This is an optimization exercise on Yosys and OpenROAD, whose aim is small area, not a production implementation.
At most, simulation tests tie the RTL to the original design; equivalence was not proved.
The series may have gaps, and a smaller design here may also do less where the tests do not look.
Only the layout flow was run in run 3; the RTL was not checked for function there.

$ cat design/flow/config.mk
export PLATFORM = sky130hd
export DESIGN_NAME = MIPS
export DESIGN_NICKNAME = MIPS
export VERILOG_FILES = /design/flow/design.v
export SDC_FILE = /design/flow/constraint.sdc
export NUM_CORES = 4
export LEC_CHECK = 0
export CAP_MARGIN = 20
export CORE_MARGIN = 2
export CORE_UTILIZATION = 40
export PLACE_DENSITY = 0.6
export SLEW_MARGIN = 20
$ cat design/flow/constraint.sdc
create_clock -name core_clock -period 12.0 [get_ports {clk}]
set_input_delay 2.4000 -clock core_clock [delete_from_list [all_inputs] [get_ports {clk}]]
set_output_delay 2.4000 -clock core_clock [all_outputs]
set_load 0.01 [all_outputs]
$ cat design/flow/design.v
`timescale 1ns / 1ps
module JC_block(
    input [15:0] jmp_address_pm,
    input [15:0] current_address,
    input [5:0] op,
    input [1:0] flag_ex,
    input interrupt,
    input clk,
    input reset,
    output [15:0] jmp_loc,
    output pc_mux_sel
    );
    wire JV;
    wire JNV;
    wire JZ;
    wire JNZ;
    wire JMP;
    wire RET;
    wire [1:0] flag_mux_1;
    wire [1:0] flag_mux_2;
    reg [1:0] flag_reg;
    wire [15:0] nxt_address;
    wire [15:0] current_address_mux;
    reg [15:0] current_address_reg;
    wire [15:0] jmp_address_mux;
    reg F1;
    reg F2;
    assign JV =  ~op[5] & op[4] & op[3] & op[2] & ~op[1] & ~op[0] ;  
    assign JNV = ~op[5] & op[4] & op[3] & op[2] & ~op[1] & op[0] ;  
    assign JZ =  ~op[5] & op[4] & op[3] & op[2] & op[1] & ~op[0] ;  
    assign JNZ = ~op[5] & op[4] & op[3] & op[2] & op[1] & op[0] ;  
    assign JMP = ~op[5] & op[4] & op[3] & ~op[2] & ~op[1] & ~op[0] ;
    assign RET = ~op[5] & op[4] & ~op[3] & ~op[2] & ~op[1] & ~op[0] ;
    assign flag_mux_1 = (F2) ? flag_ex : flag_reg ;
    assign flag_mux_2 = (RET) ? flag_reg : flag_ex ;
    assign nxt_address = current_address + 1;
    assign current_address_mux = (interrupt)? nxt_address : current_address_reg ;
    assign jmp_address_mux = (F1) ? 'hf0000 : jmp_address_pm;
    assign jmp_loc = (RET) ? current_address_reg : jmp_address_mux ;
    assign pc_mux_sel = ( JV & flag_mux_2[0] ) | ( ~flag_mux_2[0] & JNV ) | ( JZ & flag_mux_2[1] ) | ( ~flag_mux_2[1] & JNZ ) | JMP | RET | F1 ;
    always @(posedge clk ) begin
        if (reset) begin
            flag_reg <= flag_mux_1 ;
            current_address_reg <= current_address_mux ;
            F1 <= interrupt;
            F2 <= interrupt;  
        end
        else begin
            flag_reg <= 0 ;
            current_address_reg <= 0 ;
            F1 <= 0 ;
            F2 <= 0 ;
        end
    end
endmodule  
`timescale 1ns / 1ps
module stall_control_block(
    input [5:0] op,
    input clk,
    input reset,
    output stall,
    output reg stall_pm
    );
    wire HLT;
    wire ld;
    wire JUMP;
    reg ldD0;
    reg jumpD0;
    reg jumpD1;
    assign HLT = op[0] & (~op[1]) & (~op[2]) & (~op[3]) & op[4] & (~op[5]);
    assign ld  = (~op[0]) & (~op[1]) & op[2] & (~op[3]) & op[4] & (~op[5]) & (~ldD0);
    assign JUMP = op[2] & op[3] & op[4] & (~op[5]) &( ~jumpD1);
    assign stall = HLT | ld | JUMP;
    always @(posedge clk)
    begin
			if(reset)begin
					ldD0 <= ld;
					jumpD0 <= JUMP;
					jumpD1 <= jumpD0;
					stall_pm <= stall;
            end
			else begin
					ldD0 <= 0;
					jumpD0 <= 0;
					jumpD1 <= 0;
					stall_pm <= 0;
			end
     end
endmodule
`timescale 1ns / 1ps
module program_memory_block(
    output [31:0] ins,
    output [15:0] current_address,
    input [15:0] jmp_loc,
    input pc_mux_sel,
    input [31:0] pm_rdata,
    input stall,
    input stall_pm,
    input reset,
    input clk
    );
    wire [31:0] PM_out;
    wire [15:0] hold_address_tmp;
    wire [15:0] next_address_tmp;
    wire [31:0] ins_prv_tmp;
	wire [31:0] ins_pm;
    assign PM_out = pm_rdata;
    reg [15:0] hold_address;
    reg [15:0] next_address;
    wire [15:0] CAJ;
    wire [15:0] CAR; 
    reg [31:0] ins_prv;
    assign CAJ = (stall == 1'b0) ? next_address : hold_address;
    assign CAR = (pc_mux_sel == 1'b0) ? CAJ : jmp_loc;
    assign current_address  = (reset == 1'b0) ? 16'b0 : CAR;
    assign ins_pm = (stall_pm == 1'b0) ? PM_out : ins_prv;
    assign ins = (reset == 1'b0) ? 32'b0 : ins_pm;
    assign hold_address_tmp = (reset == 1'b0) ? 16'b0 : current_address;
    assign next_address_tmp = (reset == 1'b0) ? 16'b0 : current_address + 16'b0000000000000001;
    assign ins_prv_tmp = (reset == 1'b0) ? 32'b0 : ins;
    always @ (posedge clk) begin
    if(reset)
       begin
            hold_address <= hold_address_tmp;
            next_address <= next_address_tmp;
            ins_prv <= ins_prv_tmp;
       end
       else begin
            hold_address <= 0;
            next_address <= 0;
            ins_prv <= 0;
       end
    end
endmodule
`timescale 1ns / 1ps
module Register_Bank_Block(
     input [15:0] ans_ex,
    input [15:0] ans_dm,
    input [15:0] ans_wb,
    input [15:0] imm,
    input [4:0] RA,
    input [4:0] RB,
    input [4:0] RW_dm,
    input [1:0] mux_sel_A,
    input [1:0] mux_sel_B,
    input imm_sel,
    input clk,
    output [15:0] A,
    output [15:0] B
    );
reg [15:0] RegBank [31:0];
reg [15:0] AR;
reg [15:0] BR;
wire [15:0] BI;
always @(posedge clk)
begin  
        AR <= RegBank[RA];
        BR <= RegBank[RB];
        RegBank[RW_dm] <= ans_dm;
end
assign A = (mux_sel_A == 2'b00) ? AR :
    (mux_sel_A == 2'b01) ? ans_ex :
    (mux_sel_A == 2'b10) ? ans_dm :
    (mux_sel_A == 2'b11) ? ans_wb : 0 ;
assign BI = (mux_sel_B == 2'b00) ? BR :
    (mux_sel_B == 2'b01) ? ans_ex :
    (mux_sel_B == 2'b10) ? ans_dm :
    (mux_sel_B == 2'b11) ? ans_wb : 0 ;
assign B = (imm_sel == 1'b0) ? BI : imm ;
endmodule
`timescale 1ns / 1ps
module execution_block(input [15:0] A,
                       input [15:0] B,
                       input [15:0] data_in,
                       input [5:0] op_dec,
                       input clk,
                       input reset,
                       output reg [15:0] ans_ex,
                       output reg [15:0] DM_data,
                       output reg [15:0] data_out,
                       output [1:0] flag_ex);
    wire [15:0] ans_tmp;
    wire [15:0] data_out_buff;
    reg [1:0] flag_prv;
    assign {flag_ex[0], ans_tmp} = (op_dec == 6'b000000) ? A + B :   
                                   (op_dec == 6'b000001) ? A + (~B) + 1 :   
                                   (op_dec == 6'b000010) ? {1'b0, B} :   
                                   (op_dec == 6'b000100) ? {1'b0, A & B} :   
                                   (op_dec == 6'b000101) ? {1'b0, A | B} :   
                                   (op_dec == 6'b000110) ? {1'b0, A ^ B} :   
                                   (op_dec == 6'b000111) ? {1'b0, ~B} :   
                                   (op_dec == 6'b001000) ? A + B :   
                                   (op_dec == 6'b001001) ? A + (~B) + 1 :   
                                   (op_dec == 6'b001010) ? {1'b0, B} :   
                                   (op_dec == 6'b001100) ? {1'b0, A & B} :   
                                   (op_dec == 6'b001101) ? {1'b0, A | B} :   
                                   (op_dec == 6'b001110) ? {1'b0, A ^ B} :   
                                   (op_dec == 6'b001111) ? {1'b0, ~B} :   
                                   (op_dec == 6'b010000) ? {1'b0, ans_ex} :   
                                   (op_dec == 6'b010001) ? {1'b0, ans_ex} :   
                                   (op_dec == 6'b010100) ? {1'b0, A} :   
                                   (op_dec == 6'b010101) ? {1'b0, A} :   
                                   (op_dec == 6'b010110) ? {1'b0, data_in} :   
                                   (op_dec == 6'b010111) ? {1'b0, ans_ex} :   
                                   (op_dec == 6'b011000) ? {1'b0, ans_ex} :   
                                   (op_dec == 6'b011001) ? {1'b0, A << B} :   
                                   (op_dec == 6'b011010) ? {1'b0, A >> B} :   
                                   (op_dec == 6'b011011) ? {1'b0, $signed(A) >>> B} :   
                                   (op_dec == 6'b011100) ? {flag_prv[0], ans_ex} :   
                                   (op_dec == 6'b011101) ? {flag_prv[0], ans_ex} :   
                                   (op_dec == 6'b011110) ? {flag_prv[0], ans_ex} :   
                                   (op_dec == 6'b011111) ? {flag_prv[0], ans_ex} :   
                                   {1'b0, 16'b0};   
    assign data_out_buff = (op_dec == 6'b010111) ? A : 0;   
    assign flag_ex[1] = (op_dec >= 6'b011100) ? flag_prv[1]:
                        (op_dec >= 6'b010000 & op_dec != 6'b010111) ? 0:
                         (ans_ex == 0) ? 1'b1 : 0;
    always @(posedge clk) begin
        if (reset) begin
            ans_ex <= ans_tmp;
            data_out <= data_out_buff;
            DM_data <= B;
            flag_prv <= flag_ex;
        end
        else begin
            ans_ex <= 0;
            data_out <= 0;
            DM_data <= 0;
            flag_prv <= 0;
        end
    end
endmodule  
`timescale 1ns / 1ps
module Data_Memory_Block(
    input [15:0] ans_ex,
    input [15:0] DM_data,
    input mem_rw_ex,
    input mem_en_ex,
    input mem_mux_sel_dm,
    input reset,
    input clk,
    output dm_en,
    output dm_we,
    output [15:0] dm_addr,
    output [15:0] dm_wdata,
    input [15:0] dm_rdata,
    output [15:0] ans_dm
    );
reg [15:0] Ex_out;
wire [15:0] DM_out;
assign dm_en = mem_en_ex;
assign dm_we = mem_rw_ex;
assign dm_addr = ans_ex;
assign dm_wdata = DM_data;
assign DM_out = dm_rdata;
always @(posedge clk)
begin
    if(reset)
       begin
            Ex_out <= ans_ex;
       end
       else begin
            Ex_out <= 0;
       end
end
assign ans_dm = (mem_mux_sel_dm == 1'b0)? Ex_out : DM_out;
endmodule
`timescale 1ns / 1ps
module dc_block(
input [31:0]ins,
input clk,
input reset,
output reg [15:0] imm,
output reg[5:0]op_dec,
output [4:0] RW_dm,
output [1:0] mux_sel_A,
output [1:0] mux_sel_B,
output reg imm_sel,
output reg mem_en_ex,
output reg mem_rw_ex,
output reg mem_mux_sel_dm
    );
wire JMP,Cond_J,LD_fb,Imm,ld,ST;
reg ld_dff,st_dff,lower_dff;
assign JMP = (~ins[31] && ins[30] && ins[29] && ~ins[28] && ~ins[27] && ~ins[26]);
assign Cond_J = (~ins[31] && ins[30] && ins[29] && ins[28]);
assign LD_fb = (~ins[31] && ins[30] && ~ins[29] && ins[28] && ~ins[27] && ~ins[26] && ~ld_dff);
assign Imm = (~ins[31] && ~ins[30] && ins[29]);
assign ld = (~ins[31] && ins[30] && ~ins[29] && ins[28] && ~ins[27] && ~ins[26]);
assign ST = (~ins[31] && ins[30] && ~ins[29] && ins[28] && ~ins[27] && ins[26]);
wire [5:0]op_dec_tmp;
wire [14:0]extendand;
wire [14:0]extend;
assign op_dec_tmp = (reset==0?5'b0:ins[31:26]);
wire JCnor,ld_fb_dff_tmp;
reg ld_fb_dff;
assign JCnor = ~(JMP || Cond_J || ld_dff);
assign ld_fb_dff_tmp  = (reset==0?0:ld_fb_dff);
assign extend = (JCnor==0?15'b0:15'b111111111111111);
assign extendand[0] = (extend[0] && ins[11]);    
assign extendand[1] = (extend[1] && ins[12]); 
assign extendand[2] = (extend[2] && ins[13]); 
assign extendand[3] = (extend[3] && ins[14]); 
assign extendand[4] = (extend[4] && ins[15]); 
assign extendand[5] = (extend[5] && ins[16]); 
assign extendand[6] = (extend[6] && ins[17]); 
assign extendand[7] = (extend[7] && ins[18]); 
assign extendand[8] = (extend[8] && ins[19]); 
assign extendand[9] = (extend[9] && ins[20]); 
assign extendand[10] = (extend[10] && ins[21]); 
assign extendand[11] = (extend[11] && ins[22]); 
assign extendand[12] = (extend[12] && ins[23]); 
assign extendand[13] = (extend[13] && ins[24]); 
assign extendand[14] = (extend[14] && ins[25]); 
wire ldand,ld_dff_tmp,st_dff_tmp,lower_dff_tmp;
assign ldand = (ld && ~ld_dff);
assign ld_dff_tmp = (reset==0?0:ldand);
assign st_dff_tmp = (reset==0?0:ST);
assign lower_dff_tmp = (reset==0?0:ins[26]);
wire loweror,lowerand,ldff1_tmp,ldff2_tmp,ldff3_tmp,ldff4_tmp;
reg ldff_2;
assign loweror = (ld_dff || st_dff);
assign lowerand = (loweror && ~lower_dff);
assign ldff1_tmp = (reset==0?0:lower_dff);
assign ldff2_tmp = (reset==0?0:lowerand);
assign ldff3_tmp = (reset==0?0:loweror);
assign ldff4_tmp = (reset==0?0:ldff_2);
wire immdff_tmp;
assign immdff_tmp = (reset==0?0:Imm);
wire [15:0]immreg_tmp;
assign immreg_tmp = (reset==0?0:ins[15:0]);
reg [4:0]r1,r2,r3,r4,r5,r6;
wire [4:0]r1_tmp,r2_tmp,r3_tmp,r4_tmp,r5_tmp,r6_tmp;
assign r1_tmp = (reset==0?0:extendand[9:5]);
assign r2_tmp = (reset==0?0:extendand[14:10]);
assign r3_tmp = (reset==0?0:r2);
assign r4_tmp = (reset==0?0:r3);
assign r5_tmp = (reset==0?0:r4);
assign r6_tmp = (reset==0?0:extendand[4:0]);
assign RW_dm = r4;
wire comp1,comp2,comp3,comp4,comp5,comp6;
wire a1,a2,a3,a4;
assign comp1 = (r1==r3?1:0);
assign comp2 = (r1==r4?1:0);
assign comp3 = (r5==r1?1:0);
assign comp4 = (r3==r6?1:0);
assign comp5 = (r6==r4?1:0);
assign comp6 = (r5==r6?1:0);
assign a1 = (~comp1 && comp2);
assign a2 = (~comp1 && ~comp2 && comp3);
assign a3 = (~comp4 && comp5);
assign a4 = (~comp4 && ~comp5 && comp6);
wire [1:0]enc1,enc2;
assign enc1 = ((1 && (comp1==0) && (a1==0) && (a2==0))==1?2'b00:
                ((1 && (comp1==1) && (a1==0) && (a2==0))==1?2'b01:
					 ( (1 && (comp1==0 || comp1==1) && (a1==1) && (a2==0))==1?2'b10:2'b11)));
assign enc2 = ((1 && (comp4==0) && (a3==0) && (a4==0))==1?2'b00:
                ((1 && (comp4==1) && (a3==0) && (a4==0))==1?2'b01:
					 ( (1 && (comp4==0 || comp4==1) && (a3==1) && (a4==0))==1?2'b10:2'b11)));
assign mux_sel_A = enc1;
assign mux_sel_B = enc2;
always @(posedge clk)
begin
op_dec <= op_dec_tmp;
ld_fb_dff <= ld_fb_dff_tmp;
ld_dff <= ld_dff_tmp;
st_dff <= st_dff_tmp;
lower_dff <= lower_dff_tmp;
mem_rw_ex <= ldff1_tmp;
ldff_2 <= ldff2_tmp;
mem_mux_sel_dm <= ldff4_tmp;
mem_en_ex <= ldff3_tmp;
imm_sel <= immdff_tmp;
imm <= immreg_tmp;
r1 <= r1_tmp;
r2 <= r2_tmp;
r3 <= r3_tmp;
r4 <= r4_tmp;
r5 <= r5_tmp;
r6 <= r6_tmp;
end
endmodule
`timescale 1ns / 1ps
module write_back_block(
    input [15:0] ans_dm,
    input clk,
    input reset,
    output reg [15:0] ans_wb
    );
    always @(posedge clk)
    begin
       if(reset)
       begin
            ans_wb  <= ans_dm;
       end
       else begin
            ans_wb <= 0;
       end
    end
endmodule
`timescale 1ns / 1ps
module MIPS(
    input [15:0] data_in,
    input clk,
    input interrupt,
    input reset,
    output [15:0] data_out,
    output [15:0] pm_addr,
    input [31:0] pm_rdata,
    output dm_en,
    output dm_we,
    output [15:0] dm_addr,
    output [15:0] dm_wdata,
    input [15:0] dm_rdata
    );
wire [31:0] ins;
wire [15:0] A;
wire [15:0] B;
wire [15:0] Current_Address;
wire [15:0] ans_ex;
wire [15:0] ans_dm;
wire [15:0] ans_wb;
wire [1:0] mux_sel_A;
wire [1:0] mux_sel_B;
wire imm_sel;
assign pm_addr = Current_Address;
wire stall,stall_pm,pc_mux_sel;
wire [15:0] jmp_loc;
wire [1:0] flag_ex;
wire [15:0] DM_data;
wire [15:0] imm;
wire [5:0] op_dec;
wire [4:0] RW_dm;
wire mem_en_ex,mem_rw_ex,mem_mux_sel_dm;
JC_block jc(
    .jmp_address_pm(ins[14:0]),
    .current_address(Current_Address),
    .op(ins[31:26]),
    .flag_ex(flag_ex),
    .interrupt(interrupt),
    .clk(clk),
    .reset(reset),
    .jmp_loc(jmp_loc),
    .pc_mux_sel(pc_mux_sel)
    );
stall_control_block sc(
    .op(ins[31:26]),
    .clk(clk),
    .reset(reset),
    .stall(stall),
    .stall_pm(stall_pm)
    );
program_memory_block pm(
    .ins(ins),
    .current_address(Current_Address),
    .jmp_loc(jmp_loc),
    .pc_mux_sel(pc_mux_sel),
    .pm_rdata(pm_rdata),
    .stall(stall),
    .stall_pm(stall_pm),
    .reset(reset),
    .clk(clk)
    );
Register_Bank_Block reg_bank(
    .ans_ex(ans_ex),
    .ans_dm(ans_dm),
    .ans_wb(ans_wb),
    .imm(imm),
    .RA(ins[20:16]),
    .RB(ins[15:11]),
    .RW_dm(RW_dm),
    .mux_sel_A(mux_sel_A),
    .mux_sel_B(mux_sel_B),
    .imm_sel(imm_sel),
    .clk(clk),
    .A(A),
    .B(B)
    );
execution_block ex(
		.A(A),
		.B(B),
      .data_in(data_in),
      .op_dec(op_dec),
      .clk(clk),
      .reset(reset),
      .ans_ex(ans_ex),
      .DM_data(DM_data),
      .data_out(data_out),
      .flag_ex(flag_ex)
		);
Data_Memory_Block dm(
	 .ans_ex(ans_ex),
    .DM_data(DM_data),
    .mem_rw_ex(mem_rw_ex),
    .mem_en_ex(mem_en_ex),
    .mem_mux_sel_dm(mem_mux_sel_dm),
    .reset(reset),
    .clk(clk),
    .dm_en(dm_en),
    .dm_we(dm_we),
    .dm_addr(dm_addr),
    .dm_wdata(dm_wdata),
    .dm_rdata(dm_rdata),
    .ans_dm(ans_dm)
    );
dc_block dc(
	 .ins(ins),
    .clk(clk),
	 .reset(reset),
    .imm(imm),
    .op_dec(op_dec),
    .RW_dm(RW_dm),
    .mux_sel_A(mux_sel_A),
    .mux_sel_B(mux_sel_B),
    .imm_sel(imm_sel),
    .mem_en_ex(mem_en_ex),
    .mem_rw_ex(mem_rw_ex),
    .mem_mux_sel_dm(mem_mux_sel_dm)
    );
write_back_block wb(
    .ans_dm(ans_dm),
    .clk(clk),
    .reset(reset),
    .ans_wb(ans_wb)
    );
endmodule
$ cat design/flow/run.sh
#!/bin/bash
# synth_recipe.tcl (not shown) runs the flow's synth.tcl, then flattens the netlist and writes it again
# the make line also repeats each setting of config.mk as NAME=value (left out here)
make -C /OpenROAD-flow-scripts/flow DESIGN_CONFIG=/design/flow/config.mk WORK_HOME=/design/flow/orfs CLKGATE_MAP_FILE= SYNTH_SCRIPT=/design/flow/synth_recipe.tcl finish
Fig. 1: run 1, metal 4
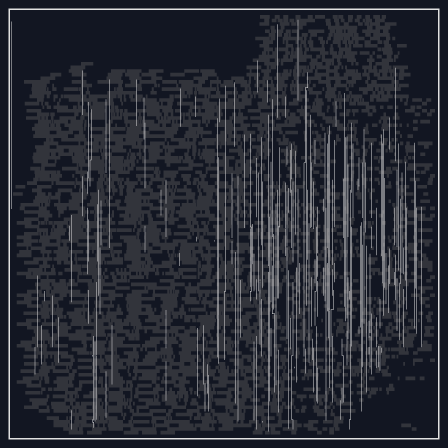
wire length on this layer: 11900 um
share of all routed wire: 7.1%
nets with wire on the layer: 160
main direction: vertical

Fig. 2: run 1, placed cells, one colour a class
Bar = 100 um.
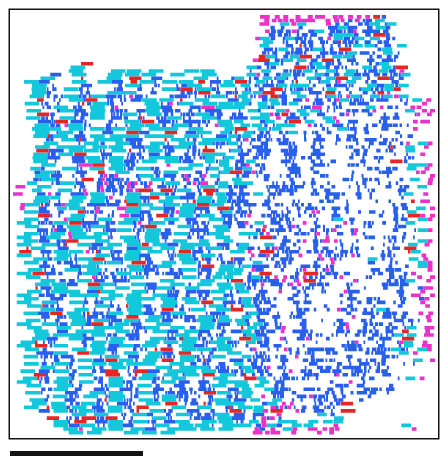
| colour | class | cells | share of their area |
|---|---|---|---|
| blue | all other logic | 2963 | 43% |
| red | clock drivers and dummy loads | 150 | 6.0% |
| cyan | flip-flops | 749 | 45% |
| magenta | other buffers and delay cells | 268 | 5.4% |

Fig. 3: run 1, cell placement
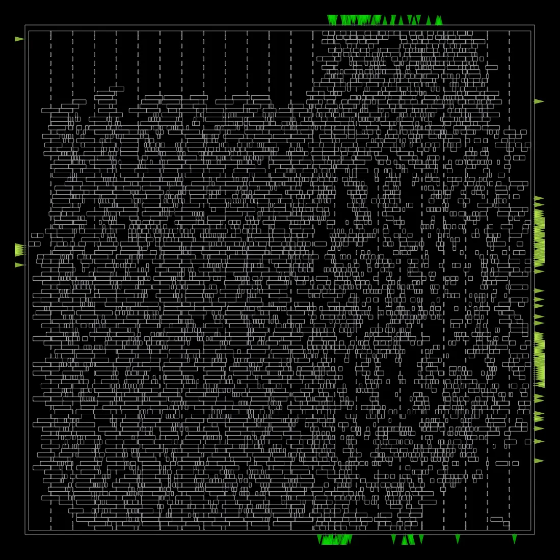
fin util: 46.1%
n_taps: 1298
sequential share of cell area: 43.6%
Layout fillers: 9423
Rows: 116

## run 1: per-layer routing
layer,vias to the layer above,routed length [um]
met5,-,34
met4,6,11900
met3,471,14300
met2,1985,76800
met1,17083,64000
li1,15039,-
## run 1: area by class of cell
class | instances | area share [%]
repair buffers | 268 | 5.24
multi-input cells | 2873 | 41.1
clock buffers | 118 | 5.07
inverters | 90 | 0.789
flip-flops and latches | 749 | 43.6
diodes | 1 | 0.00542
well taps | 1298 | 3.52
clock inverters | 32 | 0.705
## run 1: worst max-delay path: cells and delay by family
kind / cells / cell delay (ns)
muxes: 1 / 0.36
and+or+nand+nor: 3 / 0.81
AOI/OAI and AO/OA: 11 / 3.07
adders and majority gates: 2 / 0.72
buffers and inverters: 4 / 1.55
==> notes.md, run 1 <==
status - complete, no violations
Final Setup Violations - 0
post-synthesis cell count - 4017
layout cells sized above 1 - 12.7%
Routed WL per cell - 30.8 um
Worst setup startpoint - dm_rdata[0]
worst-margin pin slew - 1.28 ns
die area - 104000 um^2
CTS tree - done
clock latency on the worst-skew pair - 0.68 ns
DRC - 0
Final nets - 4182
drt initial violations - 4540
synthesis-to-finish area growth - 14.0%
CP max FO - 35
first-pass GRT wire length - 238 mm
Die X - 322 um
Starting Density - 40.4%
Worst Path Arrival - 8.96 ns
largest net degree at the start of global routing - 149
initial antenna violation count - 6
reg2reg start - dc.r4[4]$_SDFF_PN0_
fin crit share - 94.7%
Port Buffers - 132
worst hold path endpoint - sc.ldD0$_SDFF_PN0_
xor and xnor area share after synthesis - 1.52%
max reg flops - 512
EDFF count, synth - 512
Synth area leader - edfxtp_1
die span in y - 322 um
Synth Area in Compound Gates - 13.9%
critical path class - input port to output port
Root Buffer - clkbuf_16
Placed Area - 43400 um^2
most frequent cells in the layout - 812 x nand2_1, 512 x edfxtp_1, 259 x nand3_1, 236 x dfxtp_1, 228 x nor2_1
clk_skew - 0.0244 ns
post-placement cell count - 5276
simple-gate portion of the synthesized area - 18.7%
clk sinks - 749
fin cells - 5429
Antenna Violating Nets Remaining - 0
Ports - 133
critical path, cell by cell - clkdlybuf4s50_1 -> mux2_2 -> or3_1 -> a21oi_1 -> o31a_1 -> clkinv_2 -> ha_1 -> inv_1 -> fa_1 -> o21bai_1 -> a21oi_2 -> o21ai_1 -> a21oi_2 -> a31oi_1 -> or3_1 -> a221o_1 -> a41oi_2 -> o21a_4 -> nor2b_1 -> a211oi_1 -> clkdlybuf4s50_1
Hold WS - 0.417 ns
multi-input gate area in the final layout - 18900 um^2
Worst Hold Class - flop to flop
core area - 100000 um^2
Hold Vio Cnt, Final - 0
Clock Pin Slew Worst Setup and Hold Paths - 0.06 ns
most common cell in the netlist - nand2_1
Biggest register - reg_bank.RegBank
mux cell area share after synthesis - 10.7%
syn nets - 4135
CP peak stage delay - 0.64 ns
Critical Path RT - 9.60 ns
met2 Use GR - 50.7%
RSZ-0062 raised after global routing - no
Synth area leaders - edfxtp_1 38%, dfxtp_1 12%, nand2_1 7.6%
CTS max path bufs - 3
Detail Placement HPWL - 112 mm
slowest CP cell - clkdlybuf4s50_1
Num CTS Buffers - 82
DR vias - 34584
routed wire length - 167 mm
dpl ws - 0.818 ns
reg-to-reg critical path endpoint - jc.current_address_reg[14]$_SDFFE_PN0P_
register area share after synthesis - 49.7%
via density per instance - 6.37
prevailing post-synth register cell - edfxtp_1
post-route cell area - 46100 um^2
setup TNS - 0 ns
Reg area - 20100 um^2
met1 usage - 39.5%
post-synth top area share - 38.0%
vias in the first global route - 33241
cts hold-fix bufs - 0
GR peak layer - met2
largest family of logic cells by synthesized area - simple AND/OR/NAND/NOR gates
global-route met3 utilization - 6.17%
post-route minimum period - 11.36 ns
Synth Register Bits - 749
H-tree depth - 3
Critical Path Start Type - input port
commonest non-fill, non-tap cell in the layout - nand2_1
r2r setup slk - 3.06 ns
Max Cap Violations - 0
Avg Cell Area, Syn - 10.1 um^2
Setup crit end - pm_addr[1]
Synth Warn # - 9
Max Freq - 88.0 MHz
postcts setup bufs - 0
Total GRT Usage - 31.7%
Worst Setup End Kind - output port
min-delay src - sc.ldD0$_SDFF_PN0_
ys async rst share - 0%
post-synth cell types - 98
drt pass-1 iters - 8
Post-Synth Adder-Cell Area - 1.61%
biggest regs - reg_bank.RegBank: 512 flops, pm.ins_prv: 32 flops
Worst slew margin - 14.1%
gr ovfl total - 0
worst hold path stage count - 1
R2R depth - 27
post_cts resized - 0
Pins Over Slew Limit - 0
Setup WS post-layout - 0.637 ns
Post-synth top cells - 818 x nand2_1, 512 x edfxtp_1, 263 x nor2_1
routability cong. - 1.02
Synth Cell Area - 40500 um^2
--- run 2 (diff from run 1) ---
--- a/design/flow/config.mk
+++ b/design/flow/config.mk
@@ -9,4 +9,6 @@
 export CORE_MARGIN = 2
-export CORE_UTILIZATION = 40
-export PLACE_DENSITY = 0.6
+export CORE_UTILIZATION = 55
+export CTS_BUF_LIST = sky130_fd_sc_hd__clkbuf_4 sky130_fd_sc_hd__clkbuf_8
+export CTS_CLUSTER_SIZE = 25
+export PLACE_DENSITY = 0.7
 export SLEW_MARGIN = 20
Fig. 4: run 2, placed cells, one colour a class
Bar = 100 um.
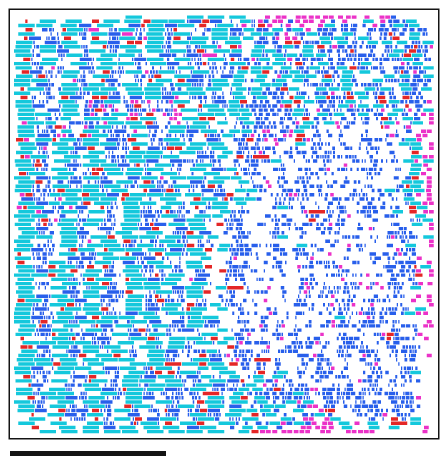
| colour | class | cells | share of their area |
|---|---|---|---|
| cyan | flip-flops | 749 | 45% |
| magenta | other buffers and delay cells | 267 | 5.4% |
| red | clock drivers and dummy loads | 219 | 6.0% |
| blue | all other logic | 2963 | 43% |

Fig. 5: run 2, drive-strength map
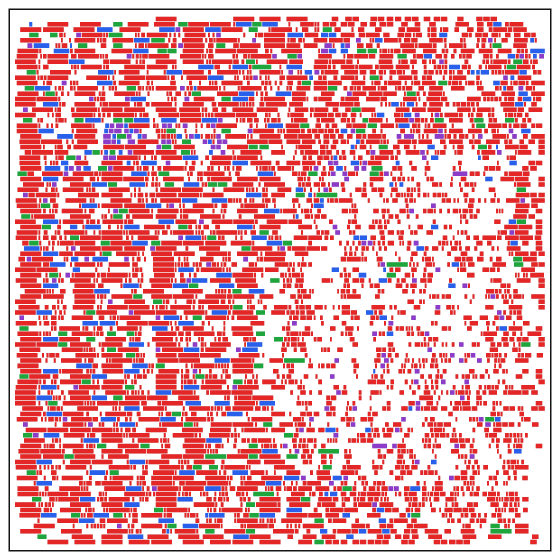
| colour | size | cells | share | most used |
|---|---|---|---|---|
| red | drive 1 or less | 3601 | 86% | nand2_1 |
| green | drive 6 and up | 161 | 3.8% | clkbuf_8 |
| blue | drive 2 | 241 | 5.7% | mux4_2 |
| purple | drive 3 to 4 | 195 | 4.6% | buf_4 |
Setup WS post-layout: 0.343 ns
non-clock buffer count: 267

==> run 2 against run 1 <==
  * Still clean
  * Worst setup slack lost 0.29 ns
  * Non-clock buffer count shrank 1
  * Clock skew grew 0.017 ns
  * Critical path depth shrank 1
  * Worst hold slack gained 0.0056 ns
  * Die area shrank 27%
  * Via count grew 2.9%
  * Global-route usage grew 10 points
  * Critical endpoint is now pm_addr[3]
  * Highest routed layer unchanged
==> notes.md, run 2 <==
vias in the first global route - 33472
Synth Area in Compound Gates - 13.9%
Post-Synth Adder-Cell Area - 1.61%
DR vias - 35598
Total GRT Usage - 41.8%
most frequent cells in the layout - 813 x nand2_1, 512 x edfxtp_1, 259 x nand3_1, 244 x nor2_1, 236 x dfxtp_1
Hold Vio Cnt, Final - 0
post-synth cell types - 98
die span in y - 275 um
die area - 75700 um^2
gr ovfl total - 0
Synth area leaders - edfxtp_1 38%, dfxtp_1 12%, nand2_1 7.6%
Setup crit end - pm_addr[3]
cts hold-fix bufs - 0
layout cells sized above 1 - 14.2%
post_cts resized - 0
biggest regs - reg_bank.RegBank: 512 flops, pm.ins_prv: 32 flops
clock buf count - 189
Worst Hold Class - flop to flop
Data buffer area share - 5.21%
Biggest register - reg_bank.RegBank
multi-input gates - 2873
Die X - 275 um
worst path bufs/invs - 6
critical path class - input port to output port
Rows - 99
core area - 72800 um^2
worst-margin pin slew - 1.26 ns
EDFF count, synth - 512
Final nets - 4218
reg2reg start - dc.mem_mux_sel_dm$_SDFF_PN0_
Final Setup Violations - 0
Starting Density - 55.5%
Pins Over Slew Limit - 0
commonest non-fill, non-tap cell in the layout - nand2_1
first-pass GRT wire length - 229 mm
r2r setup slk - 3.22 ns
Root Buffer - clkbuf_8
postcts setup bufs - 0
multi-input gate share of total cell area - 41.4%
Antenna Cells - 14
synthesis-to-finish area growth - 12.9%
multi-input gate area in the final layout - 18900 um^2
xor and xnor area share after synthesis - 1.52%
initial antenna violation count - 16
clock latency on the worst-skew pair - 0.76 ns
Synth Warn # - 9
register area share after synthesis - 49.7%
fin cells - 5171
drt pass-1 iters - 12
routability cong. - 1.10
H-tree depth - 3
Seq Cell Count - 749
setup TNS - 0 ns
prevailing post-synth register cell - edfxtp_1
crit-path leading delay family - compound AO/OA/AOI/OAI gates
CP peak stage delay - 0.86 ns
Post-synth top cells - 818 x nand2_1, 512 x edfxtp_1, 263 x nor2_1
fin crit share - 97.1%
Worst Path Arrival - 9.26 ns
routed wire length - 159 mm
fin util - 62.7%
post-route minimum period - 11.66 ns
Antenna Violating Nets Remaining - 0
status - complete, no violations
max reg flops - 512
most common cell in the netlist - nand2_1
Top class by area - sequential cells
largest net degree at the start of global routing - 139
post-route cell area - 45700 um^2
Ports - 133
Avg Cell Area, Syn - 10.1 um^2
RSZ-0062 raised after global routing - no
DRC - 0
largest family of logic cells by synthesized area - simple AND/OR/NAND/NOR gates
Layout fillers - 5989
mux cell area share after synthesis - 10.7%
invs w/o clock - 90
ys async rst share - 0%
critical path, cell by cell - clkdlybuf4s50_1 -> mux2i_1 -> clkinv_1 -> a22o_1 -> a221oi_2 -> inv_1 -> ha_1 -> a21oi_1 -> nor2b_1 -> nand2_1 -> o211ai_1 -> a31oi_1 -> buf_4 -> or3_1 -> a221o_1 -> a41oi_2 -> o21a_4 -> buf_4 -> mux2i_2 -> clkdlybuf4s50_1
Routed WL per cell - 30.7 um
Placed Area - 42900 um^2
syn nets - 4135
Synth Register Bits - 749
Worst setup startpoint - dm_rdata[13]
CP max FO - 37
clk tree area frac - 5.87%
CTS max path bufs - 3
Reg area - 20100 um^2
Num CTS Buffers - 119
Synth Cell Area - 40500 um^2
Detail Placement HPWL - 104 mm
post-placement cell count - 4938
Max Cap Violations - 0
drt initial violations - 5035
via density per instance - 6.88
Critical Path Start Type - input port
reg-to-reg critical path endpoint - jc.current_address_reg[12]$_SDFFE_PN0P_
clk sinks - 749
Clock Pin Slew Worst Setup and Hold Paths - 0.05 ns
worst hold path stage count - 1
Worst Setup End Kind - output port
post-synthesis cell count - 4017
slowest CP cell - clkinv_1
Synth area leader - edfxtp_1
Port Buffers - 132
clk_skew - 0.0409 ns
post-synth top area share - 38.0%
n_taps - 959
R2R depth - 29
sequential share of cell area - 44.1%
stages on the worst setup path - 20
Critical Path RT - 9.60 ns
CTS tree - done
simple-gate portion of the synthesized area - 18.7%
Max Freq - 85.8 MHz
Worst slew margin - 15.4%
==> run 2: worst min-delay path by stage <==
stage                             startpoint                  to  slack [ns]
after floorplan           sc.ldD0$_SDFF_PN0_  sc.ldD0$_SDFF_PN0_        0.39
after global placement    sc.ldD0$_SDFF_PN0_  sc.ldD0$_SDFF_PN0_        0.41
after detailed placement  sc.ldD0$_SDFF_PN0_  sc.ldD0$_SDFF_PN0_        0.41
after CTS                 sc.ldD0$_SDFF_PN0_  sc.ldD0$_SDFF_PN0_        0.42
after global routing      sc.ldD0$_SDFF_PN0_  sc.ldD0$_SDFF_PN0_        0.45
final                     sc.ldD0$_SDFF_PN0_  sc.ldD0$_SDFF_PN0_        0.42
==> run 2: metal layers <==
metal | up-vias | GRT usage (%) | part of all wire, %
li1 | 15124 | - | -
met1 | 16977 | 52.1 | 36
met3 | 749 | 12.1 | 12
met4 | 4 | 27.7 | 8.1
met2 | 2744 | 63.4 | 44
met5 | - | 0 | 0.017
==> run 2: stage by stage <==
stage,hold slack [ns],setup WS (ns)
after floorplan,0.393,2.30
after global placement,0.413,0.687
after detailed placement,0.409,0.612
after CTS,0.423,0.596
after global routing,0.447,0.0696
final,0.423,0.343
==> run 3: a larger rewrite; changed files in full <==
==> design/flow/design.v <==
module MIPS(
    input [15:0] data_in,
    input clk,
    input interrupt,
    input reset,
    output reg [15:0] data_out,
    output [15:0] pm_addr,
    input [31:0] pm_rdata,
    output reg dm_en,
    output reg dm_we,
    output reg [15:0] dm_addr,
    output reg [15:0] dm_wdata,
    input [15:0] dm_rdata
    );
reg [31:0] ins_prv;      
reg stall_pm;
reg [15:0] hold_address;
reg rq;                  
reg ldD0, jumpD0, jumpD1;
reg F1;
reg [15:0] creg;         
wire [31:0] ins = reset ? (stall_pm ? ins_prv : pm_rdata) : 32'b0;
wire [5:0] op = ins[31:26];
wire op_ld   = (op == 6'b010100);
wire op_hlt  = (op == 6'b010001);
wire op_ret  = (op == 6'b010000);
wire op_jmp  = (op == 6'b011000);
wire op_cj   = (op[5:2] == 4'b0111);
wire ld   = op_ld & ~ldD0;
wire jump = op_cj & ~jumpD1;
wire stall = op_hlt | ld | jump;
wire [1:0] flag_ex;
wire take_cj = op_cj & (op[1] ? (flag_ex[1] ^ op[0]) : (flag_ex[0] ^ op[0]));
wire pc_mux_sel = take_cj | op_jmp | op_ret | F1;
wire [15:0] inc = hold_address + 16'd1;
wire [15:0] creg_eff = F1 ? inc : creg;
wire [15:0] jmp_loc = op_ret ? creg_eff : (F1 ? 16'b0 : {1'b0, ins[14:0]});
wire [15:0] CAJ = (stall | ~rq) ? hold_address : inc;
wire [15:0] current_address = reset ? (pc_mux_sel ? jmp_loc : CAJ) : 16'b0;
assign pm_addr = current_address;
wire jcnor = ~(op_jmp | op_cj | ldD0);
reg jc_q;
always @(posedge clk) begin
    ins_prv <= ins;
    stall_pm <= stall;
    hold_address <= current_address;
    rq <= reset;
    ldD0 <= ld;
    jumpD0 <= jump;
    jumpD1 <= reset & jumpD0;
    F1 <= reset & interrupt;
    creg <= reset ? creg_eff : 16'b0;
    jc_q <= jcnor;
end
wire [5:0] op_dec = ins_prv[31:26];
wire [15:0] imm = ins_prv[15:0];
wire imm_sel = (op_dec[5:3] == 3'b001);
wire st_dff = (op_dec == 6'b010101);
wire lower_dff = op_dec[0];
wire loweror = ldD0 | st_dff;
wire [4:0] r1 = jc_q ? ins_prv[20:16] : 5'b0;
wire [4:0] r2 = jc_q ? ins_prv[25:21] : 5'b0;
wire [4:0] r6 = jc_q ? ins_prv[15:11] : 5'b0;
reg [4:0] r3, r4, r5;
reg ldff_2, mem_mux_sel_dm;
always @(posedge clk) begin
    r3 <= reset ? r2 : 5'b0;
    r4 <= reset ? r3 : 5'b0;
    r5 <= reset ? r4 : 5'b0;
    dm_we <= reset & lower_dff;
    ldff_2 <= reset & loweror & ~lower_dff;
    mem_mux_sel_dm <= reset & ldff_2;
    dm_en <= reset & loweror;
end
reg [15:0] RegBank [0:31];
reg [15:0] AR, BR;
reg [15:0] ans_ex, Ex_out, ans_wb;
wire [15:0] ans_dm = mem_mux_sel_dm ? dm_rdata : Ex_out;
genvar g, k;
generate for (g = 0; g < 32; g = g + 1) begin : wr
    always @(posedge clk) if (r4 == g) RegBank[g] <= ans_dm;
end endgenerate
wire [31:0] sa = 32'b1 << ins[20:16];
wire [31:0] sb = 32'b1 << ins[15:11];
wire [15:0] rda, rdb;
generate for (k = 0; k < 16; k = k + 1) begin : rd
    wire [31:0] col;
    for (g = 0; g < 32; g = g + 1) begin : c
        assign col[g] = RegBank[g][k];
    end
    rd32 ua(.d(col), .s(sa), .y(rda[k]));
    rd32 ub(.d(col), .s(sb), .y(rdb[k]));
end endgenerate
always @(posedge clk) begin
    AR <= rda;
    BR <= rdb;
end
wire [15:0] A = (r1 == r3) ? ans_ex : (r1 == r4) ? ans_dm : (r1 == r5) ? ans_wb : AR;
wire [15:0] B = imm_sel ? imm :
                (r6 == r3) ? ans_ex : (r6 == r4) ? ans_dm : (r6 == r5) ? ans_wb : BR;
reg [1:0] flag_prv;
wire sub = op_dec[0];
wire [15:0] Bx = sub ? ~B : B;
wire [16:0] sum = {1'b0, A} + {1'b0, Bx} + {16'b0, sub};
wire addc = sub ? ~sum[16] : sum[16];
wire [15:0] Arev;
genvar gi;
generate for (gi = 0; gi < 16; gi = gi + 1) begin : rv
    assign Arev[gi] = A[15-gi];
end endgenerate
wire sh_left = (op_dec[1:0] == 2'b01);
wire fill = (op_dec[1:0] == 2'b11) & A[15];
wire [15:0] sh_in = sh_left ? Arev : A;
wire [31:0] sh_full = {{16{fill}}, sh_in} >> B[3:0];
wire [15:0] sh_r = (|B[15:4]) ? {16{fill}} : sh_full[15:0];
wire [15:0] sh_rrev;
generate for (gi = 0; gi < 16; gi = gi + 1) begin : rv2
    assign sh_rrev[gi] = sh_r[15-gi];
end endgenerate
wire [15:0] sh_res = sh_left ? sh_rrev : sh_r;
reg [15:0] ans_tmp;
reg c_tmp;
always @* begin
    ans_tmp = 16'b0;
    c_tmp = 1'b0;
    if (op_dec[5:4] == 2'b00) begin
        case (op_dec[2:0])
            3'b000, 3'b001: begin ans_tmp = sum[15:0]; c_tmp = addc; end
            3'b010: ans_tmp = B;
            3'b100: ans_tmp = A & B;
            3'b101: ans_tmp = A | B;
            3'b110: ans_tmp = A ^ B;
            3'b111: ans_tmp = ~B;
            default: ans_tmp = 16'b0;
        endcase
    end else if (op_dec[5:4] == 2'b01) begin
        case (op_dec[3:0])
            4'b0000, 4'b0001, 4'b0111, 4'b1000: ans_tmp = ans_ex;
            4'b0100, 4'b0101: ans_tmp = A;
            4'b0110: ans_tmp = data_in;
            4'b1001, 4'b1010, 4'b1011: ans_tmp = sh_res;
            4'b1100, 4'b1101, 4'b1110, 4'b1111: begin ans_tmp = ans_ex; c_tmp = flag_prv[0]; end
            default: ans_tmp = 16'b0;
        endcase
    end
end
assign flag_ex[0] = c_tmp;
assign flag_ex[1] = (op_dec[5] | (op_dec[4:2] == 3'b111)) ? flag_prv[1] :
                    (op_dec[4] & (op_dec[3:0] != 4'b0111)) ? 1'b0 :
                    (ans_ex == 16'b0);
always @(posedge clk) begin
    ans_ex <= reset ? ans_tmp : 16'b0;
    data_out <= (reset && op_dec == 6'b010111) ? A : 16'b0;
    dm_wdata <= B;
    flag_prv <= reset ? flag_ex : 2'b0;
    Ex_out <= ans_ex;
    ans_wb <= ans_dm;
end
always @* dm_addr = ans_ex;
endmodule
module cell_aoi222(input a1, a2, b1, b2, c1, c2, output y);
    assign y = ~((a1 & a2) | (b1 & b2) | (c1 & c2));
endmodule
module cell_aoi22(input a1, a2, b1, b2, output y);
    assign y = ~((a1 & a2) | (b1 & b2));
endmodule
module rd32(input [31:0] d, input [31:0] s, output y);
    wire [10:0] n;
    genvar g;
    generate for (g = 0; g < 10; g = g + 1) begin : a
        cell_aoi222 u(.a1(d[3*g]), .a2(s[3*g]), .b1(d[3*g+1]), .b2(s[3*g+1]), .c1(d[3*g+2]), .c2(s[3*g+2]), .y(n[g]));
    end endgenerate
    cell_aoi22 u10(.a1(d[30]), .a2(s[30]), .b1(d[31]), .b2(s[31]), .y(n[10]));
    assign y = ~&n;
endmodule
==> design/flow/config.mk <==
export PLATFORM = sky130hd
export DESIGN_NAME = MIPS
export DESIGN_NICKNAME = MIPS
export VERILOG_FILES = /design/flow/design.v
export SDC_FILE = /design/flow/constraint.sdc
export NUM_CORES = 4
export LEC_CHECK = 0
export CAP_MARGIN = 20
export CORE_MARGIN = 2
export CORE_UTILIZATION = 40
export PLACE_DENSITY = 0.6
export SLEW_MARGIN = 20
export SYNTH_HIERARCHICAL = 1
export SYNTH_MINIMUM_KEEP_SIZE = 0
Fig. 6: run 3, metal 4
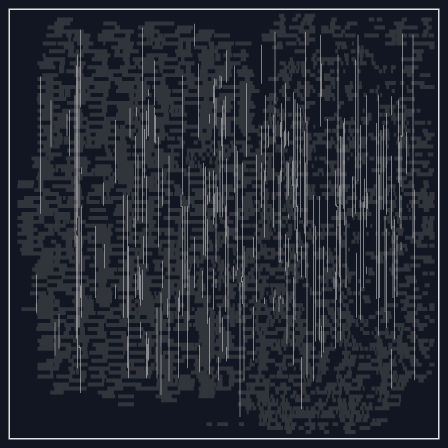
main direction: vertical
wire length on this layer: 10000 um
longest straight run: 165 um

Fig. 7: run 3, cell placement
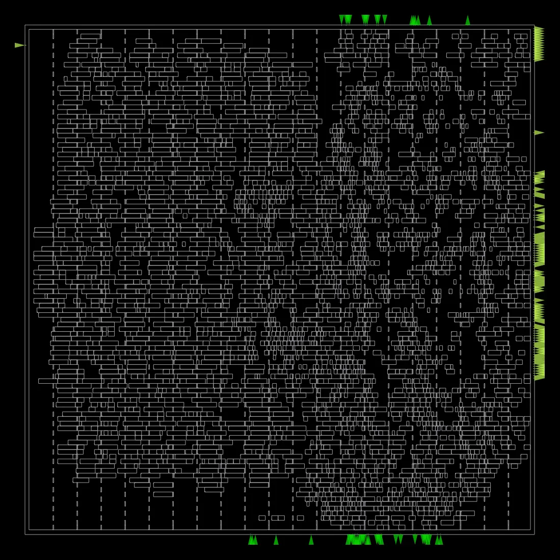
sequential share of cell area: 49.4%
fin cells: 4098

==> run 3 against run 2 <==
  * Final cell count fell by 21%
  * Register-to-register slack improved by 1.7 ns
  * Design area is 14% lower
  * Critical path type unchanged
==> notes.md, run 3 <==
status - complete, no violations
Met2 Wirelength - 64.0 mm
Starting Density - 40.3%
Total GRT Usage - 31.3%
post-placement cell count - 3946
initial antenna violation count - 12
Clock Pin Slew Worst Setup and Hold Paths - 0.05 ns
Die X - 294 um
DR vias - 28115
fin util - 47.3%
CTS tree - done
Worst Hold Class - flop to flop
layout cells sized above 1 - 13.6%
Synth area leaders - edfxtp_1 46%, dfxtp_1 12%, a222oi_1 9.6%
Routed WL per cell - 33.9 um
Critical Path RT - 9.60 ns
first-pass GRT wire length - 195 mm
drt initial violations - 5402
stages on the worst setup path - 21
Final Setup Violations - 0
CTS max path bufs - 3
clock latency on the worst-skew pair - 0.67 ns
met2 Use GR - 50.5%
Setup crit end - pm_addr[1]
mux cell area share after synthesis - 4.62%
via density per instance - 6.86
Synth Warn # - 8
postcts setup bufs - 0
post-synth cell types - 93
gr ovfl total - 0
RSZ-0062 raised after global routing - no
Port Buffers - 132
Ports - 133
Post-Synth Adder-Cell Area - 1.85%
synthesis-to-finish area growth - 17.5%
setup TNS - 0 ns
commonest non-fill, non-tap cell in the layout - edfxtp_1
Synth Cell Area - 33500 um^2
min-delay src - jumpD0$_DFF_P_
DRC - 0
Synth Area in Compound Gates - 20.2%
simple-gate portion of the synthesized area - 11.2%
Critical Path Start Type - input port
Setup WS post-layout - 1.13 ns
Biggest register - RegBank
routability cong. - 0.993
crit-path leading delay family - buffers and inverters
global-route met3 utilization - 6.76%
worst hold path endpoint - jumpD1$_DFF_P_
CP peak stage delay - 0.69 ns
Worst Path Arrival - 8.47 ns
post-synth top area share - 45.8%
GR peak layer - met2
worst hold path stage count - 1
most frequent cells in the layout - 512 x edfxtp_1, 323 x a222oi_1, 225 x nor2_1, 201 x dfxtp_1, 168 x nand2_1
Final nets - 3066
drt pass-1 iters - 14
Antenna Violating Nets Remaining - 0
Detail Placement HPWL - 92.0 mm
dpl ws - 1.22 ns
xor and xnor area share after synthesis - 1.91%
largest family of logic cells by synthesized area - compound AO/OA/AOI/OAI gates
slowest CP cell - mux2_2
cts hold-fix bufs - 0
Layout fillers - 7452
Worst setup startpoint - dm_rdata[3]
biggest regs - RegBank: 512 flops, ins_prv: 32 flops
Post-synth top cells - 512 x edfxtp_1, 323 x a222oi_1, 291 x nor2_1
largest net degree at the start of global routing - 64
Max Freq - 92.0 MHz
Synth Register Bits - 716
Worst slew margin - 12.8%
prevailing post-synth register cell - edfxtp_1
Worst Setup End Kind - output port
uppermost routed layer - met5
critical path, cell by cell - clkdlybuf4s50_1 -> mux2_2 -> nor2_1 -> o31ai_2 -> buf_4 -> inv_1 -> xnor2_1 -> ha_1 -> a21oi_1 -> o211ai_1 -> nand3_1 -> and3_1 -> o21a_1 -> or3_1 -> o211ai_1 -> xor2_1 -> a311oi_4 -> buf_4 -> a311oi_1 -> a211oi_1 -> clkdlybuf4s50_1
routed wire length - 139 mm
Rows - 106
Hold Vio Cnt, Final - 0
reg-to-reg critical path endpoint - hold_address[1]$_DFF_P_
ys async rst share - 0%
clk sinks - 716
die span in y - 294 um
clk_skew - 0.0482 ns
Pins Over Slew Limit - 0
Synth area leader - edfxtp_1
max reg flops - 512
Root Buffer - clkbuf_16
worst path bufs/invs - 5
Max Cap Violations - 0
reg2reg start - r4[3]$_SDFF_PN0_
fin crit share - 90.6%
r2r setup slk - 4.90 ns
register area share after synthesis - 58.0%
post-route minimum period - 10.87 ns
most common cell in the netlist - edfxtp_1
vias in the first global route - 27024
syn nets - 2871
Avg Cell Area, Syn - 12.2 um^2
worst-margin pin slew - 1.31 ns
critical path class - input port to output port
die area - 86200 um^2
Num CTS Buffers - 79
post_cts resized - 0
post-synthesis cell count - 2755
CP max FO - 37
EDFF count, synth - 512
R2R depth - 21
wire length on met3 - 15.1 mm
met1 usage - 38.3%
core area - 83300 um^2
met1 wire length - 49.8 mm
H-tree depth - 3
-- run 3: cell count changes after synthesis, sizes merged, moves of 64 or more --
cell | before | now
nand4 | 14 | 78
a21oi | 149 | 85
a311oi | 132 | 6
clkbuf | 205 | 68
a222oi | 0 | 323
mux4 | 128 | 8
nand2 | 819 | 168
nand3 | 260 | 72
-- run 3: stage by stage --
step                hold WS, ns  cell area [um^2]
finish                    0.448             39400
floorplan                 0.392             33500
global route              0.458             39400
detailed placement        0.419             36600
CTS                       0.449             39400
global placement          0.418             36600
-- run 3: cell families (layout without fill, tap and decap cells) --
group                    Yosys count  after routing
AO/OA/AOI/OAI                    804            804
XOR/XNOR                          73             73
adder cells (fa/ha/maj)           49             49
buffers and inverters            184            445
flip-flops                       716            716
multiplexers                     139            139
other                              0              2
AND/OR/NAND/NOR                  790            790
-- run 3: cell type report --
cell class                      count  area [um^2]  area share [%]
Antenna cell                        2         5.00          0.0127
Clock buffer                       95         2110            5.36
Sequential cell                   716        19500            49.4
Timing Repair Buffer              226         2040            5.19
Clock inverter                     52          616            1.56
Tap cell                         1080         1350            3.43
Multi-Input combinational cell   1855        13600            34.4
Inverter                           72          273           0.692
--- run 4 (changed files replaced; the others as in run 3) ---
==> design/flow/design.v <==
module MIPS(
    input [15:0] data_in,
    input clk,
    input interrupt,
    input reset,
    output reg [15:0] data_out,
    output [15:0] pm_addr,
    input [31:0] pm_rdata,
    output reg dm_en,
    output reg dm_we,
    output [15:0] dm_addr,
    output reg [15:0] dm_wdata,
    input [15:0] dm_rdata
    );
genvar g, k;
reg [31:0] ins_prv;      
reg stall_pm;
reg [15:0] hold_address;
reg rq;                  
reg ldD0, jumpD0, jumpD1;
reg F1;
reg [15:0] creg;         
wire [31:0] ins = reset ? (stall_pm ? ins_prv : pm_rdata) : 32'b0;
wire [5:0] op = ins[31:26];
wire op_ld   = (op == 6'b010100);
wire op_hlt  = (op == 6'b010001);
wire op_ret  = (op == 6'b010000);
wire op_jmp  = (op == 6'b011000);
wire op_cj   = (op[5:2] == 4'b0111);
wire ld   = op_ld & ~ldD0;
wire jump = op_cj & ~jumpD1;
wire stall = op_hlt | ld | jump;
wire [1:0] flag_ex;
wire take_cj = op_cj & (op[1] ? (flag_ex[1] ^ op[0]) : (flag_ex[0] ^ op[0]));
wire pc_mux_sel = take_cj | op_jmp | op_ret | F1;
wire [15:0] inc = hold_address + 16'd1;
wire [15:0] creg_eff = F1 ? inc : creg;
wire seq = ~(stall | ~rq);
wire p_creg = reset & pc_mux_sel & op_ret & ~F1;
wire p_inc  = reset & (pc_mux_sel ? (op_ret & F1) : seq);
wire p_hold = reset & ~pc_mux_sel & ~seq;
wire p_ins  = reset & pc_mux_sel & ~op_ret & ~F1;
wire [15:0] jfield = {1'b0, ins[14:0]};
wire [15:0] current_address;
generate for (k = 0; k < 16; k = k + 1) begin : pcm
    wire n0;
    cell_aoi222 u0(.a1(creg[k]), .a2(p_creg), .b1(inc[k]), .b2(p_inc), .c1(hold_address[k]), .c2(p_hold), .y(n0));
    assign current_address[k] = ~(n0 & ~(jfield[k] & p_ins));
end endgenerate
assign pm_addr = current_address;
wire jcnor = ~(op_jmp | op_cj | ldD0);
reg jc_q;
always @(posedge clk) begin
    ins_prv <= ins;
    stall_pm <= stall;
    hold_address <= current_address;
    rq <= reset;
    ldD0 <= ld;
    jumpD0 <= jump;
    jumpD1 <= reset & jumpD0;
    F1 <= reset & interrupt;
    creg <= reset ? creg_eff : 16'b0;
    jc_q <= jcnor;
end
wire [5:0] op_dec = ins_prv[31:26];
wire [15:0] imm = ins_prv[15:0];
wire imm_sel = (op_dec[5:3] == 3'b001);
wire st_dff = (op_dec == 6'b010101);
wire lower_dff = op_dec[0];
wire loweror = ldD0 | st_dff;
wire [4:0] r1 = jc_q ? ins_prv[20:16] : 5'b0;
wire [4:0] r2 = jc_q ? ins_prv[25:21] : 5'b0;
wire [4:0] r6 = jc_q ? ins_prv[15:11] : 5'b0;
reg [4:0] r3, r4, r5;
reg ldff_2, mem_mux_sel_dm;
always @(posedge clk) begin
    r3 <= reset ? r2 : 5'b0;
    r4 <= reset ? r3 : 5'b0;
    r5 <= reset ? r4 : 5'b0;
    dm_we <= reset & lower_dff;
    ldff_2 <= reset & loweror & ~lower_dff;
    mem_mux_sel_dm <= reset & ldff_2;
    dm_en <= reset & loweror;
end
reg [15:0] RegBank [0:31];
reg [15:0] AR, BR;
reg [15:0] ans_ex, Ex_out, ans_wb;
wire [15:0] ans_dm = mem_mux_sel_dm ? dm_rdata : Ex_out;
generate for (g = 0; g < 32; g = g + 1) begin : wr
    wire we = (r4 == g);
    wire [15:0] dn;
    for (k = 0; k < 16; k = k + 1) begin : b
        cell_a22o u(.a1(ans_dm[k]), .a2(we), .b1(RegBank[g][k]), .b2(~we), .y(dn[k]));
    end
    always @(posedge clk) RegBank[g] <= dn;
end endgenerate
wire [31:0] sa = 32'b1 << ins[20:16];
wire [31:0] sb = 32'b1 << ins[15:11];
wire [15:0] rda, rdb;
generate for (k = 0; k < 16; k = k + 1) begin : rd
    wire [31:0] col;
    for (g = 0; g < 32; g = g + 1) begin : c
        assign col[g] = RegBank[g][k];
    end
    rd32 ua(.d(col), .s(sa), .y(rda[k]));
    rd32 ub(.d(col), .s(sb), .y(rdb[k]));
end endgenerate
always @(posedge clk) begin
    AR <= rda;
    BR <= rdb;
end
wire c1 = (r1 == r3), c2 = (r1 == r4), c3 = (r1 == r5);
wire c4 = (r6 == r3), c5 = (r6 == r4), c6 = (r6 == r5);
wire mm = mem_mux_sel_dm;
wire sA_ex = c1;
wire sA_dr = ~c1 & c2 & mm;
wire sA_eo = ~c1 & c2 & ~mm;
wire sA_wb = ~c1 & ~c2 & c3;
wire sA_ar = ~c1 & ~c2 & ~c3;
wire sB_im = imm_sel;
wire sB_ex = ~imm_sel & c4;
wire sB_dr = ~imm_sel & ~c4 & c5 & mm;
wire sB_eo = ~imm_sel & ~c4 & c5 & ~mm;
wire sB_wb = ~imm_sel & ~c4 & ~c5 & c6;
wire sB_br = ~imm_sel & ~c4 & ~c5 & ~c6;
wire [15:0] A, B;
generate for (k = 0; k < 16; k = k + 1) begin : fw
    wire na0, nb0, nb1;
    cell_aoi222 ua0(.a1(ans_ex[k]), .a2(sA_ex), .b1(dm_rdata[k]), .b2(sA_dr), .c1(Ex_out[k]), .c2(sA_eo), .y(na0));
    assign A[k] = ~(na0 & ~(ans_wb[k] & sA_wb) & ~(AR[k] & sA_ar));
    cell_aoi222 ub0(.a1(ans_ex[k]), .a2(sB_ex), .b1(dm_rdata[k]), .b2(sB_dr), .c1(Ex_out[k]), .c2(sB_eo), .y(nb0));
    cell_aoi222 ub1(.a1(ans_wb[k]), .a2(sB_wb), .b1(BR[k]), .b2(sB_br), .c1(imm[k]), .c2(sB_im), .y(nb1));
    assign B[k] = ~(nb0 & nb1);
end endgenerate
reg [1:0] flag_prv;
wire alu_grp = (op_dec[5:4] == 2'b00);
wire sub = (op_dec[2:0] == 3'b001);
wire [15:0] Bx = B ^ {16{sub}};
wire [16:0] cy;
wire [15:0] sum;
assign cy[0] = sub;
generate for (k = 0; k < 16; k = k + 1) begin : add
    cell_fa u(.a(A[k]), .b(Bx[k]), .ci(cy[k]), .s(sum[k]), .co(cy[k+1]));
end endgenerate
wire addc = cy[16] ^ sub;
wire sh_left = ~op_dec[1] & op_dec[0];
wire fill = op_dec[1] & op_dec[0] & A[15];
wire [15:0] sx0 = A;
wire [15:0] sx1, sx2, sx3, sx4;       
shstage #(.S(1), .INV(0)) st0(.x(sx0), .amt(B[0]), .left(sh_left), .fill(fill), .y(sx1));
shstage #(.S(2), .INV(1)) st1(.x(sx1), .amt(B[1]), .left(sh_left), .fill(fill), .y(sx2));
shstage #(.S(4), .INV(0)) st2(.x(sx2), .amt(B[2]), .left(sh_left), .fill(fill), .y(sx3));
shstage #(.S(8), .INV(1)) st3(.x(sx3), .amt(B[3]), .left(sh_left), .fill(fill), .y(sx4));
wire big = |B[15:4];
reg [3:0] kt;
always @* begin
    case (op_dec[2:0])
        3'b010: kt = 4'b1010;
        3'b100: kt = 4'b1000;
        3'b101: kt = 4'b1110;
        3'b110: kt = 4'b0110;
        3'b111: kt = 4'b0101;
        default: kt = 4'b0000;
    endcase
end
wire r_add  = alu_grp & ~op_dec[2] & ~op_dec[1];
wire r_lu   = alu_grp & (op_dec[2] | (op_dec[1] & ~op_dec[0]));
wire grp01  = (op_dec[5:4] == 2'b01);
wire r_hold = grp01 & ((op_dec[3:0] == 4'b0000) | (op_dec[3:0] == 4'b0001) | (op_dec[3:0] == 4'b0111) |
                       (op_dec[3:0] == 4'b1000) | (op_dec[3:2] == 2'b11));
wire r_a    = grp01 & (op_dec[3:1] == 3'b010);
wire r_in   = grp01 & (op_dec[3:0] == 4'b0110);
wire r_sh   = grp01 & (op_dec[3:2] == 2'b10) & (op_dec[1:0] != 2'b00);
wire r_shv  = r_sh & ~big;
wire r_fill = r_sh & big & fill;
wire [15:0] ans_tmp;
generate for (k = 0; k < 16; k = k + 1) begin : res
    wire lu = B[k] ? (A[k] ? kt[3] : kt[1]) : (A[k] ? kt[2] : kt[0]);
    wire n0, n1, n2;
    cell_aoi222 u0(.a1(sum[k]), .a2(r_add), .b1(lu), .b2(r_lu), .c1(ans_ex[k]), .c2(r_hold), .y(n0));
    cell_aoi222 u1(.a1(A[k]), .a2(r_a), .b1(data_in[k]), .b2(r_in), .c1(sx4[k]), .c2(r_shv), .y(n1));
    assign ans_tmp[k] = ~(n0 & n1 & ~r_fill);
end endgenerate
wire c_tmp = (r_add & addc) | (grp01 & (op_dec[3:2] == 2'b11) & flag_prv[0]);
assign flag_ex[0] = c_tmp;
assign flag_ex[1] = (op_dec[5] | (op_dec[4:2] == 3'b111)) ? flag_prv[1] :
                    (op_dec[4] & (op_dec[3:0] != 4'b0111)) ? 1'b0 :
                    (ans_ex == 16'b0);
always @(posedge clk) begin
    ans_ex <= reset ? ans_tmp : 16'b0;
    data_out <= (reset && op_dec == 6'b010111) ? A : 16'b0;
    dm_wdata <= B;
    flag_prv <= reset ? flag_ex : 2'b0;
    Ex_out <= ans_ex;
    ans_wb <= ans_dm;
end
assign dm_addr = ans_ex;
endmodule
module shstage #(parameter S = 1, parameter INV = 0) (
    input [15:0] x, input amt, input left, input fill, output [15:0] y);
    wire sk = ~amt;
    wire sl = amt & left;
    wire sr = amt & ~left;
    wire fd = INV ? ~fill : fill;               
    genvar i;
    generate for (i = 0; i < 16; i = i + 1) begin : b
        if (i - S >= 0 && i + S <= 15) begin : full
            cell_aoi222 u(.a1(x[i]), .a2(sk), .b1(x[i-S]), .b2(sl), .c1(x[i+S]), .c2(sr), .y(y[i]));
        end else if (i - S < 0) begin : le
            if (INV) begin : iv
                cell_aoi222 u(.a1(x[i]), .a2(sk), .b1(x[i+S]), .b2(sr), .c1(amt), .c2(left), .y(y[i]));
            end else begin : tr
                cell_aoi22 u(.a1(x[i]), .a2(sk), .b1(x[i+S]), .b2(sr), .y(y[i]));
            end
        end else begin : re
            cell_aoi222 u(.a1(x[i]), .a2(sk), .b1(x[i-S]), .b2(sl), .c1(fd), .c2(sr), .y(y[i]));
        end
    end endgenerate
endmodule
module cell_aoi222(input a1, a2, b1, b2, c1, c2, output y);
    assign y = ~((a1 & a2) | (b1 & b2) | (c1 & c2));
endmodule
module cell_aoi221(input a1, a2, b1, b2, c1, output y);
    assign y = ~((a1 & a2) | (b1 & b2) | c1);
endmodule
module cell_aoi22(input a1, a2, b1, b2, output y);
    assign y = ~((a1 & a2) | (b1 & b2));
endmodule
module cell_fa(input a, b, ci, output s, co);
    assign s = a ^ b ^ ci;
    assign co = (a & b) | (ci & (a ^ b));
endmodule
module rd32(input [31:0] d, input [31:0] s, output y);
    wire [9:0] n;
    genvar g;
    generate for (g = 0; g < 10; g = g + 1) begin : a
        cell_aoi222 u(.a1(d[3*g]), .a2(s[3*g]), .b1(d[3*g+1]), .b2(s[3*g+1]), .c1(d[3*g+2]), .c2(s[3*g+2]), .y(n[g]));
    end endgenerate
    wire m30, m31, p0, p1, p2;
    cell_nand2 u30(.a(d[30]), .b(s[30]), .y(m30));
    cell_nand2 u31(.a(d[31]), .b(s[31]), .y(m31));
    cell_nand4 q0(.a(n[0]), .b(n[1]), .c(n[2]), .d(n[3]), .y(p0));
    cell_nand4 q1(.a(n[4]), .b(n[5]), .c(n[6]), .d(n[7]), .y(p1));
    cell_nand4 q2(.a(n[8]), .b(n[9]), .c(m30), .d(m31), .y(p2));
    cell_or3 q3(.a(p0), .b(p1), .c(p2), .y(y));
endmodule
module cell_nand2(input a, b, output y);
    assign y = ~(a & b);
endmodule
module cell_nand4(input a, b, c, d, output y);
    assign y = ~(a & b & c & d);
endmodule
module cell_or3(input a, b, c, output y);
    assign y = a | b | c;
endmodule
module cell_a22o(input a1, a2, b1, b2, output y);
    assign y = (a1 & a2) | (b1 & b2);
endmodule
Fig. 8: run 4, placed cells, one colour a class
Bar = 100 um.
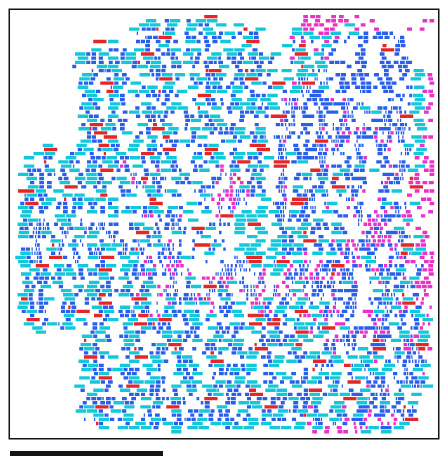
| colour | class | cells | share of their area |
|---|---|---|---|
| blue | all other logic | 2101 | 45% |
| cyan | flip-flops | 716 | 40% |
| red | clock drivers and dummy loads | 143 | 7.5% |
| magenta | other buffers and delay cells | 363 | 8.3% |

Fig. 9: run 4, cell placement
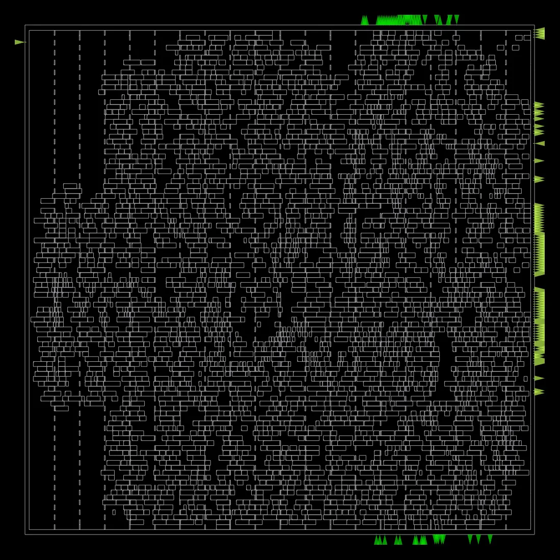
Layout fillers: 6900
Seq Cell Count: 716
fin util: 49.4%
core area: 75800 um^2
sequential share of cell area: 38.3%

==> run 4 against run 3 <==
  * First-iteration DRC count up 25%
  * Final cell count grew 5.0%
  * Design area down 5.0%
  * Now fails the layout checks on setup timing
  * Synthesized area decreased by 8.9%
  * Critical path depth is 8 higher
  * Highest routed layer is now met4
==> notes.md, run 4 <==
die span in y - 280 um
Reg area - 14300 um^2
drt initial violations - 6742
Avg Cell Area, Syn - 10.6 um^2
Hold WS - 0.443 ns
post-route cell area - 37400 um^2
initial antenna violation count - 5
R2R depth - 37
Synth area leader - dfxtp_1
Fail Reasons - setup timing
Synth Register Bits - 716
Worst Setup End Kind - output port
Biggest register - RegBank
Worst slew margin - 24.8%
Synth Warn # - 9
routability cong. - 1.01
min-delay src - jumpD1$_DFF_P_
r2r setup slk - 1.91 ns
Synth Area in Compound Gates - 34.5%
post-synth cell types - 72
fin cells - 4304
Num CTS Buffers - 79
RSZ-0062 raised after global routing - yes
ys async rst share - 0%
post-synth top area share - 46.9%
Worst Hold Class - flop to flop
critical path class - input port to output port
gr ovfl total - 0
Data buffer area share - 8.04%
biggest regs - RegBank: 512 flops, ins_prv: 32 flops
multi-input gate share of total cell area - 42.5%
Critical Path RT - 9.60 ns
Total GRT Usage - 33.1%
reg-to-reg critical path endpoint - hold_address[6]$_DFF_P_
Critical Path Start Type - input port
Clock Pin Slew Worst Setup and Hold Paths - 0.06 ns
H-tree depth - 3
prevailing post-synth register cell - dfxtp_1
Routed WL per cell - 31.7 um
post-placement cell count - 4144
largest family of logic cells by synthesized area - compound AO/OA/AOI/OAI gates
die area - 78600 um^2
non-clock buffer count - 363
worst-margin pin slew - 1.13 ns
most common cell in the netlist - dfxtp_1
worst hold path endpoint - jumpD0$_DFF_P_
Worst Path Arrival - 10.83 ns
worst hold path stage count - 1
Setup crit end - pm_addr[9]
Pins Over Slew Limit - 0
Max Freq - 75.6 MHz
clock buf count - 110
routed wire length - 136 mm
Synth Cell Area - 30600 um^2
Detail Placement HPWL - 90.6 mm
clock latency on the worst-skew pair - 0.67 ns
synthesis-to-finish area growth - 22.5%
via density per instance - 7.26
EDFF count, synth - 0
Post-Synth Adder-Cell Area - 1.09%
Antenna Cells - 3
setup TNS - -18.54 ns
Final Setup Violations - 16
multi-input gates - 2036
max reg flops - 512
CTS tree - done
post-synthesis cell count - 2886
CP max FO - 6
vias in the first global route - 28800
first-pass GRT wire length - 197 mm
Port Buffers - 132
Placed Area - 34700 um^2
CTS max path bufs - 3
post_cts resized - 72
mux cell area share after synthesis - 2.57%
Final nets - 3345
Synth area leaders - dfxtp_1 47%, a222oi_1 16%, a22o_1 15%
clk_skew - 0.0450 ns
multi-input gate area in the final layout - 15900 um^2
post-route minimum period - 13.23 ns
Ports - 133
Top class by area - multi-input gates
simple-gate portion of the synthesized area - 12.0%
dpl ws - -2.26 ns
most frequent cells in the layout - 715 x dfxtp_1, 515 x a22o_1, 476 x a222oi_1, 261 x nand2_1, 226 x buf_4
register area share after synthesis - 46.9%
DRC - 0
Die X - 280 um
syn nets - 2970
Setup WS post-layout - -1.23 ns
xor and xnor area share after synthesis - 1.26%
Root Buffer - clkbuf_16
cts hold-fix bufs - 0
DR vias - 31242
Post-synth top cells - 716 x dfxtp_1, 515 x a22o_1, 476 x a222oi_1
fin crit share - 110%
drt pass-1 iters - 17
Antenna Violating Nets Remaining - 0
Worst setup startpoint - dm_rdata[0]
n_taps - 978
invs w/o clock - 65
clk tree area frac - 7.25%
status - finished with violations
[run 4: Yosys stat by module (local to each module, per instance), excerpt]
| module | copies in the design | area, um^2 | flip-flops and latches |
|---|---|---|---|
| cell_nand2 | 64 | 3.75 | 0 |
| MIPS | 1 | 19800 | 716 |
| cell_a22o | 512 | 8.76 | 0 |
| cell_fa | 16 | 20.0 | 0 |
| cell_nand4 | 96 | 6.26 | 0 |
| cell_or3 | 32 | 6.26 | 0 |
| cell_aoi222 | 475 | 10.0 | 0 |
| cell_aoi22 | 5 | 12.5 | 0 |
[run 4: critical path: cells and delay by family]
family / cells / cell delay (ns)
xor+xnor: 1 / 0.19
compound gates: 7 / 1.63
fa+ha+maj: 16 / 5.85
simple gates: 2 / 0.29
buf+inv: 3 / 0.47
[run 4: per-layer routing]
| layer | part of all wire, % | wire length, um | track usage (%) |
|---|---|---|---|
| met5 | 0 | 0 | 0 |
| met4 | 4.7 | 6440 | 13.6 |
| met3 | 12 | 15700 | 7.21 |
| met2 | 45 | 60700 | 52.0 |
| met1 | 39 | 53400 | 44.1 |
--- run 5 (diff from run 4) ---
--- a/design/flow/design.v
+++ b/design/flow/design.v
@@ -22,3 +22,8 @@
 reg [15:0] creg;         
-wire [31:0] ins = reset ? (stall_pm ? ins_prv : pm_rdata) : 32'b0;
+wire s_pm = reset & ~stall_pm;
+wire s_prv = reset & stall_pm;
+wire [31:0] ins;
+generate for (k = 0; k < 32; k = k + 1) begin : im
+    cell_a22o u(.a1(pm_rdata[k]), .a2(s_pm), .b1(ins_prv[k]), .b2(s_prv), .y(ins[k]));
+end endgenerate
 wire [5:0] op = ins[31:26];
@@ -50,2 +55,8 @@
 assign pm_addr = current_address;
+wire s_ci = reset & F1;
+wire s_cc = reset & ~F1;
+wire [15:0] creg_d;
+generate for (k = 0; k < 16; k = k + 1) begin : cm
+    cell_a22o u(.a1(inc[k]), .a2(s_ci), .b1(creg[k]), .b2(s_cc), .y(creg_d[k]));
+end endgenerate
 wire jcnor = ~(op_jmp | op_cj | ldD0);
@@ -61,3 +72,3 @@
     F1 <= reset & interrupt;
-    creg <= reset ? creg_eff : 16'b0;
+    creg <= creg_d;
     jc_q <= jcnor;
@@ -87,3 +98,7 @@
 reg [15:0] ans_ex, Ex_out, ans_wb;
-wire [15:0] ans_dm = mem_mux_sel_dm ? dm_rdata : Ex_out;
+wire [15:0] ans_dm;
+wire mm_n = ~mem_mux_sel_dm;
+generate for (k = 0; k < 16; k = k + 1) begin : dmx
+    cell_a22o u(.a1(dm_rdata[k]), .a2(mem_mux_sel_dm), .b1(Ex_out[k]), .b2(mm_n), .y(ans_dm[k]));
+end endgenerate
 generate for (g = 0; g < 32; g = g + 1) begin : wr
@@ -111,4 +126,10 @@
 end
-wire c1 = (r1 == r3), c2 = (r1 == r4), c3 = (r1 == r5);
-wire c4 = (r6 == r3), c5 = (r6 == r4), c6 = (r6 == r5);
+wire n1, n2, n3, n4, n5, n6;     
+cmp5 q1(.a(r1), .b(r3), .ne(n1));
+cmp5 q2(.a(r1), .b(r4), .ne(n2));
+cmp5 q3(.a(r1), .b(r5), .ne(n3));
+cmp5 q4(.a(r6), .b(r3), .ne(n4));
+cmp5 q5(.a(r6), .b(r4), .ne(n5));
+cmp5 q6(.a(r6), .b(r5), .ne(n6));
+wire c1 = ~n1, c2 = ~n2, c3 = ~n3, c4 = ~n4, c5 = ~n5, c6 = ~n6;
 wire mm = mem_mux_sel_dm;
@@ -144,3 +165,5 @@
 end endgenerate
-wire addc = cy[16] ^ sub;
+wire cout;
+cout16 ucl(.a(A), .b(Bx), .ci(sub), .co(cout));
+wire addc = cout ^ sub;
 wire sh_left = ~op_dec[1] & op_dec[0];
@@ -165,5 +188,5 @@
 end
-wire r_add  = alu_grp & ~op_dec[2] & ~op_dec[1];
-wire r_lu   = alu_grp & (op_dec[2] | (op_dec[1] & ~op_dec[0]));
-wire grp01  = (op_dec[5:4] == 2'b01);
+wire r_add  = reset & alu_grp & ~op_dec[2] & ~op_dec[1];
+wire r_lu   = reset & alu_grp & (op_dec[2] | (op_dec[1] & ~op_dec[0]));
+wire grp01  = reset & (op_dec[5:4] == 2'b01);
 wire r_hold = grp01 & ((op_dec[3:0] == 4'b0000) | (op_dec[3:0] == 4'b0001) | (op_dec[3:0] == 4'b0111) |
@@ -177,3 +200,4 @@
 generate for (k = 0; k < 16; k = k + 1) begin : res
-    wire lu = B[k] ? (A[k] ? kt[3] : kt[1]) : (A[k] ? kt[2] : kt[0]);
+    wire lu;
+    cell_mux4 ul(.d0(kt[0]), .d1(kt[2]), .d2(kt[1]), .d3(kt[3]), .s0(A[k]), .s1(B[k]), .y(lu));
     wire n0, n1, n2;
@@ -189,3 +213,3 @@
 always @(posedge clk) begin
-    ans_ex <= reset ? ans_tmp : 16'b0;
+    ans_ex <= ans_tmp;
     data_out <= (reset && op_dec == 6'b010111) ? A : 16'b0;
@@ -258 +282,41 @@
 endmodule
+module cell_xor2(input a, b, output y);
+    assign y = a ^ b;
+endmodule
+module cell_nand3(input a, b, c, output y);
+    assign y = ~(a & b & c);
+endmodule
+module cell_xnor2(input a, b, output y);
+    assign y = ~(a ^ b);
+endmodule
+module cell_nor2(input a, b, output y);
+    assign y = ~(a | b);
+endmodule
+module cell_mux4(input d0, d1, d2, d3, s0, s1, output y);
+    assign y = s1 ? (s0 ? d3 : d2) : (s0 ? d1 : d0);
+endmodule
+module cmp5(input [4:0] a, input [4:0] b, output ne);
+    wire [4:0] x;
+    wire e0, e1;
+    genvar i;
+    generate for (i = 0; i < 4; i = i + 1) begin : b_
+        cell_xor2 u(.a(a[i]), .b(b[i]), .y(x[i]));
+    end endgenerate
+    wire e2;
+    cell_nor2 u5(.a(x[0]), .b(x[1]), .y(e0));
+    cell_nor2 u6(.a(x[2]), .b(x[3]), .y(e1));
+    cell_xnor2 u7(.a(a[4]), .b(b[4]), .y(e2));
+    cell_nand3 u8(.a(e0), .b(e1), .c(e2), .y(ne));
+endmodule
+module cout16(input [15:0] a, input [15:0] b, input ci, output co);
+    wire [15:0] g = a & b;
+    wire [15:0] t = a | b;
+    wire [3:0] G, T;
+    genvar j;
+    generate for (j = 0; j < 4; j = j + 1) begin : grp
+        assign G[j] = g[4*j+3] | (t[4*j+3] & g[4*j+2]) | (t[4*j+3] & t[4*j+2] & g[4*j+1]) |
+                      (t[4*j+3] & t[4*j+2] & t[4*j+1] & g[4*j]);
+        assign T[j] = &t[4*j+3:4*j];
+    end endgenerate
+    assign co = G[3] | (T[3] & G[2]) | (T[3] & T[2] & G[1]) | (T[3] & T[2] & T[1] & (G[0] | (T[0] & ci)));
+endmodule
==> design/flow/flow/run.sh (new file) <==
#!/bin/bash
# Standard layout, with the smallest buffer (buf_1) on every input and output port.
set -euo pipefail
export BUFFER_PORTS_ARGS="-buffer_cell sky130_fd_sc_hd__buf_1"
bash standard.sh > standard.log 2>&1
==> design/flow/standard.sh (new file) <==
#!/bin/bash
# synth_recipe.tcl (not shown) runs the flow's synth.tcl, then flattens the netlist and writes it again
# the make line also repeats each setting of config.mk as NAME=value (left out here)
make -C /OpenROAD-flow-scripts/flow DESIGN_CONFIG=/design/flow/config.mk WORK_HOME=/design/flow/orfs CLKGATE_MAP_FILE= SYNTH_SCRIPT=/design/flow/synth_recipe.tcl "${@:-finish}"
--- a/design/flow/config.mk
+++ b/design/flow/config.mk
@@ -7,7 +7,9 @@
 export LEC_CHECK = 0
-export CAP_MARGIN = 20
+export CAP_MARGIN = 10
 export CORE_MARGIN = 2
 export CORE_UTILIZATION = 40
+export CTS_CLUSTER_DIAMETER = 80
+export CTS_CLUSTER_SIZE = 20
 export PLACE_DENSITY = 0.6
-export SLEW_MARGIN = 20
+export SLEW_MARGIN = 10
 export SYNTH_HIERARCHICAL = 1
removed: design/flow/run.sh
Fig. 10: run 5, metal 4
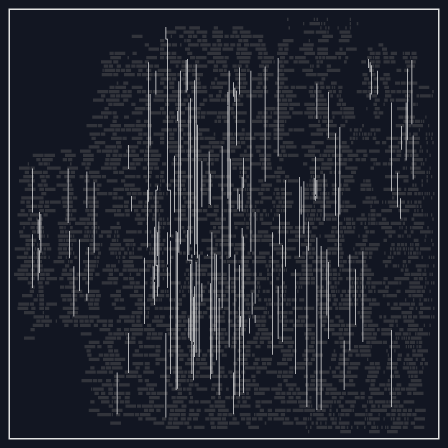
wire length on this layer: 5900 um
main direction: vertical
share of all routed wire: 4.7%
longest straight run: 120 um
nets with wire on the layer: 114

Fig. 11: run 5, selected gate families
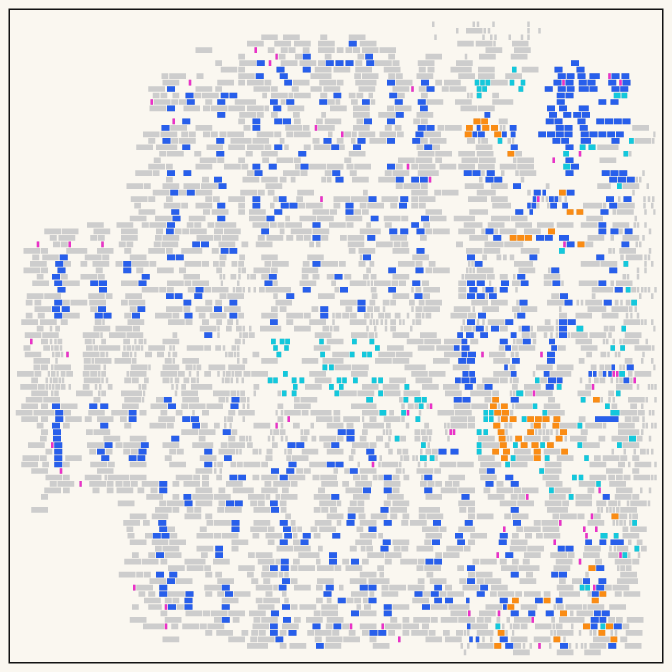
| colour | family | cells |
|---|---|---|
| blue | inverting AOI/OAI gates | 540 |
| orange | XOR/XNOR gates | 62 |
| cyan | AND and OR gates | 118 |
| magenta | inverters | 64 |

==> run 5 against run 4 <==
  * The run now finishes clean
  * Via count is 8.5% lower
  * Wire length decreased by 8.0%
  * Highest routed layer is now met5
  * Non-clock buffer count shrank 136
  * Synthesized cell count shrank 11%
==> notes.md, run 5 <==
status - complete, no violations
biggest regs - RegBank: 512 flops, ins_prv: 32 flops
Worst Path Arrival - 10.27 ns
uppermost routed layer - met5
Avg Cell Area, Syn - 11.3 um^2
dpl ws - 1.82 ns
crit-path leading delay family - adder cells
routability cong. - 0.985
drt pass-1 iters - 17
non-clock buffer count - 227
GR peak layer - met2
Hold Vio Cnt, Final - 0
Pins Over Slew Limit - 0
Max Cap Violations - 0
met1 usage - 44.0%
RSZ-0062 raised after global routing - no
Placed Area - 31500 um^2
Synth area leaders - dfxtp_1 49%, a22o_1 17%, a222oi_1 16%
Synth Warn # - 9
Root Buffer - clkbuf_16
Worst Setup End Kind - flop
Ports - 133
most common cell in the netlist - dfxtp_1
Rows - 98
syn nets - 2665
Detail Placement HPWL - 83.1 mm
prevailing post-synth register cell - dfxtp_1
Post-synth top cells - 716 x dfxtp_1, 576 x a22o_1, 475 x a222oi_1
wire length on met3 - 15.5 mm
Die X - 274 um
Seq Cell Count - 716
Final nets - 2919
Routed WL per cell - 33.0 um
n_taps - 950
DR vias - 28583
post-placement cell count - 3737
CTS tree - done
Worst Hold Class - flop to flop
first-pass GRT wire length - 180 mm
post-route cell area - 32900 um^2
initial antenna violation count - 5
Worst slew margin - 6.86%
cts hold-fix bufs - 0
fin crit share - 81.6%
Critical Path Start Type - flop
fin cells - 3802
worst path bufs/invs - 2
xor and xnor area share after synthesis - 1.86%
clk sinks - 716
max reg flops - 512
critical path class - flop to flop
multi-input gate share of total cell area - 44.3%
Synth area leader - dfxtp_1
ys async rst share - 0%
sequential share of cell area - 43.6%
die span in y - 274 um
simple-gate portion of the synthesized area - 9.77%
multi-input gate area in the final layout - 14500 um^2
vias in the first global route - 26359
[run 5: cell count changes after synthesis, sizes merged, moves of 18 or more]
cell / before / now
mux2: 29 / 1
nor2: 173 / 114
nor2b: 26 / 6
mux2i: 46 / 1
o31a: 32 / 0
o21ai: 47 / 24
nand2: 262 / 153
buf: 21 / 3
xor2: 28 / 46
nand4b: 19 / 0
a22o: 515 / 576
clkbuf: 48 / 16
and2: 24 / 51
[run 5: final timing paths]
| check | start | to | slack [ns] | cells after the start |
|---|---|---|---|---|
| hold / removal | jumpD1$_DFF_P_ | jumpD0$_DFF_P_ | 0.42 | 1 |
| hold reg to reg | jumpD1$_DFF_P_ | jumpD0$_DFF_P_ | 0.42 | 1 |
| setup reg to reg | jc_q$_DFF_P_ | ans_ex[15]$_DFF_P_ | 2.20 | 27 |
| setup / recovery | jc_q$_DFF_P_ | ans_ex[15]$_DFF_P_ | 2.20 | 27 |
--- run 6 (diff from run 5) ---
==> design/flow/run.sh (new file) <==
#!/bin/bash
# synth_recipe.tcl (not shown) runs the flow's synth.tcl, then flattens the netlist and writes it again
# the make line also repeats each setting of config.mk as NAME=value (left out here)
make -C /OpenROAD-flow-scripts/flow DESIGN_CONFIG=/design/flow/config.mk WORK_HOME=/design/flow/orfs CLKGATE_MAP_FILE= SYNTH_SCRIPT=/design/flow/synth_recipe.tcl finish
removed: design/flow/flow/run.sh
removed: design/flow/standard.sh
Fig. 12: run 6, cell placement
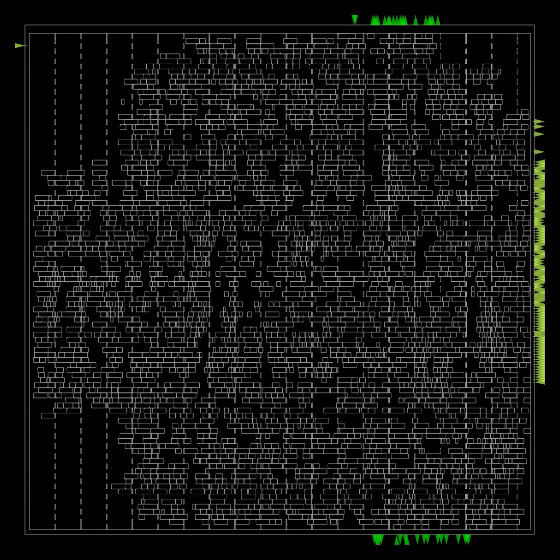
fin util: 46.9%
Rows: 98

Fig. 13: run 6, drive-strength map
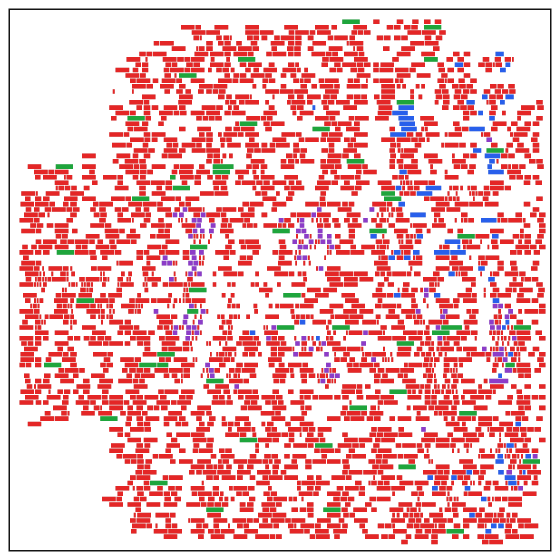
| colour | size | cells | share | most used |
|---|---|---|---|---|
| green | drive 6 and up | 52 | 1.8% | clkbuf_16 |
| purple | drive 3 to 4 | 106 | 3.7% | buf_4 |
| blue | drive 2 | 73 | 2.6% | mux4_2 |
| red | drive 1 or less | 2625 | 92% | dfxtp_1 |

==> run 6 against run 5 <==
  * Synthesized cell count is the same
  * Highest routed layer unchanged
  * Synthesized area stayed put
  * Critical path depth down 9
  * Worst setup slack worse by 0.46 ns
==> notes.md, run 6 <==
Met2 Wirelength - 54.9 mm
DRC - 0
Port Buffers - 132
gr ovfl total - 0
multi-input gate area in the final layout - 14500 um^2
Synth area leaders - dfxtp_1 49%, a22o_1 17%, a222oi_1 16%
Worst setup startpoint - dm_rdata[3]
post-placement cell count - 3742
Layout fillers - 6544
routed wire length - 125 mm
die area - 75000 um^2
Critical Path RT - 9.60 ns
met1 wire length - 49.8 mm
Total GRT Usage - 32.0%
Worst Setup End Kind - output port
die span in y - 274 um
crit-path leading delay family - simple AND/OR/NAND/NOR gates
global-route met3 utilization - 6.41%
Max Freq - 97.5 MHz
critical path, cell by cell - clkdlybuf4s50_1 -> a222oi_1 -> nand2_1 -> xor2_1 -> o22ai_1 -> nor2_1 -> a21oi_1 -> o2111ai_1 -> a211o_1 -> xnor2_1 -> o32ai_4 -> o21ai_2 -> nor3b_2 -> or2_4 -> nor3b_2 -> a222oi_1 -> o21ai_0 -> clkdlybuf4s50_1
post-synthesis cell count - 2581
most common cell in the netlist - dfxtp_1
Avg Cell Area, Syn - 11.3 um^2
CP peak stage delay - 0.90 ns
Synth Register Bits - 716
GR peak layer - met2
Final nets - 2924
routability cong. - 0.986
clock latency on the worst-skew pair - 0.63 ns
most frequent cells in the layout - 716 x dfxtp_1, 562 x a22o_1, 475 x a222oi_1, 153 x nand2_1, 132 x clkdlybuf4s50_1
Worst Hold Class - flop to flop
wire length on met3 - 14.6 mm
uppermost routed layer - met5
Starting Density - 40.6%
biggest regs - RegBank: 512 flops, ins_prv: 32 flops
register area share after synthesis - 49.2%
cts hold-fix bufs - 0
CTS max path bufs - 3
Final Setup Violations - 0
met1 usage - 44.0%
core area - 71900 um^2
Hold WS - 0.439 ns
commonest non-fill, non-tap cell in the layout - dfxtp_1
postcts setup bufs - 0
clk sinks - 716
post-route minimum period - 10.26 ns
largest net degree at the start of global routing - 34
min-delay src - jumpD1$_DFF_P_
post-synth cell types - 59
worst path bufs/invs - 2
post-route cell area - 33700 um^2
Worst slew margin - 7.17%
Biggest register - RegBank
via density per instance - 7.45
Reg area - 14300 um^2
met2 Use GR - 48.9%
status - complete, no violations
slowest CP cell - nor3b_2
clk_skew - 0.0305 ns
CTS tree - done
drt pass-1 iters - 17
fin cells - 3809
Setup WS post-layout - 1.74 ns
post-synth top area share - 49.2%
Post-synth top cells - 716 x dfxtp_1, 576 x a22o_1, 475 x a222oi_1
Placed Area - 32300 um^2
drt initial violations - 6400
first-pass GRT wire length - 181 mm
Hold Vio Cnt, Final - 0
max reg flops - 512
setup TNS - 0 ns
Synth area leader - dfxtp_1
syn nets - 2665
Antenna Violating Nets Remaining - 0
Num CTS Buffers - 44
post_cts resized - 0
ys async rst share - 0%
Routed WL per cell - 32.9 um
Die X - 274 um
fin crit share - 85.5%
synthesis-to-finish area growth - 15.5%
Ports - 133
initial antenna violation count - 2
Synth Warn # - 9
DR vias - 28367
H-tree depth - 2
worst-margin pin slew - 1.39 ns
Clock Pin Slew Worst Setup and Hold Paths - 0.08 ns
dpl ws - 1.43 ns
Worst Path Arrival - 7.86 ns
CP max FO - 16
RSZ-0062 raised after global routing - no
Critical Path Start Type - input port
Root Buffer - clkbuf_16
Synth Cell Area - 29100 um^2
EDFF count, synth - 0
critical path class - input port to output port
[run 6: cell counts after synthesis]
Identical to the previous run, type by type.
[run 6: kinds of logic after synthesis]
family / after synthesis / share of synthesized area [%]
AO/OA/AOI/OAI: 1120 / 35.5
flip-flops: 716 / 49.2
AND/OR/NAND/NOR: 562 / 9.77
buffers and inverters: 83 / 1.10
XOR/XNOR: 62 / 1.86
adder cells (fa/ha/maj): 20 / 1.25
multiplexers: 18 / 1.31
[run 6: final timing paths]
kind / cells after the start / endpoint / slack (ns)
setup / recovery: 18 / pm_addr[14] / 1.74
hold / removal: 1 / jumpD0$_DFF_P_ / 0.44
setup reg to reg: 27 / ans_ex[15]$_DFF_P_ / 2.19
hold reg to reg: 1 / jumpD0$_DFF_P_ / 0.44
[run 6: modules after synthesis, one instance, submodules excluded, a selection]
module,cell area [um^2],copies in the design
cell_nand2,3.75,64
cell_aoi22,12.5,5
cout16,231,1
MIPS,16900,1
cell_xor2,8.76,24
cell_aoi222,10.0,475
[run 6: cell type report]
type	count	area share, %
multi-input cells	1782	43.1
flip-flops and latches	716	42.6
well taps	950	3.53
clock buffers	50	3.37
clock inverters	12	0.516
diodes	3	0.0223
repair buffers	232	6.15
inverters	64	0.713
--- run 7 (diff from run 6) ---
--- a/design/flow/design.v
+++ b/design/flow/design.v
@@ -96,3 +96,3 @@
 reg [15:0] RegBank [0:31];
-reg [15:0] AR, BR;
+reg [15:0] AR;
 reg [15:0] ans_ex, Ex_out, ans_wb;
@@ -112,3 +112,3 @@
 wire [31:0] sa = 32'b1 << ins[20:16];
-wire [31:0] sb = 32'b1 << ins[15:11];
+wire [31:0] sb = 32'b1 << ins_prv[15:11];
 wire [15:0] rda, rdb;
@@ -124,5 +124,4 @@
     AR <= rda;
-    BR <= rdb;
 end
-wire n1, n2, n3, n4, n5, n6;     
+wire n1, n2, n3, n4, n5;     
 cmp5 q1(.a(r1), .b(r3), .ne(n1));
@@ -132,4 +131,3 @@
 cmp5 q5(.a(r6), .b(r4), .ne(n5));
-cmp5 q6(.a(r6), .b(r5), .ne(n6));
-wire c1 = ~n1, c2 = ~n2, c3 = ~n3, c4 = ~n4, c5 = ~n5, c6 = ~n6;
+wire c1 = ~n1, c2 = ~n2, c3 = ~n3, c4 = ~n4, c5 = ~n5;
 wire mm = mem_mux_sel_dm;
@@ -144,7 +142,6 @@
 wire sB_eo = ~imm_sel & ~c4 & c5 & ~mm;
-wire sB_wb = ~imm_sel & ~c4 & ~c5 & c6;
-wire sB_br = ~imm_sel & ~c4 & ~c5 & ~c6;
+wire sB_br = ~imm_sel & ~c4 & ~c5;
 wire [15:0] A, B;
 generate for (k = 0; k < 16; k = k + 1) begin : fw
-    wire na0, nb0, nb1;
+    wire na0, nb0;
     cell_aoi222 ua0(.a1(ans_ex[k]), .a2(sA_ex), .b1(dm_rdata[k]), .b2(sA_dr), .c1(Ex_out[k]), .c2(sA_eo), .y(na0));
@@ -152,4 +149,3 @@
     cell_aoi222 ub0(.a1(ans_ex[k]), .a2(sB_ex), .b1(dm_rdata[k]), .b2(sB_dr), .c1(Ex_out[k]), .c2(sB_eo), .y(nb0));
-    cell_aoi222 ub1(.a1(ans_wb[k]), .a2(sB_wb), .b1(BR[k]), .b2(sB_br), .c1(imm[k]), .c2(sB_im), .y(nb1));
-    assign B[k] = ~(nb0 & nb1);
+    assign B[k] = ~(nb0 & ~(rdb[k] & sB_br) & ~(imm[k] & sB_im));
 end endgenerate
==> design/flow/flow/run.sh (new file) <==
#!/bin/bash
# Standard layout, with the smallest buffer (buf_1) on every input and output port.
set -euo pipefail
export BUFFER_PORTS_ARGS="-buffer_cell sky130_fd_sc_hd__buf_1"
bash standard.sh > standard.log 2>&1
==> design/flow/standard.sh (new file) <==
#!/bin/bash
# synth_recipe.tcl (not shown) runs the flow's synth.tcl, then flattens the netlist and writes it again
# the make line also repeats each setting of config.mk as NAME=value (left out here)
make -C /OpenROAD-flow-scripts/flow DESIGN_CONFIG=/design/flow/config.mk WORK_HOME=/design/flow/orfs CLKGATE_MAP_FILE= SYNTH_SCRIPT=/design/flow/synth_recipe.tcl "${@:-finish}"
removed: design/flow/run.sh
Fig. 14: run 7, cell placement
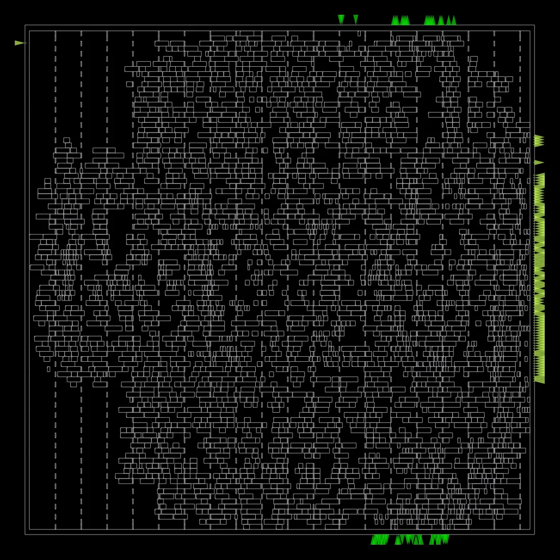
Seq Cell Count: 700
sequential share of cell area: 43.3%
core area: 71400 um^2

Fig. 15: run 7, drive-strength map
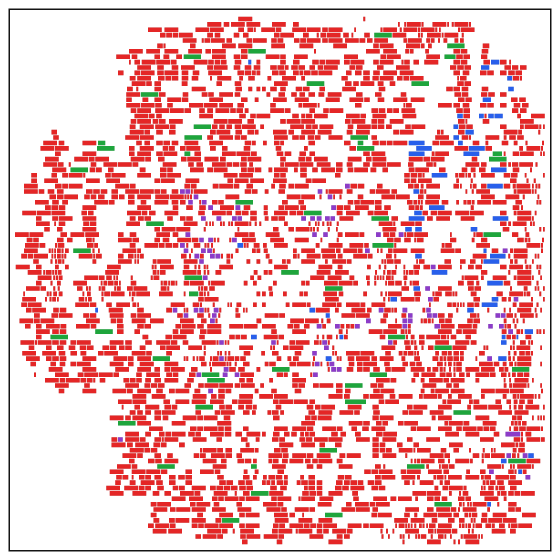
| colour | size | cells | share | most used |
|---|---|---|---|---|
| green | drive 6 and up | 54 | 1.9% | clkbuf_16 |
| purple | drive 3 to 4 | 93 | 3.3% | buf_4 |
| red | drive 1 or less | 2635 | 93% | dfxtp_1 |
| blue | drive 2 | 57 | 2.0% | mux4_2 |

==> run 7 against run 6 <==
  * Still clean
  * Non-clock buffer count fell by 13
  * Worst hold slack better by 0.014 ns
  * Sequential share of layout area is 0.72 points higher
  * Global-route usage down 0.84 points
  * First-iteration DRC count is 4.7% lower
  * Critical endpoint is now pm_addr[9]
==> notes.md, run 7 <==
vias in the first global route - 25428
prevailing post-synth register cell - dfxtp_1
uppermost routed layer - met4
syn nets - 2674
fin cells - 3791
die span in y - 272 um
fin crit share - 87.5%
Worst Path Arrival - 8.10 ns
Rows - 98
Synth area leader - dfxtp_1
biggest regs - RegBank: 512 flops, ins_prv: 32 flops
reg-to-reg critical path endpoint - ans_ex[15]$_DFF_P_
critical path class - flop to output port
Hold WS - 0.453 ns
Critical Path RT - 9.60 ns
worst hold path endpoint - jumpD1$_DFF_P_
Routed WL per cell - 32.1 um
xor and xnor area share after synthesis - 1.70%
Biggest register - RegBank
min-delay src - jumpD0$_DFF_P_
die area - 74200 um^2
R2R depth - 27
Synth Area in Compound Gates - 35.6%
Synth Register Bits - 700
Post-Synth Adder-Cell Area - 1.26%
Ports - 133
Num CTS Buffers - 44
commonest non-fill, non-tap cell in the layout - dfxtp_1
Clock Pin Slew Worst Setup and Hold Paths - 0.08 ns
via density per instance - 7.37
routability cong. - 0.988
worst path bufs/invs - 2
Max Cap Violations - 0
r2r setup slk - 1.69 ns
Synth Cell Area - 28800 um^2
mux cell area share after synthesis - 1.35%
ys async rst share - 0%
CTS tree - done
post_cts resized - 0
Max Freq - 95.2 MHz
Antenna Violating Nets Remaining - 0
largest family of logic cells by synthesized area - compound AO/OA/AOI/OAI gates
Worst Hold Class - flop to flop
Detail Placement HPWL - 82.7 mm
post-placement cell count - 3726
post-synth top area share - 48.6%
Port Buffers - 132
Synth area leaders - dfxtp_1 49%, a22o_1 18%, a222oi_1 16%
stages on the worst setup path - 24
clock latency on the worst-skew pair - 0.62 ns
largest net degree at the start of global routing - 34
Hold Vio Cnt, Final - 0
synthesis-to-finish area growth - 12.3%
initial antenna violation count - 3
Pins Over Slew Limit - 0
setup TNS - 0 ns
reg2reg start - ins_prv[14]$_DFF_P_
most common cell in the netlist - dfxtp_1
Worst Setup End Kind - output port
post-synthesis cell count - 2590
worst hold path stage count - 1
crit-path leading delay family - simple AND/OR/NAND/NOR gates
simple-gate portion of the synthesized area - 10.4%
status - complete, no violations
dpl ws - 1.75 ns
routed wire length - 122 mm
postcts setup bufs - 0
Worst setup startpoint - ins_prv[14]$_DFF_P_
Synth Warn # - 9
max reg flops - 512
Setup crit end - pm_addr[9]
post-route minimum period - 10.50 ns
Setup WS post-layout - 1.50 ns
post-synth cell types - 58
gr ovfl total - 0
cts hold-fix bufs - 0
DR vias - 27957
Avg Cell Area, Syn - 11.1 um^2
CP peak stage delay - 0.76 ns
clk sinks - 700
slowest CP cell - dfxtp_1
Worst slew margin - 10.5%
critical path, cell by cell - nor2_1 -> nand2_1 -> nor2_1 -> buf_4 -> a222oi_1 -> nand4_1 -> or3_1 -> nand2_1 -> nand3_1 -> xor2_1 -> o22ai_1 -> nor2_1 -> a21oi_1 -> o2111ai_1 -> a211o_1 -> xor2_1 -> nand3_1 -> nand2_1 -> o21ai_0 -> o31ai_4 -> and3b_1 -> a222oi_1 -> o21ai_0 -> buf_1
H-tree depth - 2
DRC - 0
Total GRT Usage - 31.1%
Root Buffer - clkbuf_16
Final Setup Violations - 0
met1 wire length - 49.1 mm
most frequent cells in the layout - 700 x dfxtp_1, 569 x a22o_1, 459 x a222oi_1, 184 x nand2_1, 132 x buf_1
layout cells sized above 1 - 7.19%
drt pass-1 iters - 20
RSZ-0062 raised after global routing - no
wire length on met3 - 13.9 mm
clk_skew - 0.0265 ns
register area share after synthesis - 48.6%
Die X - 272 um
EDFF count, synth - 0
worst-margin pin slew - 1.34 ns
Critical Path Start Type - flop
first-pass GRT wire length - 175 mm
CP max FO - 17
Final nets - 2907
## run 7: through the flow
stage | util (%) | cell area, um^2
global placement | 43.5 | 31000
floorplan | - | 28800
finish | 45.4 | 32400
detailed placement | 43.5 | 31000
global route | 45.4 | 32400
CTS | 45.3 | 32400
## run 7: cell type report
class	instances	area (um^2)
fillers	6669	39000
multi-input cells	1810	14500
flip-flops and latches	700	14000
well taps	950	1190
clock buffers	47	1150
repair buffers	219	1150
inverters	48	180
clock inverters	15	168
diodes	2	5.00
## run 7: per-layer routing
layer / vias up / global-route usage, %
met2: 2165 / 46.6
met5: - / 0
li1: 11751 / -
met3: 273 / 5.94
met1: 13768 / 43.4
met4: 0 / 13.9
--- run 8 (diff from run 7) ---
--- a/design/flow/config.mk
+++ b/design/flow/config.mk
@@ -7,3 +7,3 @@
 export LEC_CHECK = 0
-export CAP_MARGIN = 10
+export CAP_MARGIN = 20
 export CORE_MARGIN = 2
@@ -12,4 +12,5 @@
 export CTS_CLUSTER_SIZE = 20
+export GPL_TIMING_DRIVEN = 0
 export PLACE_DENSITY = 0.6
-export SLEW_MARGIN = 10
+export SLEW_MARGIN = 20
 export SYNTH_HIERARCHICAL = 1
Fig. 16: run 8, drive-strength map
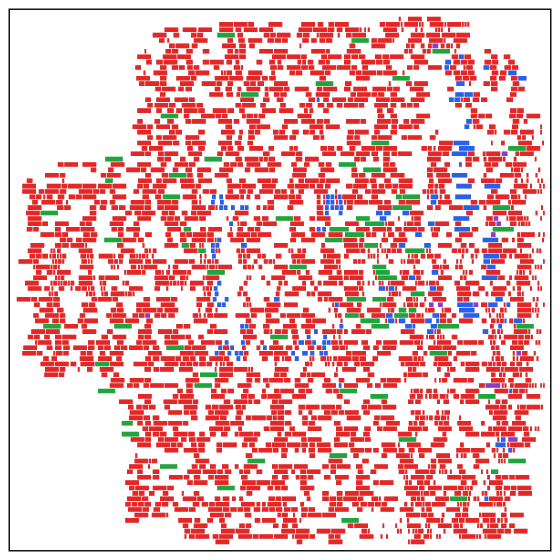
| colour | size | cells | share | most used |
|---|---|---|---|---|
| blue | drive 2 | 137 | 4.9% | nor2_2 |
| purple | drive 3 to 4 | 12 | 0.43% | buf_4 |
| red | drive 1 or less | 2584 | 92% | dfxtp_1 |
| green | drive 6 and up | 73 | 2.6% | clkbuf_16 |
synthesis-to-finish area growth: 12.8%
Setup WS post-layout: 0.578 ns
post-route cell area: 32500 um^2
non-clock buffer count: 191

Fig. 17: run 8, cell placement
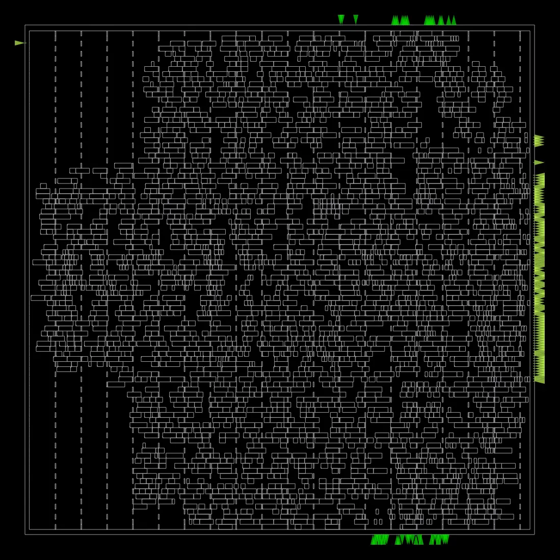
Layout fillers: 6598
n_taps: 950

==> run 8 against run 7 <==
  * Synthesized area is the same
  * Worst hold slack gained 0.0095 ns
  * Die area is the same
  * Wire length increased by 0.44%
  * Fmax fell by 8.1%
  * Largest cell class unchanged
==> notes.md, run 8 <==
wire length on met3 - 15.4 mm
Avg Cell Area, Syn - 11.1 um^2
most frequent cells in the layout - 700 x dfxtp_1, 560 x a22o_1, 459 x a222oi_1, 184 x nand2_1, 132 x buf_1
post_cts resized - 0
Critical Path RT - 12.48 ns
syn nets - 2674
Post-synth top cells - 700 x dfxtp_1, 576 x a22o_1, 459 x a222oi_1
Critical Path Start Type - flop
CTS max path bufs - 3
clk_skew - 0.0271 ns
Reg area - 14000 um^2
Clock Pin Slew Worst Setup and Hold Paths - 0.08 ns
Worst Path Arrival - 11.90 ns
Synth Register Bits - 700
post-synth top area share - 48.6%
worst path bufs/invs - 1
met1 wire length - 47.6 mm
post-synth cell types - 58
Top class by area - multi-input gates
Port Buffers - 132
layout cells sized above 1 - 7.91%
register area share after synthesis - 48.6%
status - complete, no violations
GR peak layer - met2
commonest non-fill, non-tap cell in the layout - dfxtp_1
sequential share of cell area - 43.1%
Data buffer area share - 3.43%
CP peak stage delay - 0.77 ns
drt initial violations - 6898
post-route minimum period - 11.42 ns
via density per instance - 7.50
routed wire length - 122 mm
vias in the first global route - 26114
fin cells - 3757
post-synthesis cell count - 2590
EDFF count, synth - 0
Synth area leader - dfxtp_1
Synth Cell Area - 28800 um^2
gr ovfl total - 0
multi-input gates - 1810
H-tree depth - 2
routability cong. - 1.01
Antenna Violating Nets Remaining - 0
drt pass-1 iters - 17
Root Buffer - clkbuf_16
Antenna Cells - 1
Total GRT Usage - 31.4%
postcts setup bufs - 0
CP max FO - 16
uppermost routed layer - met5
first-pass GRT wire length - 177 mm
Max Cap Violations - 0
Met2 Wirelength - 52.1 mm
Final Setup Violations - 0
Die X - 272 um
Synth Warn # - 9
Rows - 98
CTS tree - done
clk tree area frac - 3.94%
Ports - 133
[run 8: cell counts after synthesis]
No cell type changed its count.
[run 8: cells by family after synthesis]
family                   Yosys count  share of synthesized area [%]
AO/OA/AOI/OAI                   1119                           35.6
AND/OR/NAND/NOR                  596                           10.4
XOR/XNOR                          56                           1.70
multiplexers                      19                           1.35
buffers and inverters             80                           1.10
flip-flops                       700                           48.6
adder cells (fa/ha/maj)           20                           1.26
[run 8: path summary, 6_finish.rpt]
path | start | end | slack, ns | cells after the start
max reg2reg | ins_prv[11]$_DFF_P_ | ans_ex[15]$_DFF_P_ | 0.58 | 27
min reg2reg | ldD0$_DFF_P_ | jc_q$_DFF_P_ | 0.46 | 1
max | ins_prv[11]$_DFF_P_ | ans_ex[15]$_DFF_P_ | 0.58 | 27
min | ldD0$_DFF_P_ | jc_q$_DFF_P_ | 0.46 | 1
[run 8: stage by stage]
step / hold slack (ns) / setup WS (ns)
floorplan: 0.405 / 2.25
global placement: 0.424 / 0.924
detailed placement: 0.430 / 0.977
CTS: 0.450 / 0.900
global route: 0.469 / 0.547
finish: 0.462 / 0.578
--- run 9 (diff from run 8) ---
--- a/design/flow/config.mk
+++ b/design/flow/config.mk
@@ -9,3 +9,3 @@
 export CORE_MARGIN = 2
-export CORE_UTILIZATION = 40
+export CORE_UTILIZATION = 55
 export CTS_CLUSTER_DIAMETER = 80
@@ -13,3 +13,3 @@
 export GPL_TIMING_DRIVEN = 0
-export PLACE_DENSITY = 0.6
+export PLACE_DENSITY = 0.7
 export SLEW_MARGIN = 20
Fig. 18: run 9, placed cells, one colour a class
Bar = 50 um.
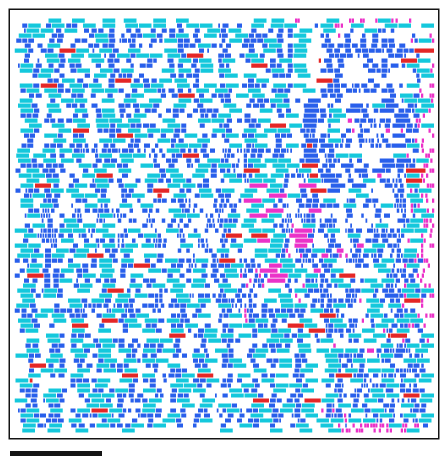
| colour | class | cells | share of their area |
|---|---|---|---|
| magenta | other buffers and delay cells | 186 | 3.5% |
| cyan | flip-flops | 700 | 45% |
| red | clock drivers and dummy loads | 51 | 3.8% |
| blue | all other logic | 1858 | 48% |

Fig. 19: run 9, cell placement
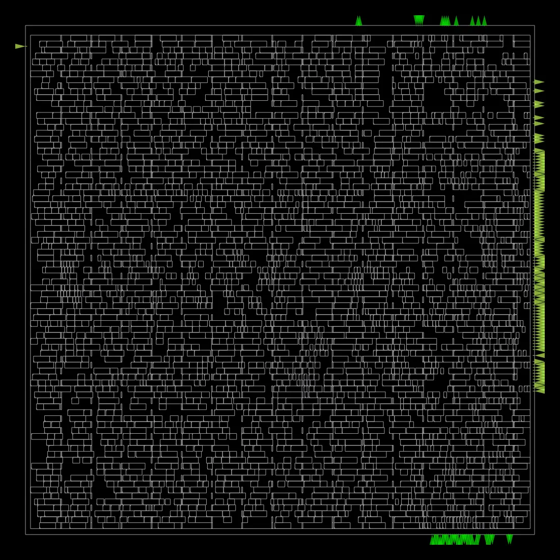
Rows: 83
sequential share of cell area: 43.7%
fin util: 62.1%
Layout fillers: 4308

==> run 9 against run 8 <==
  * Critical path type unchanged
  * Fmax shrank 0.37%
  * Global-route usage grew 9.7 points
  * Synthesized area is the same
  * Register-to-register slack lost 0.04 ns
  * Sequential share of layout area grew 0.59 points
  * Worst hold slack lost 0.014 ns
  * Highest routed layer unchanged
==> notes.md, run 9 <==
syn nets - 2674
DR vias - 28413
synthesis-to-finish area growth - 11.2%
initial antenna violation count - 4
layout cells sized above 1 - 7.69%
DRC - 0
Synth Warn # - 9
vias in the first global route - 25260
Max Cap Violations - 0
post-placement cell count - 3424
clk sinks - 700
Hold WS - 0.448 ns
cts hold-fix bufs - 0
Synth Area in Compound Gates - 35.6%
Synth area leader - dfxtp_1
post-route minimum period - 11.46 ns
Pins Over Slew Limit - 0
prevailing post-synth register cell - dfxtp_1
Biggest register - RegBank
via density per instance - 8.17
critical path class - flop to flop
die area - 54300 um^2
slowest CP cell - clkbuf_1
Root Buffer - clkbuf_16
max reg flops - 512
most common cell in the netlist - dfxtp_1
fin crit share - 95.5%
Die X - 233 um
Post-synth top cells - 700 x dfxtp_1, 576 x a22o_1, 459 x a222oi_1
clock latency on the worst-skew pair - 0.60 ns
Post-Synth Adder-Cell Area - 1.26%
post_cts resized - 0
uppermost routed layer - met5
CP max FO - 16
post-route cell area - 32100 um^2
register area share after synthesis - 48.6%
GR peak layer - met1
Final Setup Violations - 0
drt pass-1 iters - 17
mux cell area share after synthesis - 1.35%
Num CTS Buffers - 41
post-synth top area share - 48.6%
status - complete, no violations
routability cong. - 1.01
Port Buffers - 132
Synth Cell Area - 28800 um^2
CTS tree - done
gr ovfl total - 0
Clock Pin Slew Worst Setup and Hold Paths - 0.08 ns
post-synth cell types - 58
fin cells - 3477
RSZ-0062 raised after global routing - no
wire length on met3 - 18.8 mm
Worst Hold Class - flop to flop
Antenna Violating Nets Remaining - 0
met1 usage - 58.7%
core area - 51600 um^2
xor and xnor area share after synthesis - 1.70%
simple-gate portion of the synthesized area - 10.4%
Worst Path Arrival - 11.94 ns
Critical Path RT - 12.47 ns
crit-path leading delay family - adder cells
met1 wire length - 44.8 mm
Max Freq - 87.2 MHz
Final nets - 2871
Routed WL per cell - 33.6 um
H-tree depth - 2
Synth Register Bits - 700
Worst slew margin - 14.6%
most frequent cells in the layout - 700 x dfxtp_1, 560 x a22o_1, 459 x a222oi_1, 184 x nand2_1, 132 x buf_1
largest net degree at the start of global routing - 33
EDFF count, synth - 0
most used cell, CP - fa_1
Ports - 133
commonest non-fill, non-tap cell in the layout - dfxtp_1
Hold Vio Cnt, Final - 0
ys async rst share - 0%
met2 Use GR - 56.6%
worst-margin pin slew - 1.28 ns
post-synthesis cell count - 2590
Placed Area - 30800 um^2
CP peak stage delay - 0.82 ns
Detail Placement HPWL - 79.1 mm
drt initial violations - 7273
CTS max path bufs - 3
Critical Path Start Type - flop
die span in y - 233 um
Met2 Wirelength - 47.5 mm
worst path bufs/invs - 1
postcts setup bufs - 0
dpl ws - 0.944 ns
Synth area leaders - dfxtp_1 49%, a22o_1 18%, a222oi_1 16%
Total GRT Usage - 41.0%
clk_skew - 0.0187 ns
largest family of logic cells by synthesized area - compound AO/OA/AOI/OAI gates
biggest regs - RegBank: 512 flops, ins_prv: 32 flops
global-route met3 utilization - 12.8%
setup TNS - 0 ns
first-pass GRT wire length - 167 mm
Worst Setup End Kind - flop
Avg Cell Area, Syn - 11.1 um^2
Setup WS post-layout - 0.536 ns
Starting Density - 55.8%
routed wire length - 117 mm
[run 9: cell counts after synthesis]
Identical to the previous run, type by type.
[run 9: worst paths after layout]
| path | slack [ns] | cells past startpoint | to | start |
|---|---|---|---|---|
| worst max-delay path | 0.54 | 27 | ans_ex[15]$_DFF_P_ | ins_prv[12]$_DFF_P_ |
| worst min-delay path | 0.45 | 1 | jumpD1$_DFF_P_ | jumpD0$_DFF_P_ |
| worst max register to register | 0.54 | 27 | ans_ex[15]$_DFF_P_ | ins_prv[12]$_DFF_P_ |
| worst min register to register | 0.45 | 1 | jumpD1$_DFF_P_ | jumpD0$_DFF_P_ |
[run 9: final cells by class]
cell class	count	area (um^2)
sequential	700	14000
tap	680	851
inverter	48	180
timing repair buffer	154	966
fill	4308	19600
buffer	32	138
multi-input combinational	1810	14700
clock buffer	46	1100
clock inverter	5	81.3
antenna	2	5.00
[run 9: cell families after synthesis]
kind of cell             after synthesis
buffers and inverters                 80
AND/OR/NAND/NOR                      596
multiplexers                          19
flip-flops                           700
AO/OA/AOI/OAI                       1119
XOR/XNOR                              56
adder cells (fa/ha/maj)               20
--- run 10 (diff from run 9) ---
--- a/design/flow/config.mk
+++ b/design/flow/config.mk
@@ -7,3 +7,3 @@
 export LEC_CHECK = 0
-export CAP_MARGIN = 20
+export CAP_MARGIN = 10
 export CORE_MARGIN = 2
@@ -12,5 +12,4 @@
 export CTS_CLUSTER_SIZE = 20
-export GPL_TIMING_DRIVEN = 0
 export PLACE_DENSITY = 0.7
-export SLEW_MARGIN = 20
+export SLEW_MARGIN = 10
 export SYNTH_HIERARCHICAL = 1
Fig. 20: run 10, placed cells, one colour a class
Bar = 50 um.
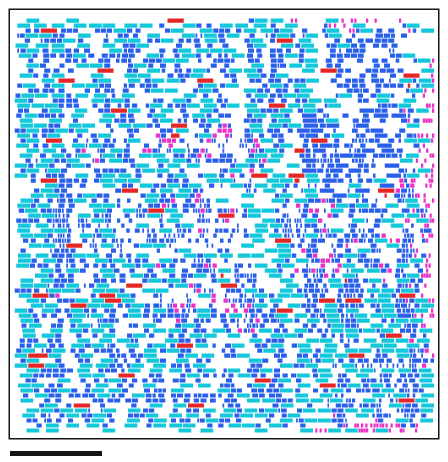
| colour | class | cells | share of their area |
|---|---|---|---|
| cyan | flip-flops | 700 | 45% |
| red | clock drivers and dummy loads | 50 | 3.7% |
| blue | all other logic | 1858 | 47% |
| magenta | other buffers and delay cells | 218 | 3.7% |

Fig. 21: run 10, cell placement
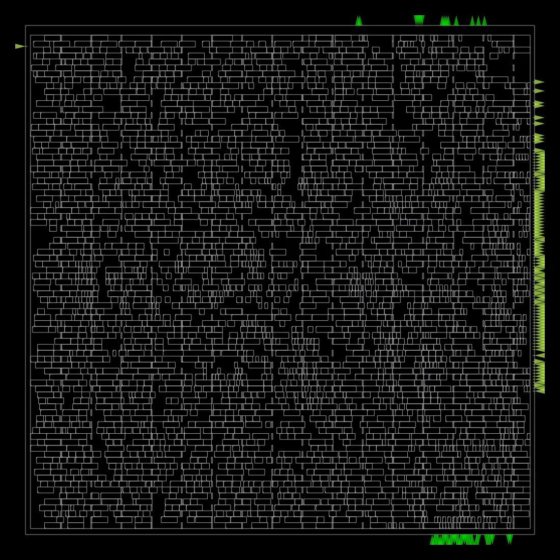
fin cells: 3508
core area: 51600 um^2

==> run 10 against run 9 <==
  * Register-to-register slack better by 0.98 ns
  * Largest cell class unchanged
  * Clock-buffer cell count decreased by 1
  * Critical path type is now flop to output port
  * Worst setup slack improved by 0.91 ns
  * Critical endpoint is now pm_addr[14]
  * Worst hold slack lost 0.0063 ns
==> notes.md, run 10 <==
status - complete, no violations
uppermost routed layer - met5
ys async rst share - 0%
dpl ws - 1.68 ns
initial antenna violation count - 7
mux cell area share after synthesis - 1.35%
Clock Pin Slew Worst Setup and Hold Paths - 0.08 ns
Placed Area - 30700 um^2
biggest regs - RegBank: 512 flops, ins_prv: 32 flops
GR peak layer - met1
Max Freq - 94.7 MHz
syn nets - 2674
clock latency on the worst-skew pair - 0.61 ns
RSZ-0062 raised after global routing - no
slowest CP cell - nor2_1
largest family of logic cells by synthesized area - compound AO/OA/AOI/OAI gates
simple-gate portion of the synthesized area - 10.4%
Synth Area in Compound Gates - 35.6%
Post-synth top cells - 700 x dfxtp_1, 576 x a22o_1, 459 x a222oi_1
CTS tree - done
Num CTS Buffers - 41
Rows - 83
met2 Use GR - 58.3%
Routed WL per cell - 33.8 um
Worst Hold Class - flop to flop
crit-path leading delay family - simple AND/OR/NAND/NOR gates
critical path class - flop to output port
CP peak stage delay - 0.98 ns
vias in the first global route - 25741
Worst Path Arrival - 8.16 ns
most frequent cells in the layout - 700 x dfxtp_1, 575 x a22o_1, 459 x a222oi_1, 184 x nand2_1, 132 x buf_1
fin crit share - 88.0%
Layout fillers - 4271
Critical Path RT - 9.60 ns
setup TNS - 0 ns
cts hold-fix bufs - 0
Max Cap Violations - 0
global-route met3 utilization - 13.8%
synthesis-to-finish area growth - 10.5%
fin util - 61.7%
Antenna Violating Nets Remaining - 0
drt pass-1 iters - 23
die span in y - 233 um
Die X - 233 um
post_cts resized - 0
Critical Path Start Type - flop
drt initial violations - 8041
Detail Placement HPWL - 78.4 mm
post-route minimum period - 10.56 ns
Synth area leaders - dfxtp_1 49%, a22o_1 18%, a222oi_1 16%
postcts setup bufs - 0
layout cells sized above 1 - 6.55%
via density per instance - 8.17
Met2 Wirelength - 47.7 mm
Pins Over Slew Limit - 0
register area share after synthesis - 48.6%
Synth Cell Area - 28800 um^2
Ports - 133
prevailing post-synth register cell - dfxtp_1
DRC - 0
H-tree depth - 2
Final Setup Violations - 0
Synth Register Bits - 700
Avg Cell Area, Syn - 11.1 um^2
gr ovfl total - 0
clk_skew - 0.0310 ns
wire length on met3 - 19.8 mm
Starting Density - 55.8%
commonest non-fill, non-tap cell in the layout - dfxtp_1
Worst Setup End Kind - output port
EDFF count, synth - 0
worst-margin pin slew - 1.40 ns
Hold Vio Cnt, Final - 0
Setup WS post-layout - 1.44 ns
clk sinks - 700
met1 wire length - 45.0 mm
DR vias - 28643
CP max FO - 17
post-synthesis cell count - 2590
routed wire length - 119 mm
routability cong. - 1.05
first-pass GRT wire length - 171 mm
post-synth cell types - 58
Final nets - 2903
Port Buffers - 132
die area - 54300 um^2
xor and xnor area share after synthesis - 1.70%
Synth Warn # - 9
most common cell in the netlist - dfxtp_1
largest net degree at the start of global routing - 34
CTS max path bufs - 3
Total GRT Usage - 42.0%
Post-Synth Adder-Cell Area - 1.26%
Root Buffer - clkbuf_16
critical path, cell by cell - or3b_2 -> nor2_1 -> a222oi_1 -> nand4_1 -> or3_1 -> nand2_1 -> nand3_1 -> xor2_1 -> o22ai_1 -> nor2_1 -> a21oi_1 -> o2111ai_1 -> a211o_1 -> xor2_1 -> nand3_1 -> nand2_1 -> o21ai_0 -> o31ai_4 -> and3b_1 -> a222oi_1 -> o21ai_0 -> buf_1
max reg flops - 512
met1 usage - 58.7%
Synth area leader - dfxtp_1
worst path bufs/invs - 1
post-route cell area - 31800 um^2
Worst slew margin - 6.35%
post-synth top area share - 48.6%
post-placement cell count - 3455
Hold WS - 0.442 ns
Biggest register - RegBank
run 10: cell counts after synthesis:
Identical to the previous run, type by type.
run 10: worst paths after layout:
kind | startpoint | to | slack [ns] | depth (start not counted)
worst max register to register | ins_prv[15]$_DFF_P_ | ans_ex[15]$_DFF_P_ | 1.52 | 26
worst min-delay path | jumpD0$_DFF_P_ | jumpD1$_DFF_P_ | 0.44 | 1
worst min register to register | jumpD0$_DFF_P_ | jumpD1$_DFF_P_ | 0.44 | 1
worst max-delay path | ins_prv[15]$_DFF_P_ | pm_addr[14] | 1.44 | 22
run 10: area by class of cell:
class | instances | area [um^2] | share of cell area, %
Multi-Input combinational cell | 1810 | 14500 | 45.6
Sequential cell | 700 | 14000 | 44.0
Timing Repair Buffer | 218 | 1140 | 3.58
Clock buffer | 45 | 1070 | 3.37
Tap cell | 680 | 851 | 2.67
Inverter | 48 | 180 | 0.566
Clock inverter | 5 | 65.1 | 0.204
Antenna cell | 2 | 5.00 | 0.0157
--- run 11 (diff from run 10) ---
--- a/design/flow/config.mk
+++ b/design/flow/config.mk
@@ -11,3 +11,3 @@
 export CTS_CLUSTER_DIAMETER = 80
-export CTS_CLUSTER_SIZE = 20
+export CTS_CLUSTER_SIZE = 25
 export PLACE_DENSITY = 0.7
Fig. 22: run 11, metal 4
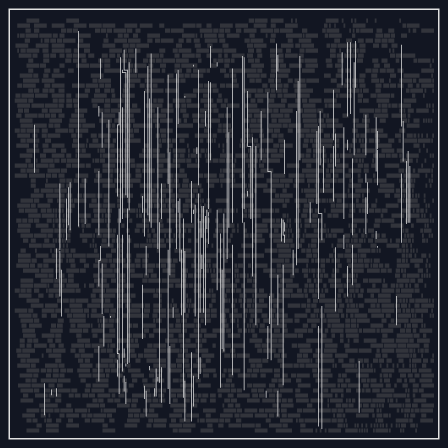
share of all routed wire: 5.2%
nets with wire on the layer: 134

Fig. 23: run 11, selected gate families
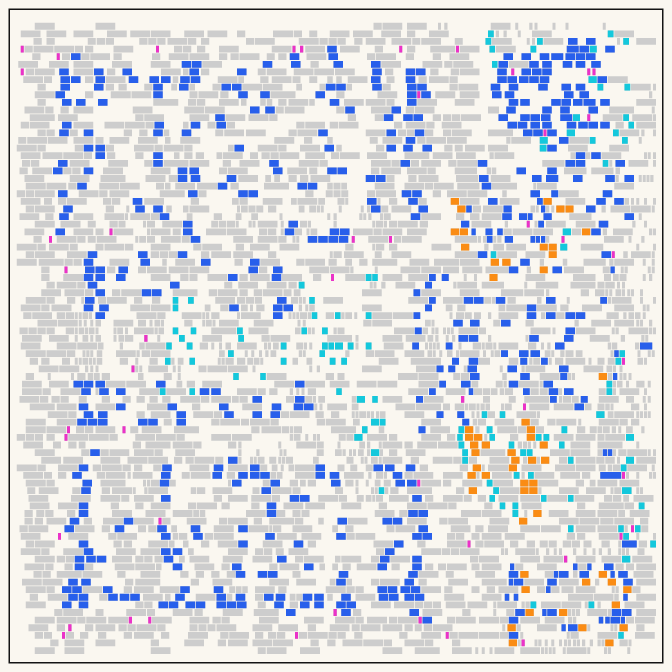
| colour | family | cells |
|---|---|---|
| cyan | AND and OR gates | 116 |
| blue | inverting AOI/OAI gates | 534 |
| orange | XOR/XNOR gates | 56 |
| magenta | inverters | 48 |
commonest non-fill, non-tap cell in the layout: dfxtp_1
multi-input gate share of total cell area: 45.6%

==> run 11 against run 10 <==
  * Die area is the same
  * Synthesized area did not move
  * Flip-flop and latch count did not move
  * Non-clock buffer count increased by 1
  * Fmax down 0.12%
  * Register-to-register slack improved by 0.02 ns
  * Clock-buffer cell count fell by 4
  * Critical path type unchanged
  * Highest routed layer unchanged
==> notes.md, run 11 <==
Synth Cell Area - 28800 um^2
Total GRT Usage - 42.1%
Seq Cell Count - 700
xor and xnor area share after synthesis - 1.70%
non-clock buffer count - 219
r2r setup slk - 1.54 ns
cts hold-fix bufs - 0
worst hold path stage count - 1
Synth Warn # - 9
Synth Area in Compound Gates - 35.6%
routability cong. - 1.05
most common cell in the netlist - dfxtp_1
Detail Placement HPWL - 78.4 mm
post-synth top area share - 48.6%
RSZ-0062 raised after global routing - no
synthesis-to-finish area growth - 10.3%
critical path class - flop to output port
biggest regs - RegBank: 512 flops, ins_prv: 32 flops
syn nets - 2674
post-placement cell count - 3455
crit-path leading delay family - simple AND/OR/NAND/NOR gates
Hold WS - 0.443 ns
setup TNS - 0 ns
postcts setup bufs - 0
Pins Over Slew Limit - 0
Die X - 233 um
invs w/o clock - 48
drt initial violations - 8267
most frequent cells in the layout - 700 x dfxtp_1, 575 x a22o_1, 459 x a222oi_1, 184 x nand2_1, 132 x buf_1
post_cts resized - 0
CTS max path bufs - 3
Biggest register - RegBank
via density per instance - 8.17
gr ovfl total - 0
Data buffer area share - 3.61%
Synth Register Bits - 700
die area - 54300 um^2
largest family of logic cells by synthesized area - compound AO/OA/AOI/OAI gates
fin crit share - 88.1%
worst path bufs/invs - 1
n_taps - 680
die span in y - 233 um
CTS tree - done
DR vias - 28704
layout cells sized above 1 - 6.68%
critical path, cell by cell - nand2b_1 -> nor2_1 -> a222oi_1 -> nand4_1 -> or3_1 -> nand2_1 -> nand3_1 -> xor2_1 -> o22ai_1 -> nor2_1 -> a21oi_1 -> o2111ai_1 -> a211o_1 -> xor2_1 -> nand3_1 -> nand2_1 -> o21ai_0 -> o31ai_4 -> and3b_1 -> a222oi_1 -> o21ai_0 -> buf_1
sequential share of cell area - 44.1%
register area share after synthesis - 48.6%
clock latency on the worst-skew pair - 0.62 ns
Root Buffer - clkbuf_16
met1 usage - 58.4%
Final Setup Violations - 0
clk tree area frac - 3.42%
Layout fillers - 4312
Antenna Violating Nets Remaining - 0
status - complete, no violations
Ports - 133
multi-input gates - 1810
Post-Synth Adder-Cell Area - 1.26%
==> run 11: worst paths after layout <==
kind                        from                  to
min reg2reg       jumpD0$_DFF_P_      jumpD1$_DFF_P_
max          ins_prv[11]$_DFF_P_         pm_addr[14]
max reg2reg  ins_prv[15]$_DFF_P_  ans_ex[15]$_DFF_P_
min               jumpD0$_DFF_P_      jumpD1$_DFF_P_
==> run 11: stage by stage <==
step	utilization, %	instance area, um^2	setup slack [ns]
2_1_floorplan	-	28800	2.25
3_3_place_gp	59.5	30700	1.85
3_5_place_dp	59.5	30700	1.68
4_1_cts	61.6	31800	1.80
5_1_grt	61.6	31800	1.22
6_report	61.6	31800	1.43

[what the ideal ports hide]
How much do the figures lean on ideal ports? The routed layouts below were timed once more, with nothing changed but the port constraints.
Step 1 assumes that a clkbuf_16 drives the clock port and a buf_2 every other input.
Step 2 also shifts input and output timing later by t, the mid clock arrival at the registers, as if the neighbouring blocks saw the same clock.
Three values: ideal, step 1, step 2; two values: the first two.
| run | shift t [ns] | slack for setup (ns) | hold slack, ns |
|---|---|---|---|
| run 1 | 0.730 | 0.637 / 0.616 / 0.616 | 0.417 / 0.417 / 0.417 |
| run 2 | 0.810 | 0.343 / 0.316 / 0.316 | 0.423 / 0.423 / 0.423 |
| run 3 | 0.716 | 1.127 / 1.103 / 1.103 | 0.448 / 0.448 / 0.448 |
| run 4 | 0.714 | -1.232 / -1.272 / -1.272 | 0.443 / 0.443 / 0.443 |
| run 5 | 0.690 | 2.205 / 2.205 / 1.717 | 0.422 / 0.422 / 0.422 |
| run 6 | 0.683 | 1.743 / 1.711 / 1.336 | 0.439 / 0.439 / 0.439 |
| run 7 | 0.667 | 1.497 / 1.433 / 1.643 | 0.453 / 0.453 / 0.453 |
| run 8 | 0.671 | 0.578 / 0.578 / 0.578 | 0.462 / 0.462 / 0.462 |
| run 9 | 0.661 | 0.536 / 0.536 / 0.536 | 0.448 / 0.448 / 0.448 |
| run 10 | 0.655 | 1.442 / 1.380 / 1.516 | 0.442 / 0.442 / 0.442 |
| run 11 | 0.668 | 1.429 / 1.364 / 1.513 | 0.443 / 0.443 / 0.443 |
For run 5, which loses most, drivers alone change the setup slack by 0.000 ns; drivers and shift together by -0.488 ns.
